Source: an optimization exercise on an open RTL-to-GDS flow (aim: a short achievable clock period and few clock cycles). Production flows keep margins and buffers that such runs may drop. In this exercise RTL edits were held to simulation tests only and were not proved equivalent to the original. Not every run is shown, and edits may drop behaviour that the tests do not exercise.

$ cat flow/design.v
`timescale 1ns/100ps
module Program_Counter(
    input  logic clk,
    input  logic rst,
    input  logic rst_pc,
	input  logic sel_pc_r,
	input  logic [31:0] jump_addr_,
    output logic [31:0] pc
);
    logic [31:0] pc_next;
	logic [31:0] pc4;
    assign pc4 = pc + 4;
	always_comb begin		
		case (sel_pc_r)
			1'b0 : pc_next = pc4;
			1'b1 : pc_next = jump_addr_;
		endcase
	end
    always_ff @(posedge clk or posedge rst) begin
        if (rst)
            pc <= 32'd0;
		  else if (rst_pc) 
				pc <= 32'b0;
        else
            pc <= pc_next;
    end
endmodule
module IF_ID(
    input  logic        clk,
    input  logic        rst,
    input  logic        flush_IFID_r,
    input  logic [31:0] inst,
    input  logic [31:0] pc,
    output logic [31:0] inst_r,
    output logic [31:0] pc_r
);
    logic rst_or_flush_IFID;
    assign rst_or_flush_IFID = rst | flush_IFID_r;
    always_ff @(posedge clk) begin
        if (rst_or_flush_IFID) begin
            inst_r <= 32'h13;
            pc_r   <= 32'd0;
        end else begin
            inst_r <= inst;
            pc_r   <= pc;
        end
    end
endmodule
module INST_DEC(
    input  logic [31:0] inst_r,
    output logic [6:0]  opcode_,
    output logic [2:0]  funct3_,
    output logic [6:0]  funct7_,
    output logic [4:0]  addr_rd_,
    output logic [4:0]  addr_rs1_,
    output logic [4:0]  addr_rs2_,
    output logic [31:0] imm_
);
	logic [31:0] IMM_I;
	logic [31:0] IMM_B;
	logic [31:0] IMM_JAL;
	logic [31:0] IMM_LUI_AUIPC;
	logic [31:0] IMM_S;
    assign opcode_   = inst_r[6:0];
	assign funct3_   = inst_r[14:12];
    assign addr_rd_  = inst_r[11:7];
    assign addr_rs1_ = inst_r[19:15];
    assign addr_rs2_ = inst_r[24:20];
    assign funct7_   = inst_r[31:25];
	assign IMM_I 		 = {{20{inst_r[31]}}, inst_r[31:20]};
    assign IMM_B 		 = {{20{inst_r[31]}}, inst_r[7], inst_r[30:25], inst_r[11:8], 1'b0};
	assign IMM_JAL		 = {{12{inst_r[31]}}, inst_r[19:12], inst_r[20], inst_r[30:21], 1'b0}; 
	assign IMM_LUI_AUIPC = {inst_r[31:12], 12'b0};
	assign IMM_S         = {{20{inst_r[31]}}, inst_r[31:25], inst_r[11:7]};
	 always_comb begin
		 case (opcode_)
		 	 7'b0010011    :imm_ = IMM_I;
			 7'b1100011    :imm_ = IMM_B;
			 7'b1101111  :imm_ = IMM_JAL;
			 7'b1100111 :imm_ = IMM_I;
			 7'b0110111  :imm_ = IMM_LUI_AUIPC;
			 7'b0010111:imm_ = IMM_LUI_AUIPC;
			 7'b0000011    :imm_ = IMM_I;
			 7'b0100011    :imm_ = IMM_S;
			 default      :imm_ = IMM_I;
		 endcase
	 end
endmodule
module CONTROLLER(
    input  logic clk,
    input  logic rst,
    input  logic [6:0] opcode_,
    input  logic [2:0] funct3_,
    input  logic [6:0] funct7_,
	input  logic [31:0] rs1_value_,
    input  logic [31:0] rs2_value_,
    output logic flush_IFID_,
    output logic flush_IDEX_,
	output logic write_read_,
	output logic sel_pc_,
    output logic rst_pc_,
	output logic [1:0] sel_rd_value_,
    output logic write_regf_en,
	output logic [1:0] sel_alu_b_,
	output logic sel_jump_,
	output logic sel_alu_a_,
    output logic [3:0] op
);
	logic BEQ_FLAG;
	logic BNE_FLAG;
	logic BLT_FLAG;
	logic BGE_FLAG;
	logic BLTU_FLAG;
	logic BGEU_FLAG;
	assign BEQ_FLAG  = (rs1_value_ ==  rs2_value_);
	assign BNE_FLAG  = (rs1_value_ !=  rs2_value_);
	assign BLT_FLAG  = ($signed(rs1_value_) <   $signed(rs2_value_));
	assign BGE_FLAG  = ($signed(rs1_value_) >=  $signed(rs2_value_));
	assign BLTU_FLAG = (rs1_value_ <   rs2_value_);
	assign BGEU_FLAG = (rs1_value_ >=  rs2_value_);
    typedef enum logic [1:0] {S0, S1, S2} FSM_STATE;
    FSM_STATE ps, ns;
    always_ff @(posedge clk or posedge rst)
        if (rst) ps <= S0;
        else     ps <= ns;
    always_comb begin
		sel_alu_a_ = 0;
		sel_jump_ = 0;
        rst_pc_ = 0;
        flush_IFID_ = 0;
        flush_IDEX_ = 0;
		sel_pc_ = 0;
        write_regf_en = 0;
		sel_alu_b_ = 0;
		sel_rd_value_ = 0;
		write_read_ = 0;
        ns = ps;
        op = 4'h5;
        case (ps)
            S0: begin
                flush_IFID_ = 1;
                flush_IDEX_ = 1;
                rst_pc_ = 1;
				sel_pc_ = 1;
                ns = S1;
            end
            S1: begin
                flush_IFID_ = 1;
                flush_IDEX_ = 1;
                rst_pc_ = 1;
				sel_pc_ = 1;
                ns = S2;
            end
            S2: begin
                case (opcode_ )
					7'b0010011 : 
					begin
						write_regf_en = 1;
						case (funct3_)
							3'b000  : op = 4'h0;
							3'b010  : op = 4'h8;
							3'b011 : op = 4'h7;
							3'b111  : op = 4'h2;
							3'b110   : op = 4'h3;
							3'b100  : op = 4'h4;
							3'b001  : op = 4'h9;
							3'b101: begin
									case(funct7_)
										7'b0000000 : op = 4'hA;
										7'b0100000 : op = 4'hB;
									endcase
                            end
                            default : op = 4'h5;
						endcase
					end
					7'b0110011 :
					begin
						write_regf_en = 1;
						sel_alu_b_ = 1;
						case (funct7_)
							7'b0000000 : begin
								case(funct3_)
									3'b000 : op = 4'h0;
									3'b001 : op = 4'h9;
									3'b010 : op = 4'h8;
									3'b011 : op = 4'h7;
									3'b100 : op = 4'h4;
									3'b101 : op = 4'hA;
									3'b110 : op = 4'h3;
									3'b111 : op = 4'h2;
								endcase
							end
							7'b0100000 : begin
								case(funct3_)
									3'b000 : op = 4'h1;
									3'b101 : op = 4'hB;
								endcase
							end
							7'b0000001: begin
								case(funct3_)
								3'b000:begin
									write_regf_en = 1;
									sel_rd_value_ = 2;
								end
								3'b011:begin
									write_regf_en = 1;
									sel_rd_value_ = 2;
								end
								3'b010:begin
									write_regf_en = 1;
									sel_rd_value_ = 2;
								end
								3'b001:begin
									write_regf_en = 1;
									sel_rd_value_ = 2;
								end
								3'b100:begin
									write_regf_en = 1;
									sel_rd_value_ = 3;
								end
								3'b101:begin
									write_regf_en = 1;
									sel_rd_value_ = 3;
								end
								3'b110:begin
									write_regf_en = 1;
									sel_rd_value_ = 3;
								end
								3'b111:begin
									write_regf_en = 1;
									sel_rd_value_ = 3;
								end
								endcase
							end
						endcase
					end
					7'b1100011: 
					begin
						sel_jump_  =  1;
						case (funct3_)
							3'b000: begin
								if (BEQ_FLAG) begin  
									sel_pc_     = 1;
									flush_IFID_ = 1;
									flush_IDEX_ = 1;
								end
							end
							3'b001: begin
								if (BNE_FLAG) begin  
									sel_pc_     = 1;
									flush_IFID_ = 1;
									flush_IDEX_ = 1;
								end
							end
							3'b100: begin
								if (BLT_FLAG) begin   
									sel_pc_     = 1;
									flush_IFID_ = 1;
									flush_IDEX_ = 1;
								end
							end
							3'b101: begin
								if (BGE_FLAG) begin   
									sel_pc_     = 1;
									flush_IFID_ = 1;	
									flush_IDEX_ = 1;
								end
							end
							3'b110: begin
								if (BLTU_FLAG) begin  
									sel_pc_     = 1;
									flush_IFID_ = 1;
									flush_IDEX_ = 1;
								end
							end
							3'b111: begin
								if (BGEU_FLAG) begin   
									sel_pc_     = 1;
									flush_IFID_ = 1;
									flush_IDEX_ = 1;
								end
							end
						endcase
					end
					7'b1101111: 
					begin
						sel_pc_       = 1;
						flush_IFID_   = 1;
						flush_IDEX_   = 1;
						sel_alu_a_    = 1;
						sel_alu_b_    = 2'b10;
						sel_jump_     = 1;
						write_regf_en = 1;
						op = 4'h0;
					end
					7'b1100111: 
					begin
						sel_pc_       = 1;
						flush_IFID_   = 1;
						flush_IDEX_   = 1;
						sel_alu_a_    = 1;
						sel_alu_b_    = 2'b10;
						sel_jump_     = 0;
						write_regf_en = 1;
						op = 4'h0;
					end
					7'b0110111: 
					begin
						sel_alu_b_    = 0;
						write_regf_en = 1;
						op = 4'hC;
					end
					7'b0010111: 
					begin
						sel_alu_a_    = 1;
						sel_alu_b_    = 0;
						write_regf_en = 1;
						op = 4'h0;
					end
					7'b0000011: begin
						op = 4'h0;
						sel_rd_value_ = 1;
						write_regf_en = 1;
					end
					7'b0100011: begin
						op = 4'h0;
						write_read_ = 1;
					end
				endcase
			end
		endcase
	end
endmodule
module ID_EX(
    input  logic        clk,
    input  logic        rst,
	input  logic [2:0]  funct3_,
    input  logic        flush_IDEX_,
	input  logic        flush_IFID_,
	input  logic        sel_pc_,
    input  logic        write_regf_en,
	input  logic		sel_jump_,
	input  logic        sel_alu_a_,
	input  logic [1:0]  sel_rd_value_,
	input  logic        write_read_,
	input  logic [1:0]  sel_alu_b_,
	input  logic [31:0] pc_r,
    input  logic [31:0] imm,
    input  logic [31:0] rs1_value_,
    input  logic [31:0] rs2_value_,
    input  logic [4:0]  addr_rd,
	input  logic [3:0]  op,
	output logic [3:0]  op_r,
	output logic [31:0] pc_rr,
    output logic [31:0] imm_r,
    output logic [31:0] rs1_value_r,
    output logic [31:0] rs2_value_r,
	output logic [2:0]  funct3_r,
    output logic [4:0]  addr_rd_r,
    output logic        write_regf_en_r,
	output logic [1:0]  sel_rd_value_r,
	output logic		sel_alu_a_r,
	output logic		write_read_r,
	output logic [1:0]  sel_alu_b_r,
	output logic 		sel_jump_r,
	output logic        flush_IDEX_r,
	output logic        flush_IFID_r,
	output logic        sel_pc_r,
	output logic [31:0] jump_addr_
);
    logic rst_or_flush_IDEX;
	logic [31:0] base_addr_;
	logic [31:0] j_addr_;
    assign rst_or_flush_IDEX = rst | flush_IDEX_r;
	always_comb begin
		case (sel_jump_r)
			1'b0 : base_addr_ = rs1_value_r;
			1'b1 : base_addr_ = pc_rr;
		endcase
	end
	assign j_addr_ = base_addr_ + imm_r;
	assign jump_addr_ = {j_addr_[31:1],(j_addr_[0] & sel_jump_r)};
    always_ff @(posedge clk) begin
        if (rst_or_flush_IDEX) begin
            imm_r           <= 32'd0;
            rs1_value_r     <= 32'd0;
            rs2_value_r     <= 32'd0;
            addr_rd_r       <= 5'd0;
            write_regf_en_r <= 1'b0;
			op_r            <= 4'b0;
			sel_jump_r		<= 1'b0;
			sel_alu_a_r     <= 1'b0;
			sel_alu_b_r     <= 2'b0;
			flush_IDEX_r    <= 1'b0;
			flush_IFID_r    <= 1'b0;
			sel_pc_r        <= 1'b0;
			pc_rr           <= 32'd0;
			funct3_r        <= 3'b0;
			sel_rd_value_r  <= 2'b00;
			write_read_r    <= 1'b0;
        end else begin
            imm_r           <= imm;
            rs1_value_r     <= rs1_value_;
            rs2_value_r     <= rs2_value_;
            addr_rd_r       <= addr_rd;
            write_regf_en_r <= write_regf_en;
			op_r            <= op;
			sel_jump_r		<= sel_jump_;
			sel_alu_a_r		<= sel_alu_a_;
			sel_alu_b_r     <= sel_alu_b_;
			flush_IDEX_r    <= flush_IDEX_;
			flush_IFID_r    <= flush_IFID_;
			sel_pc_r        <= sel_pc_;  
			pc_rr           <= pc_r;
			funct3_r        <= funct3_;
			sel_rd_value_r  <= sel_rd_value_;
			write_read_r    <= write_read_;	
        end
    end
endmodule
module ALU(
	input  logic [3:0]  op_r,       
	input  logic [31:0] imm_r,
	input  logic [31:0] pc_rr,
	input  logic [31:0] rs1_value_r,
	input  logic [31:0] rs2_value_r,
	input  logic        sel_alu_a_r,
	input  logic [1:0]  sel_alu_b_r,
    output logic [31:0] alu_out   
);
	logic [31:0] alu_a;
	logic [31:0] alu_b;
	always_comb begin
		case (sel_alu_b_r)
			2'b0 : alu_b = imm_r;
			2'b1 : alu_b = rs2_value_r;
			2'b10: alu_b = 4;
			default: alu_b = imm_r;
		endcase
	end
	always_comb begin
		case (sel_alu_a_r)
			1'b0 : alu_a = rs1_value_r;
			1'b1 : alu_a = pc_rr;
		endcase
	end
	always_comb begin
        case (op_r)
            4'h0    : alu_out = alu_a + alu_b;                          
            4'h1    : alu_out = $signed(alu_a) - $signed(alu_b);        
            4'h2    : alu_out = alu_a & alu_b;
            4'h3     : alu_out = alu_a | alu_b;
            4'h4    : alu_out = alu_a ^ alu_b;
            4'h5      : alu_out = alu_a;
            4'h6: alu_out = alu_a + 4;
            4'h7    : alu_out = alu_a < alu_b;                          
            4'h8     : alu_out = $signed(alu_a) < $signed(alu_b);        
            4'h9    : alu_out = alu_a << alu_b[4:0];                    
            4'hA    : alu_out = alu_a >> alu_b[4:0];                    
            4'hB    : alu_out = $signed(alu_a) >>> alu_b[4:0];          
            4'hC      : alu_out = alu_b;
            default       : alu_out = alu_a;                                  
        endcase
    end
endmodule
module RAM(
    input  logic        clk,
    input  logic        write_read,
    input  logic [7:0]  rs2_value_r,
    input  logic [6:0] ram_addr,
    output logic [7:0] read_data
);
    logic [7:0] ram[0:127];
	assign read_data = ram[ram_addr];
	always_ff @(posedge clk)begin
		if (write_read)begin
			ram[ram_addr] <= rs2_value_r;
		end
	end
endmodule
module LSU(
    input  logic        clk,
	input  logic [31:0] alu_out,
	input  logic [2:0]  funct3_r,
	input  logic        write_read_r,
	input  logic [31:0] rs1_value_r,
    input  logic [31:0] rs2_value_r,
	input  logic [1:0]	sel_rd_value_r,
    output logic [31:0] rd_value_
);
	logic [31:0] ram_addr;
	logic [31:0] ram_addr_p1;
	logic [31:0] ram_addr_p2;
	logic [31:0] ram_addr_p3;
	logic [31:0] ram_addr_0;
	logic [31:0] ram_addr_1;
	logic [31:0] ram_addr_2;
	logic [31:0] ram_addr_3;
    assign ram_addr = alu_out;
	assign ram_addr_p1 = ram_addr + 1;
	assign ram_addr_p2 = ram_addr + 2;
	assign ram_addr_p3 = ram_addr + 3;
	always_comb begin
		case (ram_addr[1:0])
			2'b00: begin
				ram_addr_0 = ram_addr[31:2];
				ram_addr_1 = ram_addr_p1[31:2];
				ram_addr_2 = ram_addr_p2[31:2];
				ram_addr_3 = ram_addr_p3[31:2];
			end
			2'b01: begin
				ram_addr_0 = ram_addr_p3[31:2];
				ram_addr_1 = ram_addr[31:2];
				ram_addr_2 = ram_addr_p1[31:2];
				ram_addr_3 = ram_addr_p2[31:2];
			end
			2'b10: begin
				ram_addr_0 = ram_addr_p2[31:2];
				ram_addr_1 = ram_addr_p3[31:2];
				ram_addr_2 = ram_addr[31:2];
				ram_addr_3 = ram_addr_p1[31:2];
			end
			2'b11: begin
				ram_addr_0 = ram_addr_p1[31:2];
				ram_addr_1 = ram_addr_p2[31:2];
				ram_addr_2 = ram_addr_p3[31:2];
				ram_addr_3 = ram_addr[31:2];
			end
		endcase
	end
	logic write_0;   
	logic write_1;
	logic write_2;
	logic write_3;
	always_comb begin
		write_0 = 0;
		write_1 = 0;
		write_2 = 0;
		write_3 = 0;
		case (funct3_r)
			3'b000: begin
				case (ram_addr[1:0])
					2'b00 : write_0 = 1;
					2'b01 : write_1 = 1;
					2'b10 : write_2 = 1;
					2'b11 : write_3 = 1;
				endcase
			end
			3'b001: begin
				case (ram_addr[1:0])
					2'b00 : begin
						write_0 = 1;
						write_1 = 1;
					end
					2'b01 : begin 
						write_1 = 1;
						write_2 = 1;
					end
					2'b10 : begin
						write_2 = 1;
						write_3 = 1;
					end
					2'b11 : begin
						write_3 = 1;
						write_0 = 1;
					end
				endcase
			end
			3'b010: begin
				write_0 = 1;
				write_1 = 1;
				write_2 = 1;
				write_3 = 1;
			end
		endcase
	end
	logic write_ram_0;
	logic write_ram_1;
	logic write_ram_2;
	logic write_ram_3;
	assign write_ram_0 = write_0 & write_read_r;
	assign write_ram_1 = write_1 & write_read_r;
	assign write_ram_2 = write_2 & write_read_r;
	assign write_ram_3 = write_3 & write_read_r;
	logic [7:0] write_data_0;
	logic [7:0] write_data_1;
	logic [7:0] write_data_2;
	logic [7:0] write_data_3;
	always_comb begin
		case (ram_addr[1:0])
			2'b00: begin
				write_data_0 = rs2_value_r[7:0];
				write_data_1 = rs2_value_r[15:8];
				write_data_2 = rs2_value_r[23:16];
				write_data_3 = rs2_value_r[31:24];
			end
			2'b01: begin
				write_data_0 = rs2_value_r[31:24];
				write_data_1 = rs2_value_r[7:0];
				write_data_2 = rs2_value_r[15:8];
				write_data_3 = rs2_value_r[23:16];
			end
			2'b10: begin
				write_data_0 = rs2_value_r[23:16];
				write_data_1 = rs2_value_r[31:24];
				write_data_2 = rs2_value_r[7:0];
				write_data_3 = rs2_value_r[15:8];
			end
			2'b11: begin
				write_data_0 = rs2_value_r[15:8];
				write_data_1 = rs2_value_r[23:16];
				write_data_2 = rs2_value_r[31:24];
				write_data_3 = rs2_value_r[7:0];
			end
		endcase
	end
	logic [7:0] read_data_0;
	logic [7:0] read_data_1;
	logic [7:0] read_data_2;
	logic [7:0] read_data_3;
	RAM ram_0(
			.clk        (clk),
			.write_read (write_ram_0),
			.rs2_value_r (write_data_0),
			.ram_addr	(ram_addr_0),
			.read_data  (read_data_0)
	);
	RAM ram_1(
			.clk        (clk),
			.write_read (write_ram_1),
			.rs2_value_r (write_data_1),
			.ram_addr	(ram_addr_1),
			.read_data  (read_data_1)
	);
	RAM ram_2(
			.clk        (clk),
			.write_read (write_ram_2),
			.rs2_value_r (write_data_2),
			.ram_addr	(ram_addr_2),
			.read_data  (read_data_2)
	);
	RAM ram_3(
			.clk        (clk),
			.write_read (write_ram_3),
			.rs2_value_r (write_data_3),
			.ram_addr	(ram_addr_3),
			.read_data  (read_data_3)
	);
	logic [31:0] read_data;
	always_comb begin
		case (funct3_r)
			3'b000: begin
				case(ram_addr[1:0])
					2'b00: read_data = {{24{read_data_0[7]}}, read_data_0};
					2'b01: read_data = {{24{read_data_1[7]}}, read_data_1};
					2'b10: read_data = {{24{read_data_2[7]}}, read_data_2};
					2'b11: read_data = {{24{read_data_3[7]}}, read_data_3};
				endcase
			end
			3'b001: begin
				case(ram_addr[1:0])
					2'b00: read_data = {{16{read_data_1[7]}}, read_data_1, read_data_0};
					2'b01: read_data = {{16{read_data_2[7]}}, read_data_2, read_data_1};
					2'b10: read_data = {{16{read_data_3[7]}}, read_data_3, read_data_2};
					2'b11: read_data = {{16{read_data_0[7]}}, read_data_0, read_data_3};
				endcase
			end
			3'b010: begin
				case(ram_addr[1:0])
					2'b00: read_data = {read_data_3, read_data_2, read_data_1, read_data_0};
					2'b01: read_data = {read_data_0, read_data_3, read_data_2, read_data_1};
					2'b10: read_data = {read_data_1, read_data_0, read_data_3, read_data_2};
					2'b11: read_data = {read_data_2, read_data_1, read_data_0, read_data_3};
				endcase
			end
			3'b100: begin
				case(ram_addr[1:0])
					2'b00: read_data = {24'h0, read_data_0};
					2'b01: read_data = {24'h0, read_data_1};
					2'b10: read_data = {24'h0, read_data_2};
					2'b11: read_data = {24'h0, read_data_3};
				endcase
			end
			3'b101: begin
				case(ram_addr[1:0])
					2'b00: read_data = {16'h0, read_data_1, read_data_0};
					2'b01: read_data = {16'h0, read_data_2, read_data_1};
					2'b10: read_data = {16'h0, read_data_3, read_data_2};
					2'b11: read_data = {16'h0, read_data_0, read_data_3};
				endcase
			end
			default: read_data = 32'h0;
		endcase	
	end
	logic [31:0] rs1_value_twos_comp;
	logic [31:0] rs2_value_twos_comp;
	logic [31:0] abs_rs1_value;
	logic [31:0] abs_rs2_value;
	logic [63:0] product;
	logic [63:0] product_twos_comp;
	logic sel_abs_rs1_value;
	logic sel_abs_rs2_value;
	logic sign;
	logic [31:0] mul_out;
	assign sign = rs1_value_r[31] ^ rs2_value_r[31];
	assign rs1_value_twos_comp = ~rs1_value_r + 1;
	assign rs2_value_twos_comp = ~rs2_value_r + 1;
	assign abs_rs1_value = sel_abs_rs1_value ? rs1_value_twos_comp : rs1_value_r;
	assign abs_rs2_value = sel_abs_rs2_value ? rs2_value_twos_comp : rs2_value_r;
	assign product = abs_rs1_value * abs_rs2_value;
	assign product_twos_comp = ~product + 1;
	always_comb begin
		case(funct3_r)
			3'b000:begin
				sel_abs_rs1_value = rs1_value_r[31];
				sel_abs_rs2_value = rs2_value_r[31];
				mul_out = sign ? product_twos_comp[31:0] : product[31:0];
			end
			3'b001:begin
				sel_abs_rs1_value = rs1_value_r[31];
				sel_abs_rs2_value = rs2_value_r[31];
				mul_out = sign ? product_twos_comp[63:32] : product[63:32];
			end
			3'b010:begin
				sel_abs_rs1_value = rs1_value_r[31];
				sel_abs_rs2_value = 0;
				mul_out = rs1_value_r[31] ? product_twos_comp[63:32] : product[63:32];
			end
			3'b011:begin
				sel_abs_rs1_value = 0;
				sel_abs_rs2_value = 0;
				mul_out = product[63:32];
			end
			default:begin
				sel_abs_rs1_value = 0;
				sel_abs_rs2_value = 0;
				mul_out = product[31:0];
			end
		endcase
	end
	logic [31:0] div_out;
	logic div_by_zero;
	logic div_overflow;
	assign div_by_zero  = (rs2_value_r == 32'h0);
	assign div_overflow = (rs1_value_r == 32'h80000000) && (rs2_value_r == 32'hFFFFFFFF);
	logic [31:0] quo_s, quo_u, rem_s, rem_u;
	assign quo_s = $signed(rs1_value_r) / $signed(rs2_value_r);
	assign quo_u = rs1_value_r / rs2_value_r;
	assign rem_s = $signed(rs1_value_r) % $signed(rs2_value_r);
	assign rem_u = rs1_value_r % rs2_value_r;
	always_comb begin
		case(funct3_r)
			3'b100  :  div_out = div_by_zero ? 32'hFFFFFFFF : div_overflow ? 32'h80000000 : quo_s;
			3'b101 :  div_out = div_by_zero ? 32'hFFFFFFFF : quo_u;
			3'b110  :  div_out = div_by_zero ? rs1_value_r  : div_overflow ? 32'h0 : rem_s;
			3'b111 :  div_out = div_by_zero ? rs1_value_r  : rem_u;
			default :  div_out = 32'h0;
		endcase
	end
	always_comb begin
		case (sel_rd_value_r)
			2'b00 : rd_value_ = alu_out;
			2'b01 : rd_value_ = read_data;
			2'b10 : rd_value_ = mul_out;
			2'b11 : rd_value_ = div_out;
		endcase
	end
endmodule
module REG_FILE(
    input  logic        clk,
    input  logic        rst,
    input  logic        write_regf_en_r,
    input  logic [4:0]  addr_rd_r,
    input  logic [4:0]  addr_rs1,
    input  logic [4:0]  addr_rs2,
    input  logic [31:0] rd_value_,
    output logic [31:0] rs1_value_,
    output logic [31:0] rs2_value_,
	output logic [31:0] regs_31
);
    logic [31:0] regs[0:31];
    logic addr_rd_not_0;
	logic [31:0] rs1_value;
	logic [31:0] rs2_value;
	logic sel_rs1_value_,sel_rs2_value_;
    integer i;
    assign addr_rd_not_0 = |addr_rd_r;
    assign rs1_value = regs[addr_rs1];
    assign rs2_value = regs[addr_rs2];
	assign regs_31 = regs[31];
	assign sel_rs1_value_ = write_regf_en_r & addr_rd_not_0 & (addr_rd_r == addr_rs1);
	assign sel_rs2_value_ = write_regf_en_r & addr_rd_not_0 & (addr_rd_r == addr_rs2);
	assign rs1_value_ = sel_rs1_value_ ? rd_value_ : rs1_value;
	assign rs2_value_ = sel_rs2_value_ ? rd_value_ : rs2_value;
    always_ff @(posedge clk) begin
        if (rst)
            for (i = 0; i < 32; i++) regs[i] <= 0;
        else if (write_regf_en_r && addr_rd_not_0)
            regs[addr_rd_r] <= rd_value_;
    end
endmodule
module Top(
	 input logic clk,
	 input logic rst,
	 output logic [31:0] imem_addr,
	 input  logic [31:0] imem_rdata,
	 output logic [31:0] regs_31
);
    logic rst_pc_;
    logic flush_IFID_, flush_IDEX_,sel_pc_,sel_pc_r,flush_IDEX_r,flush_IFID_r;
    logic [31:0] pc, inst, inst_r, pc_r,pc_rr;
    logic [6:0]  opcode_, funct7_;
    logic [2:0]  funct3_,funct3_r;
    logic [4:0]  addr_rd_, addr_rs1_, addr_rs2_, addr_rd_r;
    logic [31:0] imm_, imm_r,alu_a,alu_b,alu_out,jump_addr_;
    logic [31:0] rs1_value_, rs2_value_, rd_value_, rs1_value_r, rs2_value_r;
    logic        write_regf_en, write_regf_en_r,sel_jump_,sel_jump_r,sel_alu_a_,sel_alu_a_r;
	logic [1:0]  sel_alu_b_,sel_alu_b_r,sel_rd_value_,sel_rd_value_r;
	logic [3:0]  op,op_r;
	logic        write_read_,write_read_r;
	logic [31:0] ram_addr;
    Program_Counter u_pc (
        .clk    	(clk),
        .rst   	    (rst),
        .rst_pc 	(rst_pc_),
        .pc     	(pc),
		.jump_addr_ (jump_addr_),
		.sel_pc_r   (sel_pc_r)
    );
    assign imem_addr = pc;
    assign inst      = imem_rdata;
    IF_ID u_ifid (
        .clk        (clk),
        .rst        (rst),
        .flush_IFID_r(flush_IFID_r),
        .inst       (inst),
        .pc         (pc),
        .inst_r     (inst_r),
        .pc_r       (pc_r)
    );
    INST_DEC u_dec (
        .inst_r     (inst_r),
        .opcode_    (opcode_),
        .funct3_    (funct3_),
        .funct7_    (funct7_),
        .addr_rd_   (addr_rd_),
        .addr_rs1_  (addr_rs1_),
        .addr_rs2_  (addr_rs2_),
        .imm_       (imm_)
    );
    CONTROLLER u_ctrl (
        .clk            (clk),
        .rst            (rst),
        .opcode_        (opcode_),
        .flush_IFID_    (flush_IFID_),
        .flush_IDEX_    (flush_IDEX_),
        .rst_pc_        (rst_pc_),
        .write_regf_en  (write_regf_en),
		.funct3_    	(funct3_),
        .funct7_   	    (funct7_),
		.rs1_value_     (rs1_value_),
        .rs2_value_     (rs2_value_),
		.op             (op),
		.sel_jump_      (sel_jump_),
		.sel_alu_a_     (sel_alu_a_),
		.sel_alu_b_     (sel_alu_b_),
		.sel_pc_        (sel_pc_),
		.sel_rd_value_  (sel_rd_value_),
		.write_read_    (write_read_)
    );
    REG_FILE u_reg (
        .clk            (clk),
        .rst            (rst),
		.write_regf_en_r(write_regf_en_r),
        .addr_rd_r      (addr_rd_r),
        .addr_rs1       (addr_rs1_),
        .addr_rs2       (addr_rs2_),
        .rd_value_      (rd_value_),
        .rs1_value_     (rs1_value_),
        .rs2_value_     (rs2_value_),
		.regs_31        (regs_31) 
    );
    ID_EX u_idex (
        .clk            (clk),
        .rst            (rst),
        .flush_IDEX_    (flush_IDEX_),
		.flush_IFID_    (flush_IFID_),
		.flush_IDEX_r	(flush_IDEX_r),
		.flush_IFID_r	(flush_IFID_r),
		.sel_pc_		(sel_pc_),
		.sel_pc_r		(sel_pc_r),
        .write_regf_en  (write_regf_en),
        .imm            (imm_),
        .rs1_value_     (rs1_value_),
        .rs2_value_     (rs2_value_),
        .addr_rd        (addr_rd_),
        .imm_r          (imm_r),
        .rs1_value_r    (rs1_value_r),
        .rs2_value_r    (rs2_value_r),
        .addr_rd_r      (addr_rd_r),
        .write_regf_en_r(write_regf_en_r),
		.op             (op),
		.op_r           (op_r),
		.sel_jump_		(sel_jump_),
		.sel_jump_r		(sel_jump_r),
		.sel_alu_a_		(sel_alu_a_),
		.sel_alu_a_r	(sel_alu_a_r),
		.sel_alu_b_     (sel_alu_b_),
	    .sel_alu_b_r    (sel_alu_b_r),
		.pc_r           (pc_r),
		.pc_rr          (pc_rr),
		.jump_addr_     (jump_addr_),
		.funct3_        (funct3_),
		.funct3_r		(funct3_r),
		.sel_rd_value_  (sel_rd_value_),
		.sel_rd_value_r (sel_rd_value_r),
		.write_read_    (write_read_),
		.write_read_r   (write_read_r)
    );
	 ALU u_alu (
			.rs1_value_r    (rs1_value_r),
			.rs2_value_r    (rs2_value_r),
			.imm_r          (imm_r),
			.alu_out		(alu_out),
			.op_r           (op_r),
			.sel_alu_a_r	(sel_alu_a_r),
			.sel_alu_b_r    (sel_alu_b_r),
			.pc_rr			(pc_rr)
	 );
	LSU u_lsu (
			.clk            (clk),
			.funct3_r       (funct3_r),
			.rs1_value_r    (rs1_value_r),
			.rs2_value_r    (rs2_value_r), 
			.write_read_r   (write_read_r),
			.alu_out	    (alu_out),
			.sel_rd_value_r (sel_rd_value_r),
			.rd_value_      (rd_value_)
	);
endmodule
$ cat flow/run.sh
#!/bin/bash
# synth_recipe.tcl (not shown) runs the flow's synth.tcl, then flattens the netlist and writes it again
# the make line also repeats each setting of config.mk as NAME=value (left out here)
make -C /OpenROAD-flow-scripts/flow DESIGN_CONFIG=/design/flow/config.mk WORK_HOME=/design/flow/orfs CLKGATE_MAP_FILE= SYNTH_SCRIPT=/design/flow/synth_recipe.tcl finish
$ cat flow/config.mk
export PLATFORM = sky130hd
export DESIGN_NAME = Top
export DESIGN_NICKNAME = Top
export VERILOG_FILES = /design/flow/design.v
export SDC_FILE = /design/flow/constraint.sdc
export NUM_CORES = 8
export LEC_CHECK = 0
export CAP_MARGIN = 20
export CORE_MARGIN = 2
export CORE_UTILIZATION = 40
export SLEW_MARGIN = 20
$ cat flow/constraint.sdc
create_clock -name core_clock -period 115.0 [get_ports {clk}]
set_input_delay 23.0000 -clock core_clock [delete_from_list [all_inputs] [get_ports {clk}]]
set_output_delay 23.0000 -clock core_clock [all_outputs]
set_load 0.01 [all_outputs]
==> flow_metrics.py, run 1 <==
metrics = {
    "sta": {
        "report.final.slew_viol_count": 0,
        "fmax_mhz": 9.52,
        "clock_skew_ps": 180,
        "period_minus_slack_ps": 105040,
        "finalCritPeriodShare": 0.913,
        "setup_viol": 0,
        "hold_viol_final": 0,
        "fin_ws_ps": 9960,
        "max_slew_margin": 0.0561,
        "worstMarginPinSlew_ps": 1420,
        "holdWs_ps": 408,
        "rsz0062_at_grt": "no",
        "finalSetupTns_ps": 0,
    },
    "clock_tree": {
        "insertion_delay_ps": 1250,
        "clk_pin_slew_worst_paths_ps": 70,
        "ctsResizeCount": 0,
        "numCtsBuffers": 579,
        "clock-root-buffer": "clkbuf_16",
        "tritoncts": "done",
        "max-clock-path-buffers": 4,
        "htreeDepth": 6,
        "clock-sinks": 5372,
        "ctsHoldBuffers": 0,
        "cts_setup_buffers": 0,
    },
    "global_routing": {
        "use_met1": 0.465,
        "grt_use_met3": 0.0933,
        "antenna_found_initial": 132,
        "grt_pass1_vias": 270000,
        "grt_max_degree": 129,
        "gr-usage-met2": 0.528,
        "grtUsageTotal": 0.348,
        "busiest_layer": "met2",
        "grt_pass1_wl_mm": 2150,
        "grt-ovfl-total": 0,
    },
    "synth": {
        "synth_top_family_by_area": "compound AO/OA/AOI/OAI gates",
        "netlist_top_cells_area": "edfxtp_1 45%, ha_1 5.5%, fa_1 5.3%, mux4_2 4.4%, nand2_1 4.2%",
        "synthXorXnorAreaFrac": 0.0276,
        "synthArstFlopShare": 0.00633,
        "synth_largest_area_cell": "edfxtp_1",
        "yosysSeqAreaShare": 0.464,
        "synth-edff-count": 5120,
        "synth-compound-area-share": 0.144,
        "synthesis.area_um2": 343000,
        "synth_cell_type_count": 150,
        "syn_area_per_cell_um2": 10.7,
        "synthMuxAreaShare": 0.0699,
        "synth_top_area_frac": 0.449,
        "synth_seq_cells": 5372,
        "synth-simple-area-share": 0.144,
        "netlist_instances": 32200,
        "synth_warnings": 13,
        "synth_fa_ha_area_frac": 0.108,
        "yosys_most_used_dff": "edfxtp_1",
    },
    "final_layout": {
        "regArea_um2": 159000,
        "dominant_cells": "multi-input combinational cells",
        "clockNetworkAreaShare": 0.0488,
        "multi_input_area_share": 0.454,
        "fin_area_um2": 380000,
        "multi_input_area_um2": 172000,
        "buffer_area_frac": 0.0258,
        "multi_input_gates": 23300,
        "nNonClkBuffers": 1234,
        "drive_gt1_frac": 0.116,
        "sh_seq_area": 0.418,
        "nets": 34400,
        "final_common_cell": "edfxtp_1",
        "layout_common_cells": "5,120 x edfxtp_1, 3,759 x nand2_1, 3,471 x nor2_1",
        "syn_to_final_growth_pct": 10.9,
        "diodes": 138,
        "nNonClkInverters": 1500,
        "n_clock_buffer": 729,
        "fin_cells": 44000,
    },
    "setup_path": {
        "cp-startpoint": "u_idex.rs2_value_r[1]$_SDFF_PP0_",
        "path_buf_inv": 35,
        "cp_max_fo": 42,
        "crit_slowest_cell": "a211oi_1",
        "end_kind": "flip-flop",
        "crit_path_max_incr_delay_ps": 930,
        "regToRegEndpoint": "u_idex.sel_pc_r$_SDFF_PP0_",
        "r2r_start": "u_idex.rs2_value_r[1]$_SDFF_PP0_",
        "cp.arrival_ps": 106100,
        "cp.required_ps": 116060,
        "reg2reg_slack_ps": 9960,
        "start_kind": "flip-flop",
        "cp-endpoint": "u_idex.sel_pc_r$_SDFF_PP0_",
        "path_depth": 357,
        "crit_top_cell": "ha_1",
        "reg2regPathDepth": 357,
        "critical_path_class": "reg -> reg",
        "crit_family": "compound AO/OA/AOI/OAI gates",
    },
    "floorplanning": {
        "coreArea_um2": 855000,
        "fp.dieW_um": 930,
        "taps": 11500,
        "row_count": 340,
        "die-area_um2": 864000,
        "start_util": 0.401,
        "dieHeight_um": 930,
        "ios": 98,
    },
    "place": {
        "hpwl_mm": 1110,
        "dp_worst_setup_slack_ps": 11970,
        "placed_cells_incl_taps": 42900,
        "place_area_um2": 361000,
        "gp_congestion": 1.07,
        "port_buffers": 97,
    },
    "min_path": {
        "holdPathStages": 1,
        "hold-path-endpoint": "u_idex.pc_rr[30]$_SDFF_PP0_",
        "hp-start": "u_ifid.pc_r[30]$_SDFF_PP0_",
        "hold_path_class": "reg -> reg",
    },
    "routing": {
        "drt.antenna.violating_nets": 0,
        "wl_per_cell_um": 35.5,
        "via_count": 284000,
        "wl_met1_mm": 611,
        "wl_met2_mm": 680,
        "drc_errors": 0,
        "routed_wl_mm": 1560,
        "top_layer_used": "met5",
        "wl_met3_mm": 178,
        "vias_per_cell": 6.45,
        "dr.pass1.iters": 13,
        "drt_iter0_markers": 40400,
    },
    "flow_run": {
        "drv_cap": 0,
    },
    "run_status": {
        "status": "timing/DRC/antenna clean",
    },
}
Testbench counts for the RTL of run 1, summed over its fixed seeds: cycles 150,160.
run 1: cells in the mapped netlist (87+ instances only):
| library cell | instances |
|---|---|
| o211ai_1 | 229 |
| a211o_1 | 87 |
| a211oi_1 | 500 |
| and2_1 | 283 |
| o21ai_0 | 1154 |
| nor2_1 | 3491 |
| fa_1 | 901 |
| and3_1 | 362 |
| buf_1 | 190 |
| ha_1 | 1510 |
| nand2_1 | 3821 |
| nand2b_1 | 170 |
| dfxtp_1 | 218 |
| buf_4 | 120 |
| o31ai_1 | 174 |
| mux2_2 | 259 |
| xor2_1 | 365 |
| o221ai_1 | 183 |
| clkbuf_1 | 1179 |
| a221oi_1 | 104 |
| mux2i_1 | 579 |
| nor2b_1 | 246 |
| nand3_1 | 889 |
| nor4_1 | 166 |
| inv_1 | 1475 |
| or3_1 | 238 |
| o21a_1 | 319 |
| a21o_1 | 456 |
| nand4_1 | 199 |
| o22ai_1 | 454 |
| a311oi_1 | 95 |
| mux4_2 | 670 |
| a21oi_1 | 1632 |
| edfxtp_1 | 5120 |
| buf_2 | 479 |
| or2_2 | 125 |
| xnor2_1 | 714 |
| nor3_1 | 634 |
| o21bai_1 | 132 |
| a31oi_1 | 381 |
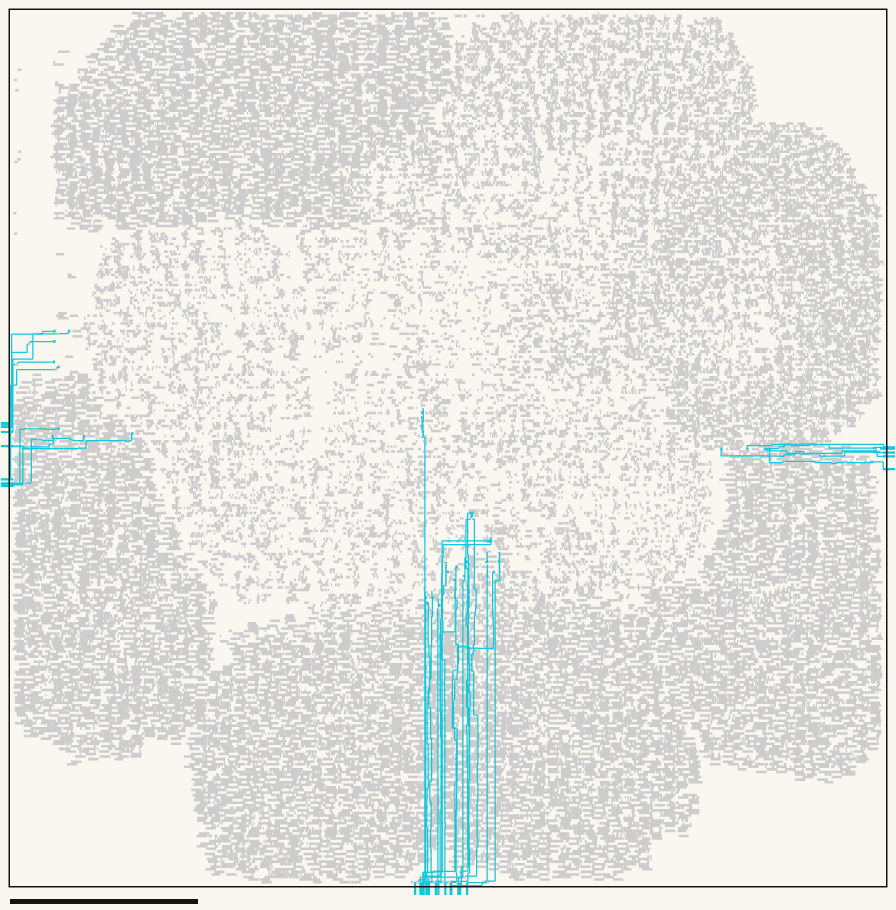
(run_1/port_nets.png)
Scale bar: 200 µm.
legend:
  imem_rdata:
    colour: cyan
    bits: 32
    direction: input
    end_cells: 33
    buffers: 32
    wire: 8,990 µm

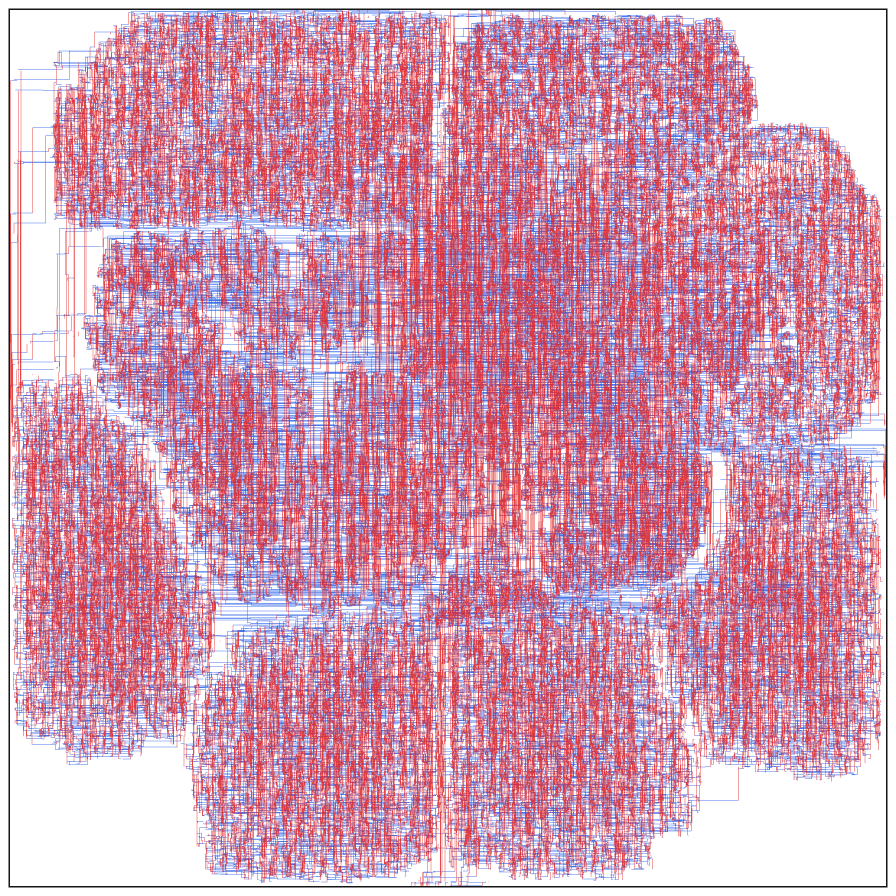
(run_1/metal_stack.png)
Two of the layers only.
legend:
  met2:
    colour: red
    wire_length: 680 mm
  met1:
    colour: blue
    wire_length: 611 mm

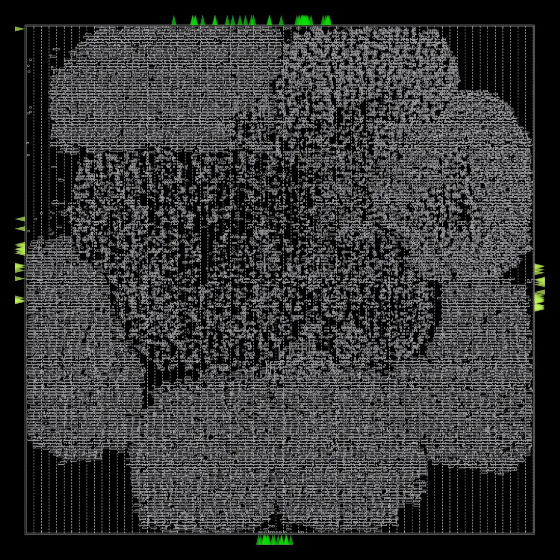
(run_1/final_placement.png)
final core utilization: 0.444
sequential cell count: 5,372
fill cell count: 79,600

==> run_1/pdn.png <==
Scale bar: 200 µm. Pins as bars on the die edge. Tap cells in grey.
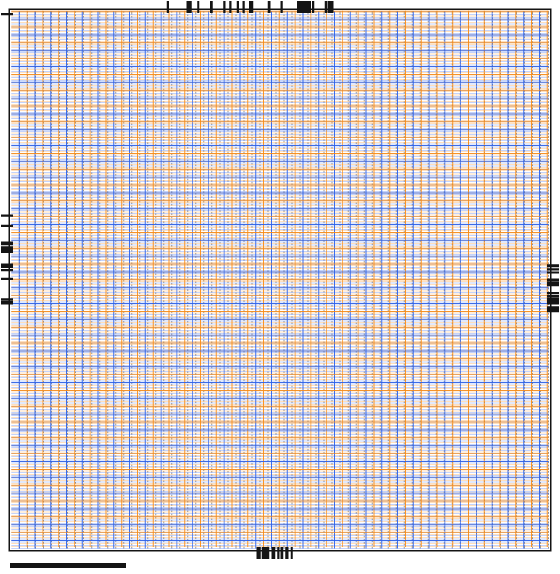

## Run 2: files that changed since run 1, shown whole
==> flow/design.v <==
module ALU(
    input  logic [31:0] a,
    input  logic [31:0] b,
    input  logic [2:0]  f3,
    input  logic        sub,
    input  logic        sra,
    output logic [31:0] y
);
    logic [31:0] sum, srl_y, sra_y;
    assign sum   = sub ? (a - b) : (a + b);
    assign srl_y = a >> b[4:0];
    assign sra_y = $signed(a) >>> b[4:0];
    always_comb begin
        case (f3)
            3'b000: y = sum;
            3'b001: y = a << b[4:0];
            3'b010: y = {31'd0, $signed(a) < $signed(b)};
            3'b011: y = {31'd0, a < b};
            3'b100: y = a ^ b;
            3'b101: y = sra ? sra_y : srl_y;
            3'b110: y = a | b;
            default: y = a & b;
        endcase
    end
endmodule
module BR_CMP(
    input  logic [31:0] a,
    input  logic [31:0] b,
    input  logic [2:0]  f3,
    output logic        taken
);
    logic eq, lt, ltu;
    assign eq  = (a == b);
    assign lt  = ($signed(a) < $signed(b));
    assign ltu = (a < b);
    always_comb begin
        case (f3)
            3'b000: taken = eq;
            3'b001: taken = ~eq;
            3'b100: taken = lt;
            3'b101: taken = ~lt;
            3'b110: taken = ltu;
            3'b111: taken = ~ltu;
            default: taken = 1'b0;
        endcase
    end
endmodule
module DMEM(
    input  logic        clk,
    input  logic        we,
    input  logic [2:0]  f3,
    input  logic [8:0]  addr,
    input  logic [31:0] wdata,
    output logic [31:0] rdata
);
    logic [7:0] bank [0:3][0:127];
    logic [6:0] idx0, idx1;
    logic [1:0] sh;
    assign idx0 = addr[8:2];
    assign idx1 = addr[8:2] + 7'd1;
    assign sh   = addr[1:0];
    logic [7:0] bout [0:3];      
    logic [7:0] byt  [0:3];      
    genvar g;
    generate
        for (g = 0; g < 4; g++) begin : g_bank
            logic [6:0] bidx;
            logic [1:0] k;       
            logic       bwe;
            assign bidx = (g < sh) ? idx1 : idx0;
            assign k    = 2'(g) - sh;
            assign bout[g] = bank[g][bidx];
            assign bwe  = we & ((f3[1:0] == 2'b10) | (f3[1:0] == 2'b01 && k[1] == 1'b0) | (k == 2'd0));
            always_ff @(posedge clk)
                if (bwe) bank[g][bidx] <= wdata[8*k +: 8];
        end
    endgenerate
    assign byt[0] = bout[sh];
    assign byt[1] = bout[sh + 2'd1];
    assign byt[2] = bout[sh + 2'd2];
    assign byt[3] = bout[sh + 2'd3];
    always_comb begin
        case (f3)
            3'b000:  rdata = {{24{byt[0][7]}}, byt[0]};
            3'b001:  rdata = {{16{byt[1][7]}}, byt[1], byt[0]};
            3'b100:  rdata = {24'd0, byt[0]};
            3'b101:  rdata = {16'd0, byt[1], byt[0]};
            default: rdata = {byt[3], byt[2], byt[1], byt[0]};
        endcase
    end
endmodule
module MULT(
    input  logic [31:0] a,
    input  logic [31:0] b,
    input  logic [1:0]  f3,
    output logic [31:0] y
);
    logic        as, bs;
    logic [65:0] p;
    assign as = (f3 != 2'b11);
    assign bs = ~f3[1];
    assign p  = $signed({as & a[31], a}) * $signed({bs & b[31], b});
    assign y  = (f3 == 2'b00) ? p[31:0] : p[63:32];
endmodule
module DIVIDER #(parameter int STEPS = 4) (
    input  logic        clk,
    input  logic        rst,
    input  logic        req,
    input  logic [31:0] a,
    input  logic [31:0] b,
    input  logic [1:0]  f3,      
    output logic        stall,
    output logic [31:0] y
);
    logic        busy, done;
    logic [31:0] R, S, Q, D, a_save;
    logic [6:0]  cnt;
    logic        negq, negr, rem, dz;
    logic        sgn, an, bn;
    logic [31:0] n, d;
    logic [5:0]  msb_n, msb_d;   
    logic signed [7:0] k;
    logic [63:0] nsh;
    assign sgn = ~f3[0];
    assign an  = sgn & a[31];
    assign bn  = sgn & b[31];
    assign n   = an ? (32'd0 - a) : a;
    assign d   = bn ? (32'd0 - b) : b;
    always_comb begin
        msb_n = 6'd0;
        msb_d = 6'd0;
        for (int i = 0; i < 32; i++) begin
            if (n[i]) msb_n = 6'(i + 1);
            if (d[i]) msb_d = 6'(i + 1);
        end
    end
    assign k   = $signed({2'b0, msb_n}) - $signed({2'b0, msb_d}) + 8'sd1;
    assign nsh = {32'd0, n} << (6'd32 - k[5:0]);
    logic [31:0] Rn, Sn, Qn;
    always_comb begin
        logic [32:0] r2;
        logic        ge;
        Rn = R; Sn = S; Qn = Q;
        r2 = 33'd0;
        ge = 1'b0;
        for (int j = 0; j < STEPS; j++) begin
            if (7'(j) < cnt) begin
                r2 = {Rn, Sn[31]};
                ge = (r2 >= {1'b0, D});
                Rn = ge ? (r2[31:0] - D) : r2[31:0];
                Sn = {Sn[30:0], 1'b0};
                Qn = {Qn[30:0], ge};
            end
        end
    end
    always_ff @(posedge clk) begin
        if (rst) begin
            busy <= 1'b0;
            done <= 1'b0;
        end else if (done) begin
            done <= 1'b0;
        end else if (busy) begin
            R <= Rn; S <= Sn; Q <= Qn;
            cnt <= cnt - 7'(STEPS);
            if (cnt <= 7'(STEPS)) begin
                busy <= 1'b0;
                done <= 1'b1;
            end
        end else if (req) begin
            D      <= d;
            negq   <= sgn & (a[31] ^ b[31]);
            negr   <= an;
            rem    <= f3[1];
            dz     <= (b == 32'd0);
            a_save <= a;
            Q      <= 32'd0;
            if (b == 32'd0 || k <= 8'sd0) begin
                R    <= n;
                done <= 1'b1;
            end else begin
                R    <= nsh[63:32];
                S    <= nsh[31:0];
                cnt  <= k[6:0];
                busy <= 1'b1;
            end
        end
    end
    assign stall = req & ~done;
    always_comb begin
        if (dz)       y = rem ? a_save : 32'hFFFF_FFFF;
        else if (rem) y = negr ? (32'd0 - R) : R;
        else          y = negq ? (32'd0 - Q) : Q;
    end
endmodule
module REG_FILE(
    input  logic        clk,
    input  logic        rst,
    input  logic        we,
    input  logic [4:0]  waddr,
    input  logic [31:0] wdata,
    input  logic [4:0]  raddr1,
    input  logic [4:0]  raddr2,
    output logic [31:0] rdata1,
    output logic [31:0] rdata2,
    output logic [31:0] regs_31
);
    logic [31:0] regs [0:31];
    assign regs[0] = 32'd0;
    assign rdata1  = regs[raddr1];
    assign rdata2  = regs[raddr2];
    assign regs_31 = regs[31];
    genvar g;
    generate
        for (g = 1; g < 32; g++) begin : g_reg
            always_ff @(posedge clk) begin
                if (rst)
                    regs[g] <= 32'd0;
                else if (we && waddr == g)
                    regs[g] <= wdata;
            end
        end
    endgenerate
endmodule
module Top(
    input  logic        clk,
    input  logic        rst,
    output logic [31:0] imem_addr,
    input  logic [31:0] imem_rdata,
    output logic [31:0] regs_31
);
    logic rst_q;
    always_ff @(posedge clk) rst_q <= rst;
    logic [31:0] pc;
    logic [31:0] ir, ir_pc;
    logic        ir_v;
    assign imem_addr = pc;
    logic [6:0] opc;
    logic [4:0] rd, rs1, rs2;
    logic [2:0] f3;
    assign opc = ir[6:0];
    assign rd  = ir[11:7];
    assign f3  = ir[14:12];
    assign rs1 = ir[19:15];
    assign rs2 = ir[24:20];
    logic is_lui, is_auipc, is_jal, is_jalr, is_br, is_ld, is_st, is_opi, is_op, is_m, is_div;
    assign is_lui   = (opc == 7'b0110111);
    assign is_auipc = (opc == 7'b0010111);
    assign is_jal   = (opc == 7'b1101111);
    assign is_jalr  = (opc == 7'b1100111);
    assign is_br    = (opc == 7'b1100011);
    assign is_ld    = (opc == 7'b0000011);
    assign is_st    = (opc == 7'b0100011);
    assign is_opi   = (opc == 7'b0010011);
    assign is_op    = (opc == 7'b0110011);
    assign is_m     = is_op & ir[25];
    assign is_div   = is_m & f3[2];
    logic [31:0] imm_i, imm_s, imm_b, imm_u, imm_j;
    assign imm_i = {{20{ir[31]}}, ir[31:20]};
    assign imm_s = {{20{ir[31]}}, ir[31:25], ir[11:7]};
    assign imm_b = {{20{ir[31]}}, ir[7], ir[30:25], ir[11:8], 1'b0};
    assign imm_u = {ir[31:12], 12'b0};
    assign imm_j = {{12{ir[31]}}, ir[19:12], ir[20], ir[30:21], 1'b0};
    logic [31:0] rv1, rv2, wb_val;
    logic        wb_en;
    REG_FILE u_rf (
        .clk(clk), .rst(rst_q),
        .we(wb_en), .waddr(rd), .wdata(wb_val),
        .raddr1(rs1), .raddr2(rs2),
        .rdata1(rv1), .rdata2(rv2),
        .regs_31(regs_31)
    );
    logic [31:0] alu_b, alu_out;
    assign alu_b = is_op ? rv2 : imm_i;
    ALU u_alu (
        .a(rv1), .b(alu_b), .f3(f3),
        .sub(is_op & ir[30]), .sra(ir[30]),
        .y(alu_out)
    );
    logic        taken, redirect;
    logic [31:0] br_tgt, jalr_tgt, tgt;
    BR_CMP u_cmp (.a(rv1), .b(rv2), .f3(f3), .taken(taken));
    assign br_tgt   = ir_pc + (is_jal ? imm_j : imm_b);
    assign jalr_tgt = rv1 + imm_i;
    assign tgt      = is_jalr ? {jalr_tgt[31:1], 1'b0} : br_tgt;
    assign redirect = ir_v & (is_jal | is_jalr | (is_br & taken));
    logic [31:0] ld_val;
    logic [31:0] ea;
    assign ea = rv1 + (is_st ? imm_s : imm_i);
    DMEM u_dmem (
        .clk(clk), .we(ir_v & is_st), .f3(f3),
        .addr(ea[8:0]), .wdata(rv2), .rdata(ld_val)
    );
    logic [31:0] mul_out, div_out;
    logic        div_stall;
    MULT u_mul (.a(rv1), .b(rv2), .f3(f3[1:0]), .y(mul_out));
    DIVIDER u_div (
        .clk(clk), .rst(rst_q),
        .req(ir_v & is_div), .a(rv1), .b(rv2), .f3(f3[1:0]),
        .stall(div_stall), .y(div_out)
    );
    always_comb begin
        if (is_ld)                 wb_val = ld_val;
        else if (is_m)             wb_val = f3[2] ? div_out : mul_out;
        else if (is_jal | is_jalr) wb_val = ir_pc + 32'd4;
        else if (is_lui)           wb_val = imm_u;
        else if (is_auipc)         wb_val = ir_pc + imm_u;
        else                       wb_val = alu_out;
    end
    assign wb_en = ir_v & ~div_stall & (rd != 5'd0) &
                   (is_op | is_opi | is_lui | is_auipc | is_jal | is_jalr | is_ld);
    always_ff @(posedge clk) begin
        if (rst_q) begin
            pc    <= 32'd0;
            ir_v  <= 1'b0;
            ir    <= 32'h13;
            ir_pc <= 32'd0;
        end else if (div_stall) begin
        end else if (redirect) begin
            pc    <= tgt;
            ir_v  <= 1'b0;
        end else begin
            pc    <= pc + 32'd4;
            ir    <= imem_rdata;
            ir_pc <= pc;
            ir_v  <= 1'b1;
        end
    end
endmodule
==> flow/config.mk <==
export PLATFORM = sky130hd
export DESIGN_NAME = Top
export DESIGN_NICKNAME = Top
export VERILOG_FILES = /design/flow/design.v
export SDC_FILE = /design/flow/constraint.sdc
export NUM_CORES = 8
export LEC_CHECK = 0
export ABC_CLOCK_PERIOD_IN_PS = 20000
export CAP_MARGIN = 40
export CORE_MARGIN = 2
export CORE_UTILIZATION = 30
export SLEW_MARGIN = 40
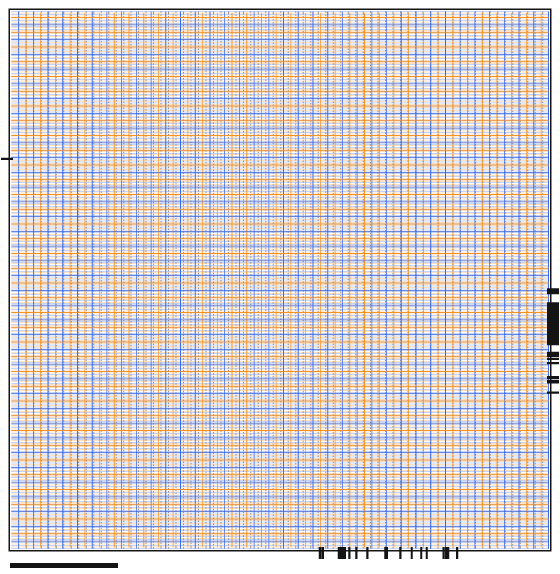
(run_2/pdn.png)
Scale bar: 200 µm. Pins as bars on the die edge. Tap cells in grey.
legend:
  VSS:
    colour: blue
  VDD:
    colour: orange
signal pins: 98
met4 straps: 73
tap cells: 12,993
met1 rails: 365
rows: 364

==> run 2 against run 1 <==
Net effect:
- synthesized area fell by 14%
- final cell count fell by 10%
- critical endpoint is now regs_31[16]
- wire length fell by 15%
- sequential share of layout area rose by 3.3 points
==> flow_metrics.py, run 2 <==
metrics = {
    "routing": {
        "drt.antenna.violating_nets": 0,
        "drc_errors": 0,
        "vias_per_cell": 6.21,
        "drt_iter0_markers": 41300,
        "routed_wl_mm": 1320,
    },
    "sta": {
        "period_minus_slack_ps": 25700,
        "max_slew_margin": 0.283,
        "worstMarginPinSlew_ps": 1070,
        "hold_viol_final": 0,
        "setup_viol": 0,
        "rsz0062_at_grt": "no",
        "fmax_mhz": 38.9,
        "report.final.slew_viol_count": 0,
        "finalSetupTns_ps": 0,
        "clock_skew_ps": 136,
    },
    "synth": {
        "synthesis.area_um2": 295000,
        "yosys_most_used_dff": "edfxtp_1",
        "synth-edff-count": 4267,
        "synth_top_family_by_area": "compound AO/OA/AOI/OAI gates",
        "synth-simple-area-share": 0.132,
        "synth_top_area_frac": 0.434,
        "synth_fa_ha_area_frac": 0.103,
        "synth_largest_area_cell": "edfxtp_1",
        "yosysSeqAreaShare": 0.508,
        "syn_area_per_cell_um2": 11.0,
        "netlist_top_cells_area": "edfxtp_1 43%, fa_1 7.7%, dfxtp_1 7.4%, nand2_1 3.4%, nor2_1 2.9%",
        "ys_top_cells_by_count": "4,267 x edfxtp_1, 2,691 x nand2_1, 2,276 x nor2_1",
        "synth_seq_cells": 5359,
        "netlist_instances": 26700,
    },
    "final_layout": {
        "drive_gt1_frac": 0.115,
        "regArea_um2": 150000,
        "multi_input_gates": 17900,
        "fin_cells": 39600,
        "dominant_cells": "sequential cells",
        "nNonClkBuffers": 946,
        "sh_seq_area": 0.451,
        "final_common_cell": "edfxtp_1",
        "buffer_area_frac": 0.0246,
        "nets": 27900,
        "layout_common_cells": "4,267 x edfxtp_1, 2,601 x nand2_1, 1,848 x nor2_1",
        "syn_to_final_growth_pct": 12.7,
        "clockNetworkAreaShare": 0.0542,
        "nFillCells": 96800,
        "n_clock_buffer": 728,
        "final_core_util": 0.339,
        "design.seq.count": 5359,
        "nNonClkInverters": 1300,
    },
    "clock_tree": {
        "max-clock-path-buffers": 5,
        "numCtsBuffers": 584,
        "clock-sinks": 5359,
        "tritoncts": "done",
        "insertion_delay_ps": 1150,
        "htreeDepth": 6,
        "ctsResizeCount": 0,
        "clk_pin_slew_worst_paths_ps": 60,
    },
    "global_routing": {
        "grtUsageTotal": 0.255,
        "grt_max_degree": 173,
        "grt_pass1_wl_mm": 1820,
        "grt_pass1_vias": 232000,
    },
    "place": {
        "hpwl_mm": 873,
        "placed_cells_incl_taps": 38500,
    },
    "setup_path": {
        "crit_path_max_incr_delay_ps": 890,
        "r2r_start": "ir[16]$_SDFFE_PP0P_",
        "regToRegEndpoint": "u_rf.regs[9][9]$_SDFFE_PP0P_",
        "cp-endpoint": "regs_31[16]",
        "reg2reg_slack_ps": 99580,
        "end_kind": "primary output",
        "crit_family": "flip-flops",
        "crit_slowest_cell": "dfxtp_1",
        "path_depth": 1,
        "path_buf_inv": 1,
        "cp.arrival_ps": 2700,
    },
    "floorplanning": {
        "coreArea_um2": 981000,
        "taps": 13000,
        "ios": 98,
        "dieHeight_um": 996,
        "row_count": 364,
        "die-area_um2": 991000,
    },
    "run_status": {
        "status": "timing/DRC/antenna clean",
    },
    "min_path": {
        "holdPathStages": 2,
    },
}
Testbench counts for the RTL of run 2, summed over its fixed seeds: cycles 139,675.
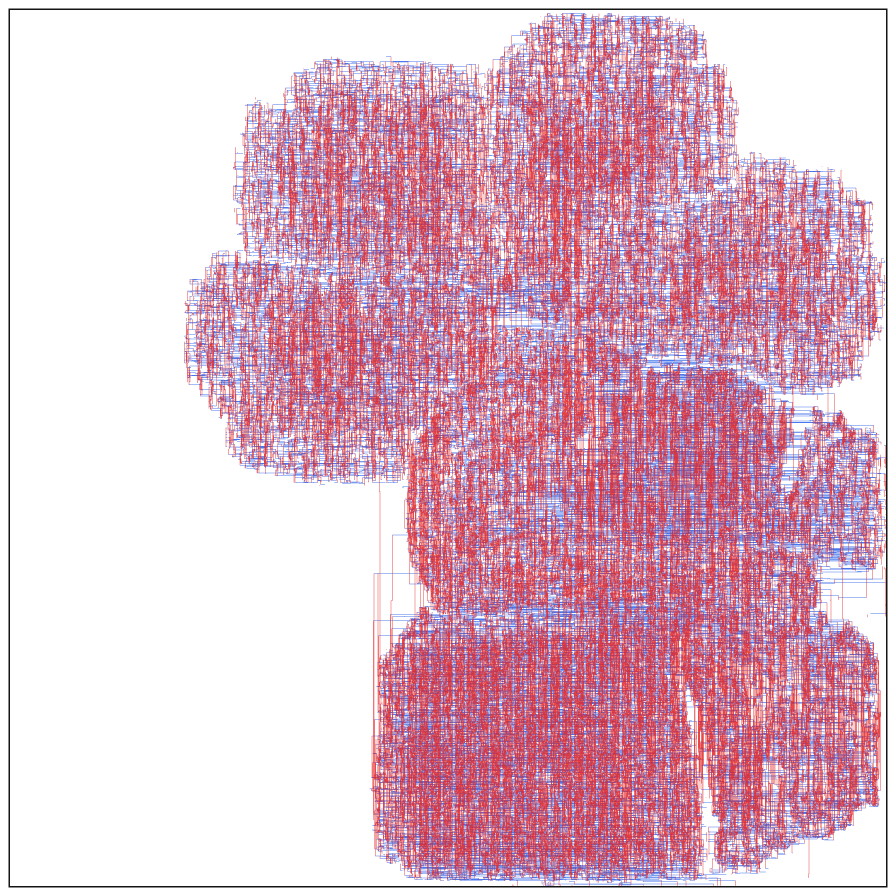
(run_2/metal_stack.png)
Two of the layers only.
legend:
  met1:
    colour: blue
    wire_length: 489 mm
  met2:
    colour: red
    wire_length: 545 mm

run 2: layer usage:
metal | global-route usage | vias to the layer above | share of wire
li1 | - | 98800 | -
met1 | 0.323 | 123000 | 0.37
met2 | 0.364 | 19200 | 0.41
met3 | 0.0955 | 4918 | 0.14
met4 | 0.166 | 88 | 0.078
met5 | 0.00595 | - | 0.0012
run 2: worst reg2reg max path, delay by kind of cell, from the launching register on:
family	cells	cell delay [ps]
buffers and inverters	12	4320
xor gates and xnor gates	1	790
DFF	1	570
and+or+nand+nor	8	2410
adders and majority gates	9	4460
AOI/OAI and AO/OA	10	2810
run 2: per-stage QoR:
stage          area [µm²]  setup slack, ps
4_1_cts            331000            89350
2_1_floorplan      295000            91530
3_3_place_gp       312000            90500
5_1_grt            332000            89280
3_5_place_dp       313000            90500
6_report           333000            89300
==> run_2/registers.png <==
Scale bar: 200 µm. Other sequential cells in the stronger grey, the rest of the logic in the fainter grey.
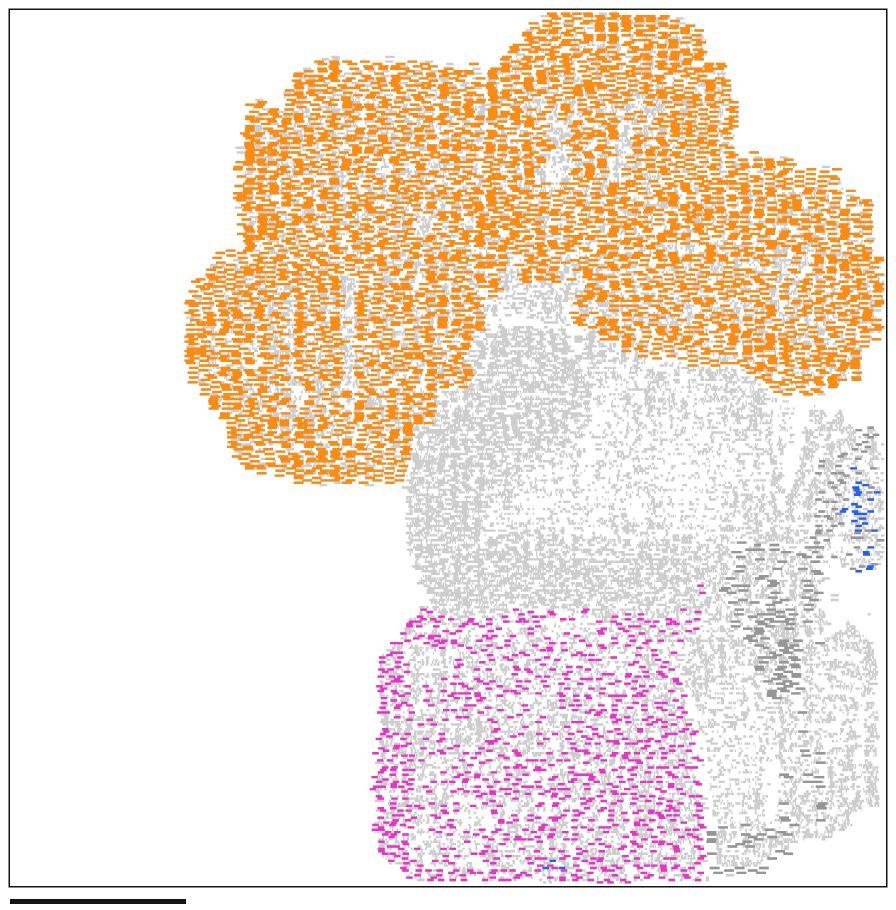

==> run 2 -> run 3 <==
--- a/flow/config.mk
+++ b/flow/config.mk
@@ -6,7 +6,7 @@
 export NUM_CORES = 8
 export LEC_CHECK = 0
 export ABC_CLOCK_PERIOD_IN_PS = 20000
-export CAP_MARGIN = 40
+export CAP_MARGIN = 60
 export CORE_MARGIN = 2
 export CORE_UTILIZATION = 30
-export SLEW_MARGIN = 40
+export SLEW_MARGIN = 75
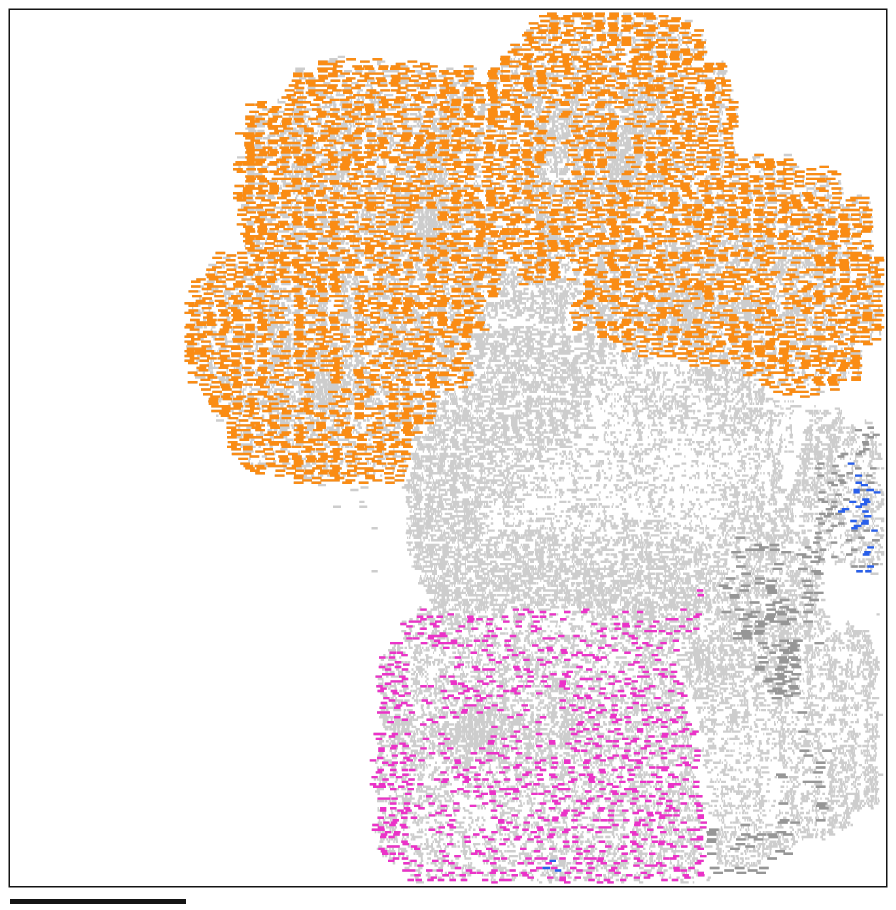
(run_3/registers.png)
Scale bar: 200 µm. Other sequential cells in the stronger grey, the rest of the logic in the fainter grey.
legend:
  ir:
    colour: blue
    sequential_cells: 32
    where: east
  u_rf.regs:
    colour: magenta
    sequential_cells: 992
  u_dmem.bank:
    colour: orange
    sequential_cells: 4,096

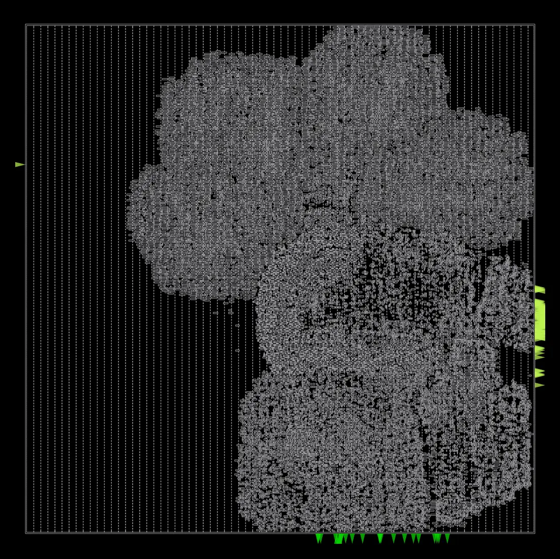
(run_3/final_placement.png)
tap cells: 13,000
fill cell count: 93,200
Row Count: 364

==> run 3 against run 2 <==
Net effect:
- hold slack better by 0.65 ps
- die area stayed put
- global-route usage rose by 0.60 points
- synthesized area is the same
- sequential share of layout area down 4.2 points
- critical endpoint is now regs_31[24]
- core utilization grew 3.5 points
- critical path type unchanged
- maximum frequency rose by 1.3%
- flip-flop and latch count stayed put
- first-iteration DRC count is essentially flat
==> flow_metrics.py, run 3 <==
metrics = {
    "synth": {
        "synth-edff-count": 4267,
        "synthMuxAreaShare": 0.0422,
        "yosysSeqAreaShare": 0.508,
        "synth_largest_area_cell": "edfxtp_1",
        "synthXorXnorAreaFrac": 0.0133,
        "synth_top_area_frac": 0.434,
        "yosys_most_used_dff": "edfxtp_1",
        "ys_top_cells_by_count": "4,267 x edfxtp_1, 2,691 x nand2_1, 2,276 x nor2_1",
        "netlist_instances": 26700,
        "synth_most_common_cell": "edfxtp_1",
        "syn_area_per_cell_um2": 11.0,
        "synthArstFlopShare": 0,
        "synth_warnings": 9,
        "synth-simple-area-share": 0.132,
    },
    "final_layout": {
        "multi_input_area_um2": 149000,
        "syn_to_final_growth_pct": 24.5,
        "nets": 29400,
        "fin_area_um2": 367000,
        "final_common_cell": "edfxtp_1",
        "regArea_um2": 150000,
        "layout_common_cells": "4,267 x edfxtp_1, 2,512 x nand2_1, 1,562 x nor2_1",
    },
    "setup_path": {
        "r2r_start": "ir[18]$_SDFFE_PP0P_",
        "path_buf_inv": 1,
        "end_kind": "primary output",
        "crit_slowest_cell": "clkdlybuf4s50_1",
        "reg2regPathDepth": 50,
        "crit_path_max_incr_delay_ps": 780,
        "cp.required_ps": 92000,
    },
    "place": {
        "placed_cells_incl_taps": 39900,
        "port_buffers": 97,
        "gp_congestion": 1.01,
    },
    "floorplanning": {
        "dieHeight_um": 996,
        "die-area_um2": 991000,
        "ios": 98,
        "fp.dieW_um": 996,
    },
    "min_path": {
        "hp-start": "u_rf.regs[30][10]$_SDFFE_PP0P_",
        "hold_path_class": "reg -> reg",
        "hold-path-endpoint": "u_rf.regs[30][10]$_SDFFE_PP0P_",
    },
    "sta": {
        "clock_skew_ps": 163,
        "fin_ws_ps": 89650,
        "rsz0062_at_grt": "no",
        "holdWs_ps": 465,
        "worstMarginPinSlew_ps": 463,
        "max_slew_margin": 0.692,
        "hold_viol_final": 0,
    },
    "global_routing": {
        "antenna_found_initial": 98,
        "grt_max_degree": 73,
        "grt_pass1_vias": 243000,
        "grt-ovfl-total": 0,
    },
    "routing": {
        "vias_per_cell": 6.18,
        "drt.antenna.violating_nets": 0,
        "drt_iter0_markers": 41300,
        "wl_per_cell_um": 32.9,
        "via_count": 254000,
        "routed_wl_mm": 1350,
        "dr.pass1.iters": 17,
        "drc_errors": 0,
    },
    "clock_tree": {
        "insertion_delay_ps": 1160,
        "numCtsBuffers": 579,
        "max-clock-path-buffers": 5,
        "ctsResizeCount": 0,
        "clk_pin_slew_worst_paths_ps": 60,
        "ctsHoldBuffers": 0,
        "clock-sinks": 5359,
    },
    "flow_run": {
        "drv_cap": 0,
    },
    "run_status": {
        "status": "timing/DRC/antenna clean",
    },
}
-- run 3: cell counts after synthesis --
No cell type changed its count.
-- run 3: layout make-up --
cell class	count	area share
antenna	87	0.000593
clock buffer	730	0.0422
clock inverter	248	0.00655
inverter	1300	0.0137
multi-input combinational	17900	0.405
sequential	5359	0.409
tap	13000	0.0443
timing repair buffer	2446	0.0792
-- run 3: metal layers --
layer / routed length [µm] / GRT usage
met2: 557000 / 0.372
met5: 675 / 0.000476
met4: 111000 / 0.177
met1: 493000 / 0.328
met3: 190000 / 0.0980
-- run 3: how the worst max path moves through the flow --
| stage | start | end | slack, ps | cells past startpoint |
|---|---|---|---|---|
| finish | u_rf.regs[31][24]$_SDFFE_PP0P_ | regs_31[24] | 89650 | 1 |
| floorplan | imem_rdata[0] | ir[0]$_SDFFE_PP1P_ | 91530 | 1 |
| global route | u_rf.regs[31][24]$_SDFFE_PP0P_ | regs_31[24] | 89670 | 1 |
| CTS | u_rf.regs[31][19]$_SDFFE_PP0P_ | regs_31[19] | 89620 | 1 |
| detailed placement | u_rf.regs[31][19]$_SDFFE_PP0P_ | regs_31[19] | 90790 | 1 |
| global placement | u_rf.regs[31][16]$_SDFFE_PP0P_ | regs_31[16] | 90500 | 1 |
==> run 4: a larger rewrite; changed files in full <==
==> flow/design.v <==
module ALU(
    input  logic [31:0] a,
    input  logic [31:0] b,
    input  logic [2:0]  f3,
    input  logic        sub,
    input  logic        sra,
    output logic [31:0] y
);
    logic [31:0] sum, srl_y, sra_y;
    assign sum   = sub ? (a - b) : (a + b);
    assign srl_y = a >> b[4:0];
    assign sra_y = $signed(a) >>> b[4:0];
    always_comb begin
        case (f3)
            3'b000: y = sum;
            3'b001: y = a << b[4:0];
            3'b010: y = {31'd0, $signed(a) < $signed(b)};
            3'b011: y = {31'd0, a < b};
            3'b100: y = a ^ b;
            3'b101: y = sra ? sra_y : srl_y;
            3'b110: y = a | b;
            default: y = a & b;
        endcase
    end
endmodule
module BR_CMP(
    input  logic [31:0] a,
    input  logic [31:0] b,
    input  logic [2:0]  f3,
    output logic        taken
);
    logic eq, lt, ltu;
    assign eq  = (a == b);
    assign lt  = ($signed(a) < $signed(b));
    assign ltu = (a < b);
    always_comb begin
        case (f3)
            3'b000: taken = eq;
            3'b001: taken = ~eq;
            3'b100: taken = lt;
            3'b101: taken = ~lt;
            3'b110: taken = ltu;
            3'b111: taken = ~ltu;
            default: taken = 1'b0;
        endcase
    end
endmodule
module DMEM(
    input  logic        clk,
    input  logic [8:0]  raddr,
    input  logic [2:0]  rf3,
    output logic [31:0] rdata,
    input  logic        we,
    input  logic [8:0]  waddr,
    input  logic [2:0]  wf3,
    input  logic [31:0] wdata
);
    logic [7:0] bank [0:3][0:127];
    logic [6:0] ridx0, ridx1, widx0, widx1;
    logic [1:0] rsh, wsh;
    assign ridx0 = raddr[8:2];
    assign ridx1 = raddr[8:2] + 7'd1;
    assign rsh   = raddr[1:0];
    assign widx0 = waddr[8:2];
    assign widx1 = waddr[8:2] + 7'd1;
    assign wsh   = waddr[1:0];
    logic [7:0] bout [0:3];      
    logic [7:0] byt  [0:3];      
    genvar g;
    generate
        for (g = 0; g < 4; g++) begin : g_bank
            logic [6:0] ridx, widx;
            logic [1:0] k;       
            logic       bwe;
            assign ridx = (g < rsh) ? ridx1 : ridx0;
            assign widx = (g < wsh) ? widx1 : widx0;
            assign k    = 2'(g) - wsh;
            assign bout[g] = bank[g][ridx];
            assign bwe  = we & ((wf3[1:0] == 2'b10) | (wf3[1:0] == 2'b01 && k[1] == 1'b0) | (k == 2'd0));
            always_ff @(posedge clk)
                if (bwe) bank[g][widx] <= wdata[8*k +: 8];
        end
    endgenerate
    assign byt[0] = bout[rsh];
    assign byt[1] = bout[rsh + 2'd1];
    assign byt[2] = bout[rsh + 2'd2];
    assign byt[3] = bout[rsh + 2'd3];
    always_comb begin
        case (rf3)
            3'b000:  rdata = {{24{byt[0][7]}}, byt[0]};
            3'b001:  rdata = {{16{byt[1][7]}}, byt[1], byt[0]};
            3'b100:  rdata = {24'd0, byt[0]};
            3'b101:  rdata = {16'd0, byt[1], byt[0]};
            default: rdata = {byt[3], byt[2], byt[1], byt[0]};
        endcase
    end
endmodule
module PREDEC(
    input  logic [31:0] ins,
    input  logic [31:0] pc,
    output logic [4:0]  rd,
    output logic [4:0]  rs1,
    output logic [4:0]  rs2,
    output logic        wrd,       
    output logic        is_ld,
    output logic        is_st,
    output logic        is_br,
    output logic        is_jal,
    output logic        is_jalr,
    output logic        is_mul,
    output logic        is_div,
    output logic [31:0] tgt        
);
    logic [6:0] opc;
    logic       is_op;
    assign opc     = ins[6:0];
    assign rd      = ins[11:7];
    assign rs1     = ins[19:15];
    assign rs2     = ins[24:20];
    assign is_ld   = (opc == 7'b0000011);
    assign is_st   = (opc == 7'b0100011);
    assign is_br   = (opc == 7'b1100011);
    assign is_jal  = (opc == 7'b1101111);
    assign is_jalr = (opc == 7'b1100111);
    assign is_op   = (opc == 7'b0110011);
    assign is_mul  = is_op & ins[25] & ~ins[14];
    assign is_div  = is_op & ins[25] & ins[14];
    assign wrd     = ~is_st & ~is_br & (rd != 5'd0);
    assign tgt     = pc + (is_jal ? {{12{ins[31]}}, ins[19:12], ins[20], ins[30:21], 1'b0}
                                  : {{20{ins[31]}}, ins[7], ins[30:25], ins[11:8], 1'b0});
endmodule
module MULT(
    input  logic [31:0] a,
    input  logic [31:0] b,
    input  logic [1:0]  f3,
    output logic [31:0] y
);
    logic        as, bs;
    logic [65:0] p;
    assign as = (f3 != 2'b11);
    assign bs = ~f3[1];
    assign p  = $signed({as & a[31], a}) * $signed({bs & b[31], b});
    assign y  = (f3 == 2'b00) ? p[31:0] : p[63:32];
endmodule
module DIVIDER #(parameter int STEPS = 4) (
    input  logic        clk,
    input  logic        rst,
    input  logic        req,
    input  logic [31:0] a,
    input  logic [31:0] b,
    input  logic [1:0]  f3,      
    output logic        stall,
    output logic [31:0] y
);
    logic        busy, done;
    logic [31:0] R, S, Q, D, a_save;
    logic [6:0]  cnt;
    logic        negq, negr, rem, dz;
    logic        sgn, an, bn;
    logic [31:0] n, d;
    logic [5:0]  msb_n, msb_d;   
    logic signed [7:0] k;
    logic [63:0] nsh;
    assign sgn = ~f3[0];
    assign an  = sgn & a[31];
    assign bn  = sgn & b[31];
    assign n   = an ? (32'd0 - a) : a;
    assign d   = bn ? (32'd0 - b) : b;
    always_comb begin
        msb_n = 6'd0;
        msb_d = 6'd0;
        for (int i = 0; i < 32; i++) begin
            if (n[i]) msb_n = 6'(i + 1);
            if (d[i]) msb_d = 6'(i + 1);
        end
    end
    assign k   = $signed({2'b0, msb_n}) - $signed({2'b0, msb_d}) + 8'sd1;
    assign nsh = {32'd0, n} << (6'd32 - k[5:0]);
    logic [31:0] Rn, Sn, Qn;
    always_comb begin
        logic [32:0] r2;
        logic        ge;
        Rn = R; Sn = S; Qn = Q;
        r2 = 33'd0;
        ge = 1'b0;
        for (int j = 0; j < STEPS; j++) begin
            if (7'(j) < cnt) begin
                r2 = {Rn, Sn[31]};
                ge = (r2 >= {1'b0, D});
                Rn = ge ? (r2[31:0] - D) : r2[31:0];
                Sn = {Sn[30:0], 1'b0};
                Qn = {Qn[30:0], ge};
            end
        end
    end
    always_ff @(posedge clk) begin
        if (rst) begin
            busy <= 1'b0;
            done <= 1'b0;
        end else if (done) begin
            done <= 1'b0;
        end else if (busy) begin
            R <= Rn; S <= Sn; Q <= Qn;
            cnt <= cnt - 7'(STEPS);
            if (cnt <= 7'(STEPS)) begin
                busy <= 1'b0;
                done <= 1'b1;
            end
        end else if (req) begin
            D      <= d;
            negq   <= sgn & (a[31] ^ b[31]);
            negr   <= an;
            rem    <= f3[1];
            dz     <= (b == 32'd0);
            a_save <= a;
            Q      <= 32'd0;
            if (b == 32'd0 || k <= 8'sd0) begin
                R    <= n;
                done <= 1'b1;
            end else begin
                R    <= nsh[63:32];
                S    <= nsh[31:0];
                cnt  <= k[6:0];
                busy <= 1'b1;
            end
        end
    end
    assign stall = req & ~done;
    always_comb begin
        if (dz)       y = rem ? a_save : 32'hFFFF_FFFF;
        else if (rem) y = negr ? (32'd0 - R) : R;
        else          y = negq ? (32'd0 - Q) : Q;
    end
endmodule
module XSLOT(
    input  logic [31:0] ins,
    input  logic [31:0] pc,
    input  logic [31:0] a,
    input  logic [31:0] b,
    output logic [31:0] res,
    output logic        taken,
    output logic [31:0] tgt,       
    output logic [31:0] jtgt,      
    output logic [31:0] ea         
);
    logic [6:0] opc;
    logic [2:0] f3;
    logic is_lui, is_auipc, is_jal, is_jalr, is_st, is_op;
    assign opc      = ins[6:0];
    assign f3       = ins[14:12];
    assign is_lui   = (opc == 7'b0110111);
    assign is_auipc = (opc == 7'b0010111);
    assign is_jal   = (opc == 7'b1101111);
    assign is_jalr  = (opc == 7'b1100111);
    assign is_st    = (opc == 7'b0100011);
    assign is_op    = (opc == 7'b0110011);
    logic [31:0] imm_i, imm_s, imm_b, imm_u, imm_j;
    assign imm_i = {{20{ins[31]}}, ins[31:20]};
    assign imm_s = {{20{ins[31]}}, ins[31:25], ins[11:7]};
    assign imm_b = {{20{ins[31]}}, ins[7], ins[30:25], ins[11:8], 1'b0};
    assign imm_u = {ins[31:12], 12'b0};
    assign imm_j = {{12{ins[31]}}, ins[19:12], ins[20], ins[30:21], 1'b0};
    logic [31:0] alu_out, jsum;
    ALU u_alu (
        .a(a), .b(is_op ? b : imm_i), .f3(f3),
        .sub(is_op & ins[30]), .sra(ins[30]),
        .y(alu_out)
    );
    BR_CMP u_cmp (.a(a), .b(b), .f3(f3), .taken(taken));
    assign tgt  = pc + (is_jal ? imm_j : imm_b);
    assign jsum = a + imm_i;
    assign jtgt = {jsum[31:1], 1'b0};
    assign ea   = a + (is_st ? imm_s : imm_i);
    always_comb begin
        if (is_jal | is_jalr) res = pc + 32'd4;
        else if (is_lui)      res = imm_u;
        else if (is_auipc)    res = pc + imm_u;
        else                  res = alu_out;
    end
endmodule
module REG_FILE(
    input  logic             clk,
    input  logic             rst,
    input  logic [3:0]       we,
    input  logic [3:0][4:0]  waddr,
    input  logic [3:0][31:0] wdata,
    input  logic [7:0][4:0]  raddr,
    output logic [7:0][31:0] rdata,
    output logic [31:0]      regs_31
);
    logic [31:0] regs [0:31];
    assign regs[0] = 32'd0;
    assign regs_31 = regs[31];
    genvar g;
    generate
        for (g = 0; g < 8; g++) begin : g_rd
            assign rdata[g] = regs[raddr[g]];
        end
        for (g = 1; g < 32; g++) begin : g_reg
            always_ff @(posedge clk) begin
                if (rst)
                    regs[g] <= 32'd0;
                else if (we[3] && waddr[3] == g)
                    regs[g] <= wdata[3];
                else if (we[2] && waddr[2] == g)
                    regs[g] <= wdata[2];
                else if (we[1] && waddr[1] == g)
                    regs[g] <= wdata[1];
                else if (we[0] && waddr[0] == g)
                    regs[g] <= wdata[0];
            end
        end
    endgenerate
endmodule
module Top(
    input  logic        clk,
    input  logic        rst,
    output logic [31:0] imem_addr,
    input  logic [31:0] imem_rdata,
    output logic [31:0] regs_31
);
    localparam int WIN = 60;         
    logic rst_q;
    always_ff @(posedge clk) rst_q <= rst;
    logic [31:0] F;                  
    logic [31:0] P;                  
    logic [31:0] PF;                 
    assign imem_addr = P;
    logic [31:0] PD, PDA;
    logic        PDV;
    logic        cv [0:127];
    logic [22:0] ct [0:127];
    logic [31:0] cd [0:127];
    logic        cb [0:127];         
    logic [4:0][31:0] A;             
    genvar g;
    generate
        for (g = 0; g < 5; g++) begin : g_addr
            assign A[g] = F + 32'(4 * g);
        end
    endgenerate
    logic [3:0][31:0] bd;
    logic [3:0][22:0] bt;
    logic [3:0]       bv, bb;
    generate
        for (g = 0; g < 4; g++) begin : g_bank
            logic [4:0] row;
            logic [6:0] e;
            assign row = F[8:4] + ((2'(g) < F[3:2]) ? 5'd1 : 5'd0);
            assign e   = {row, 2'(g)};
            assign bd[g] = cd[e];
            assign bt[g] = ct[e];
            assign bv[g] = cv[e];
            assign bb[g] = cb[e];
        end
    endgenerate
    logic PD_pred;                   
    assign PD_pred = (PD[6:0] == 7'b1100011) & PD[31];
    logic [3:0][31:0] w;             
    logic [3:0]       hit, cbit;
    generate
        for (g = 0; g < 4; g++) begin : g_slot
            logic [1:0] bs;
            logic       pdm;
            assign bs  = F[3:2] + 2'(g);
            assign pdm = PDV & (PDA[31:2] == A[g][31:2]);
            assign hit[g]  = pdm | (bv[bs] & (bt[bs] == A[g][31:9]));
            assign w[g]    = pdm ? PD : bd[bs];
            assign cbit[g] = pdm ? PD_pred : bb[bs];
        end
    endgenerate
    logic [3:0][4:0]  f_rd, f_rs1, f_rs2;
    logic [3:0]       f_wrd, f_ld, f_st, f_br, f_jal, f_jalr, f_mul, f_div;
    logic [3:0][31:0] f_tgt;
    generate
        for (g = 0; g < 4; g++) begin : g_pd
            PREDEC u_pd (
                .ins(w[g]), .pc(A[g]),
                .rd(f_rd[g]), .rs1(f_rs1[g]), .rs2(f_rs2[g]), .wrd(f_wrd[g]),
                .is_ld(f_ld[g]), .is_st(f_st[g]), .is_br(f_br[g]), .is_jal(f_jal[g]),
                .is_jalr(f_jalr[g]), .is_mul(f_mul[g]), .is_div(f_div[g]),
                .tgt(f_tgt[g])
            );
        end
    endgenerate
    logic [3:0] f_end, f_pred, okv, f_w31;
    logic [3:0][2:0] fs1, fs2;       
    assign f_pred = (f_br & cbit) | f_jal;
    assign f_end  = f_pred | f_jalr | f_div;
    assign f_w31  = f_wrd & {f_rd[3] == 5'd31, f_rd[2] == 5'd31, f_rd[1] == 5'd31, f_rd[0] == 5'd31};
    always_comb begin
        logic st_b, w31_b;
        okv[0] = hit[0];
        st_b   = f_st[0];
        w31_b  = f_w31[0];
        for (int k = 1; k < 4; k++) begin
            okv[k] = okv[k-1] & ~f_end[k-1] & hit[k] &
                     ~(f_ld[k] | f_mul[k] | f_div[k] | f_jalr[k]) &
                     ~(f_st[k] & st_b) & ~(f_w31[k] & w31_b);
            st_b   = st_b | f_st[k];
            w31_b  = w31_b | f_w31[k];
        end
        for (int k = 0; k < 4; k++) begin
            fs1[k] = 3'd0;
            fs2[k] = 3'd0;
            for (int j = 0; j < k; j++) begin
                if (f_wrd[j] && f_rd[j] == f_rs1[k]) fs1[k] = {1'b1, 2'(j)};
                if (f_wrd[j] && f_rd[j] == f_rs2[k]) fs2[k] = {1'b1, 2'(j)};
            end
        end
    end
    logic [31:0] g_next;
    always_comb begin
        g_next = A[1];
        for (int k = 0; k < 4; k++)
            if (okv[k]) g_next = f_pred[k] ? f_tgt[k] : A[k+1];
    end
    logic pg, bubble;
    assign pg     = ~hit[0] & (P == F);      
    assign bubble = ~hit[0] & (P != F);
    logic [31:0] fn;                         
    assign fn = pg ? A[1] : (bubble ? F : g_next);
    logic [3:0][31:0] xins;
    logic [3:0]       xv, xpred;
    logic [3:0][2:0]  xfs1, xfs2;
    logic [31:0]      xpc;
    logic [3:0][31:0] xpcs;
    generate
        for (g = 0; g < 4; g++) begin : g_xpc
            assign xpcs[g] = xpc + 32'(4 * g);
        end
    endgenerate
    logic [7:0][4:0]  rf_ra;
    logic [7:0][31:0] rf_rd;
    logic [3:0]       rf_we;
    logic [3:0][4:0]  rf_wa;
    logic [3:0][31:0] rf_wd;
    generate
        for (g = 0; g < 4; g++) begin : g_ra
            assign rf_ra[2*g]   = xins[g][19:15];
            assign rf_ra[2*g+1] = xins[g][24:20];
        end
    endgenerate
    REG_FILE u_rf (
        .clk(clk), .rst(rst_q),
        .we(rf_we), .waddr(rf_wa), .wdata(rf_wd),
        .raddr(rf_ra), .rdata(rf_rd),
        .regs_31(regs_31)
    );
    logic [3:0][31:0] opa, opb, sres, res, stgt, sjtgt, sea;
    logic [3:0]       staken;
    logic [3:0][4:0]  x_rd, x_rs1, x_rs2;
    logic [3:0]       x_wrd, x_ld, x_st, x_br, x_jal, x_jalr, x_mul, x_div;
    logic [3:0][31:0] x_unused_tgt;
    generate
        for (g = 0; g < 4; g++) begin : g_x
            PREDEC u_xd (
                .ins(xins[g]), .pc(xpcs[g]),
                .rd(x_rd[g]), .rs1(x_rs1[g]), .rs2(x_rs2[g]), .wrd(x_wrd[g]),
                .is_ld(x_ld[g]), .is_st(x_st[g]), .is_br(x_br[g]), .is_jal(x_jal[g]),
                .is_jalr(x_jalr[g]), .is_mul(x_mul[g]), .is_div(x_div[g]),
                .tgt(x_unused_tgt[g])
            );
            if (g == 0) begin : g_s0
                assign opa[0] = rf_rd[0];
                assign opb[0] = rf_rd[1];
            end else begin : g_sn
                logic [31:0] fa, fb;
                always_comb begin
                    fa = res[0];
                    fb = res[0];
                    for (int j = 1; j < g; j++) begin
                        if (xfs1[g][1:0] == 2'(j)) fa = res[j];
                        if (xfs2[g][1:0] == 2'(j)) fb = res[j];
                    end
                end
                assign opa[g] = xfs1[g][2] ? fa : rf_rd[2*g];
                assign opb[g] = xfs2[g][2] ? fb : rf_rd[2*g+1];
            end
            XSLOT u_xs (
                .ins(xins[g]), .pc(xpcs[g]), .a(opa[g]), .b(opb[g]),
                .res(sres[g]), .taken(staken[g]), .tgt(stgt[g]), .jtgt(sjtgt[g]), .ea(sea[g])
            );
        end
    endgenerate
    logic [31:0] ld_val, mul_out, div_out;
    logic        div_stall;
    logic        st_we;
    logic [8:0]  st_addr;
    logic [2:0]  st_f3;
    logic [31:0] st_data;
    DMEM u_dmem (
        .clk(clk),
        .raddr(sea[0][8:0]), .rf3(xins[0][14:12]), .rdata(ld_val),
        .we(st_we), .waddr(st_addr), .wf3(st_f3), .wdata(st_data)
    );
    MULT u_mul (.a(opa[0]), .b(opb[0]), .f3(xins[0][13:12]), .y(mul_out));
    DIVIDER u_div (
        .clk(clk), .rst(rst_q),
        .req(xv[0] & x_div[0]), .a(opa[0]), .b(opb[0]), .f3(xins[0][13:12]),
        .stall(div_stall), .y(div_out)
    );
    always_comb begin
        res = sres;
        if (x_ld[0])       res[0] = ld_val;
        else if (x_mul[0]) res[0] = mul_out;
        else if (x_div[0]) res[0] = div_out;
    end
    logic [3:0]  mis, ev;
    logic [3:0][31:0] rtg;
    always_comb begin
        for (int k = 0; k < 4; k++) begin
            mis[k] = xv[k] & (x_br[k] ? (staken[k] != xpred[k]) :
                              x_jal[k] ? ~xpred[k] : x_jalr[k]);
            rtg[k] = x_jalr[k] ? sjtgt[k] : ((x_br[k] & ~staken[k]) ? xpcs[k] + 32'd4 : stgt[k]);
        end
        ev[0] = xv[0];
        ev[1] = xv[1] & ~mis[0];
        ev[2] = xv[2] & ~mis[0] & ~mis[1];
        ev[3] = xv[3] & ~mis[0] & ~mis[1] & ~mis[2];
    end
    logic        redirect;
    logic [31:0] rtarget;
    assign redirect = |(mis & ev);
    always_comb begin
        rtarget = rtg[3];
        for (int k = 3; k >= 0; k--)
            if (mis[k]) rtarget = rtg[k];
    end
    always_comb begin
        for (int k = 0; k < 4; k++) begin
            rf_we[k] = ev[k] & x_wrd[k] & ~div_stall;
            rf_wa[k] = x_rd[k];
            rf_wd[k] = res[k];
        end
    end
    logic [3:0] stv;
    assign stv   = ev & x_st;
    assign st_we = |stv & ~div_stall;
    always_comb begin
        st_addr = 9'd0;
        st_f3   = 3'd0;
        st_data = 32'd0;
        for (int k = 0; k < 4; k++)
            if (stv[k]) begin
                st_addr = sea[k][8:0];
                st_f3   = xins[k][14:12];
                st_data = opb[k];
            end
    end
    logic [31:0] fsel;               
    assign fsel = redirect ? rtarget : fn;
    logic       fs_hit;
    logic [6:0] fs_e;
    assign fs_e   = fn[8:2];
    assign fs_hit = (cv[fs_e] & (ct[fs_e] == fn[31:9]) &
                     ~(PDV & (PDA[8:2] == fs_e) & (PDA[31:9] != fn[31:9]))) |
                    (PDV & (PDA == fn)) | (P == fn);
    logic [31:0] pf_d;
    assign pf_d = PF - fn;
    logic [31:0] P_f, PF_f, P_n, PF_n;
    always_comb begin
        if (!fs_hit) begin
            P_f  = fn;
            PF_f = fn + 32'd4;
        end else if (pf_d != 32'd0 && pf_d < 32'(4 * WIN)) begin
            P_f  = PF;
            PF_f = PF + 32'd4;
        end else if (pf_d[31] || pf_d == 32'd0) begin
            P_f  = fn;
            PF_f = fn + 32'd4;
        end else begin
            P_f  = fn;
            PF_f = PF;
        end
    end
    assign P_n  = redirect ? rtarget : P_f;
    assign PF_n = redirect ? PF : PF_f;
    always_ff @(posedge clk) begin
        if (rst_q) begin
            F     <= 32'd0;
            P     <= 32'd0;
            PF    <= 32'd4;
            xv    <= 4'd0;
            xpred <= 4'd0;
            xpc   <= 32'd0;
            xins  <= {4{32'h13}};
            xfs1  <= '0;
            xfs2  <= '0;
        end else if (div_stall) begin
        end else begin
            F  <= fsel;
            P  <= P_n;
            PF <= PF_n;
            xpc <= F;
            if (redirect || bubble) begin
                xv <= 4'd0;
            end else if (pg) begin
                xv      <= 4'b0001;
                xpred   <= 4'd0;
                xins[0] <= imem_rdata;
                xfs1    <= '0;
                xfs2    <= '0;
            end else begin
                xv    <= okv;
                xpred <= f_pred & okv;
                xins  <= w;
                xfs1  <= fs1;
                xfs2  <= fs2;
            end
        end
    end
    always_ff @(posedge clk) begin
        PD  <= imem_rdata;
        PDA <= P;
        PDV <= ~rst_q;
    end
    always_ff @(posedge clk) begin
        if (PDV && !rst_q) begin
            cd[PDA[8:2]] <= PD;
            ct[PDA[8:2]] <= PDA[31:9];
        end
    end
    generate
        for (g = 0; g < 128; g++) begin : g_cent
            logic [3:0] upd;
            for (genvar k = 0; k < 4; k++) begin : g_u
                assign upd[k] = ev[k] & x_br[k] & ~div_stall & (xpcs[k][8:2] == 7'(g));
            end
            always_ff @(posedge clk) begin
                if (rst_q)
                    cv[g] <= 1'b0;
                else if (PDV && PDA[8:2] == 7'(g))
                    cv[g] <= 1'b1;
            end
            always_ff @(posedge clk) begin
                if (upd[3])      cb[g] <= staken[3];
                else if (upd[2]) cb[g] <= staken[2];
                else if (upd[1]) cb[g] <= staken[1];
                else if (upd[0]) cb[g] <= staken[0];
                else if (PDV && PDA[8:2] == 7'(g)) cb[g] <= PD_pred;
            end
        end
    endgenerate
endmodule
==> flow/config.mk <==
export PLATFORM = sky130hd
export DESIGN_NAME = Top
export DESIGN_NICKNAME = Top
export VERILOG_FILES = /design/flow/design.v
export SDC_FILE = /design/flow/constraint.sdc
export NUM_CORES = 8
export LEC_CHECK = 0
export ABC_CLOCK_PERIOD_IN_PS = 20000
export CAP_MARGIN = 20
export CORE_MARGIN = 2
export CORE_UTILIZATION = 40
export SLEW_MARGIN = 20
==> run 4 against run 3 <==
Net effect:
- the run now fails in 5_1_grt
- synthesized area grew to 2.6 times the previous value
- synthesized cell count grew to 2.5 times the previous value
==> flow_metrics.py, run 4 <==
metrics = {
    "run_status": {
        "status": "stopped before the end",
        "stop_stage": "5_1_grt",
        "error": "[ERROR GRT-0116] Global routing finished with congestion. Check the congestion regions in the DRC Viewer.",
    },
    "synth": {
        "synth_top_area_frac": 0.449,
        "synth_most_common_cell": "edfxtp_1",
        "synth_warnings": 12,
        "synth_seq_cells": 12900,
        "synthArstFlopShare": 0,
        "yosysSeqAreaShare": 0.487,
        "synth-edff-count": 11400,
        "ys_top_cells_by_count": "11,400 x edfxtp_1, 5,587 x nor2_1, 5,502 x nand2_1",
        "synth_cell_type_count": 144,
        "syn_area_per_cell_um2": 11.4,
        "netlist_top_cells_area": "edfxtp_1 45%, mux4_2 9.6%, dfxtp_1 3.8%, fa_1 3.0%, nor2_1 2.7%",
        "synth_largest_area_cell": "edfxtp_1",
        "netlist_instances": 67200,
        "yosys_most_used_dff": "edfxtp_1",
        "synthesis.area_um2": 765000,
    },
    "floorplanning": {
        "ios": 98,
        "start_util": 0.400,
        "fp.dieW_mm": 1.39,
        "row_count": 508,
        "dieHeight_mm": 1.39,
    },
    "global_routing": {
        "grt_max_degree": 189,
        "grt-ovfl-total": 41,
        "grt_pass1_wl_mm": 8770,
        "use_met1": 0.749,
        "grt_pass1_vias": 740000,
        "grt_use_met3": 0.570,
        "gr-usage-met2": 0.820,
        "busiest_layer": "met2",
        "grtUsageTotal": 0.699,
    },
    "clock_tree": {
        "htreeDepth": 7,
        "cts_setup_buffers": 0,
        "numCtsBuffers": 1388,
        "max-clock-path-buffers": 6,
        "ctsResizeCount": 0,
        "clock-sinks": 12900,
        "clock-root-buffer": "clkbuf_16",
        "ctsHoldBuffers": 0,
    },
    "place": {
        "dp_worst_setup_slack_ps": 79330,
        "place_area_um2": 824000,
        "port_buffers": 97,
        "placed_cells_incl_taps": 91400,
        "gp_congestion": 1.32,
        "hpwl_mm": 4410,
    },
}
Testbench counts for the RTL of run 4, summed over its fixed seeds: cycles 57,003.
[run 4: worst max path at each step]
stage,start,end,slack (ps),cells after the start
2_1_floorplan,xins[17]$_SDFFE_PP0P_,u_dmem.bank[384][4]$_DFFE_PP_,88450,94
3_3_place_gp,xins[16]$_SDFFE_PP0P_,u_rf.regs[21][0]$_SDFFE_PP0P_,78090,116
3_5_place_dp,xins[16]$_SDFFE_PP0P_,u_rf.regs[20][0]$_SDFFE_PP0P_,79330,124
4_1_cts,xins[16]$_SDFFE_PP0P_,u_rf.regs[4][0]$_SDFFE_PP0P_,79070,124
[run 4: logic make-up after synthesis]
| kind of cell | Yosys count | share of synthesized area |
|---|---|---|
| compound gates | 18800 | 0.171 |
| mux | 5151 | 0.122 |
| xor+xnor | 1427 | 0.0165 |
| buf+inv | 8905 | 0.0467 |
| simple gates | 17400 | 0.103 |
| fa+ha+maj | 2585 | 0.0537 |
| flops | 12900 | 0.487 |

-- afterwards: timing with drivers on the ports --
Ports are ideal in the flow. The routed layouts listed here were re-timed in OpenROAD.
Step 1 sets driving cells, clkbuf_16 on the clock port and buf_2 on the other inputs (assumed; they add their load-dependent delay and slew).
Step 2, shift: input delay + t, output delay - t, t = (earliest + latest rising clock arrival at the registers) / 2. This alone moves slack from input paths to output paths.
Three values: ideal, step 1, step 2; two values: the first two.
| run | t (ns) | setup WS [ns] | worst hold slack (ns) | cell pins on the clock port's net |
|---|---|---|---|---|
| run 1 | 1.320 | 9.960 / 9.960 / 9.960 | 0.408 / 0.408 / 0.408 | 1 |
| run 2 | 1.221 | 89.305 / 89.160 / 90.381 | 0.464 / 0.464 / 0.464 | 1 |
| run 3 | 1.215 | 89.645 / 89.513 / 90.728 | 0.465 / 0.465 / 0.465 | 1 |
After both steps every run listed still meets setup and hold.
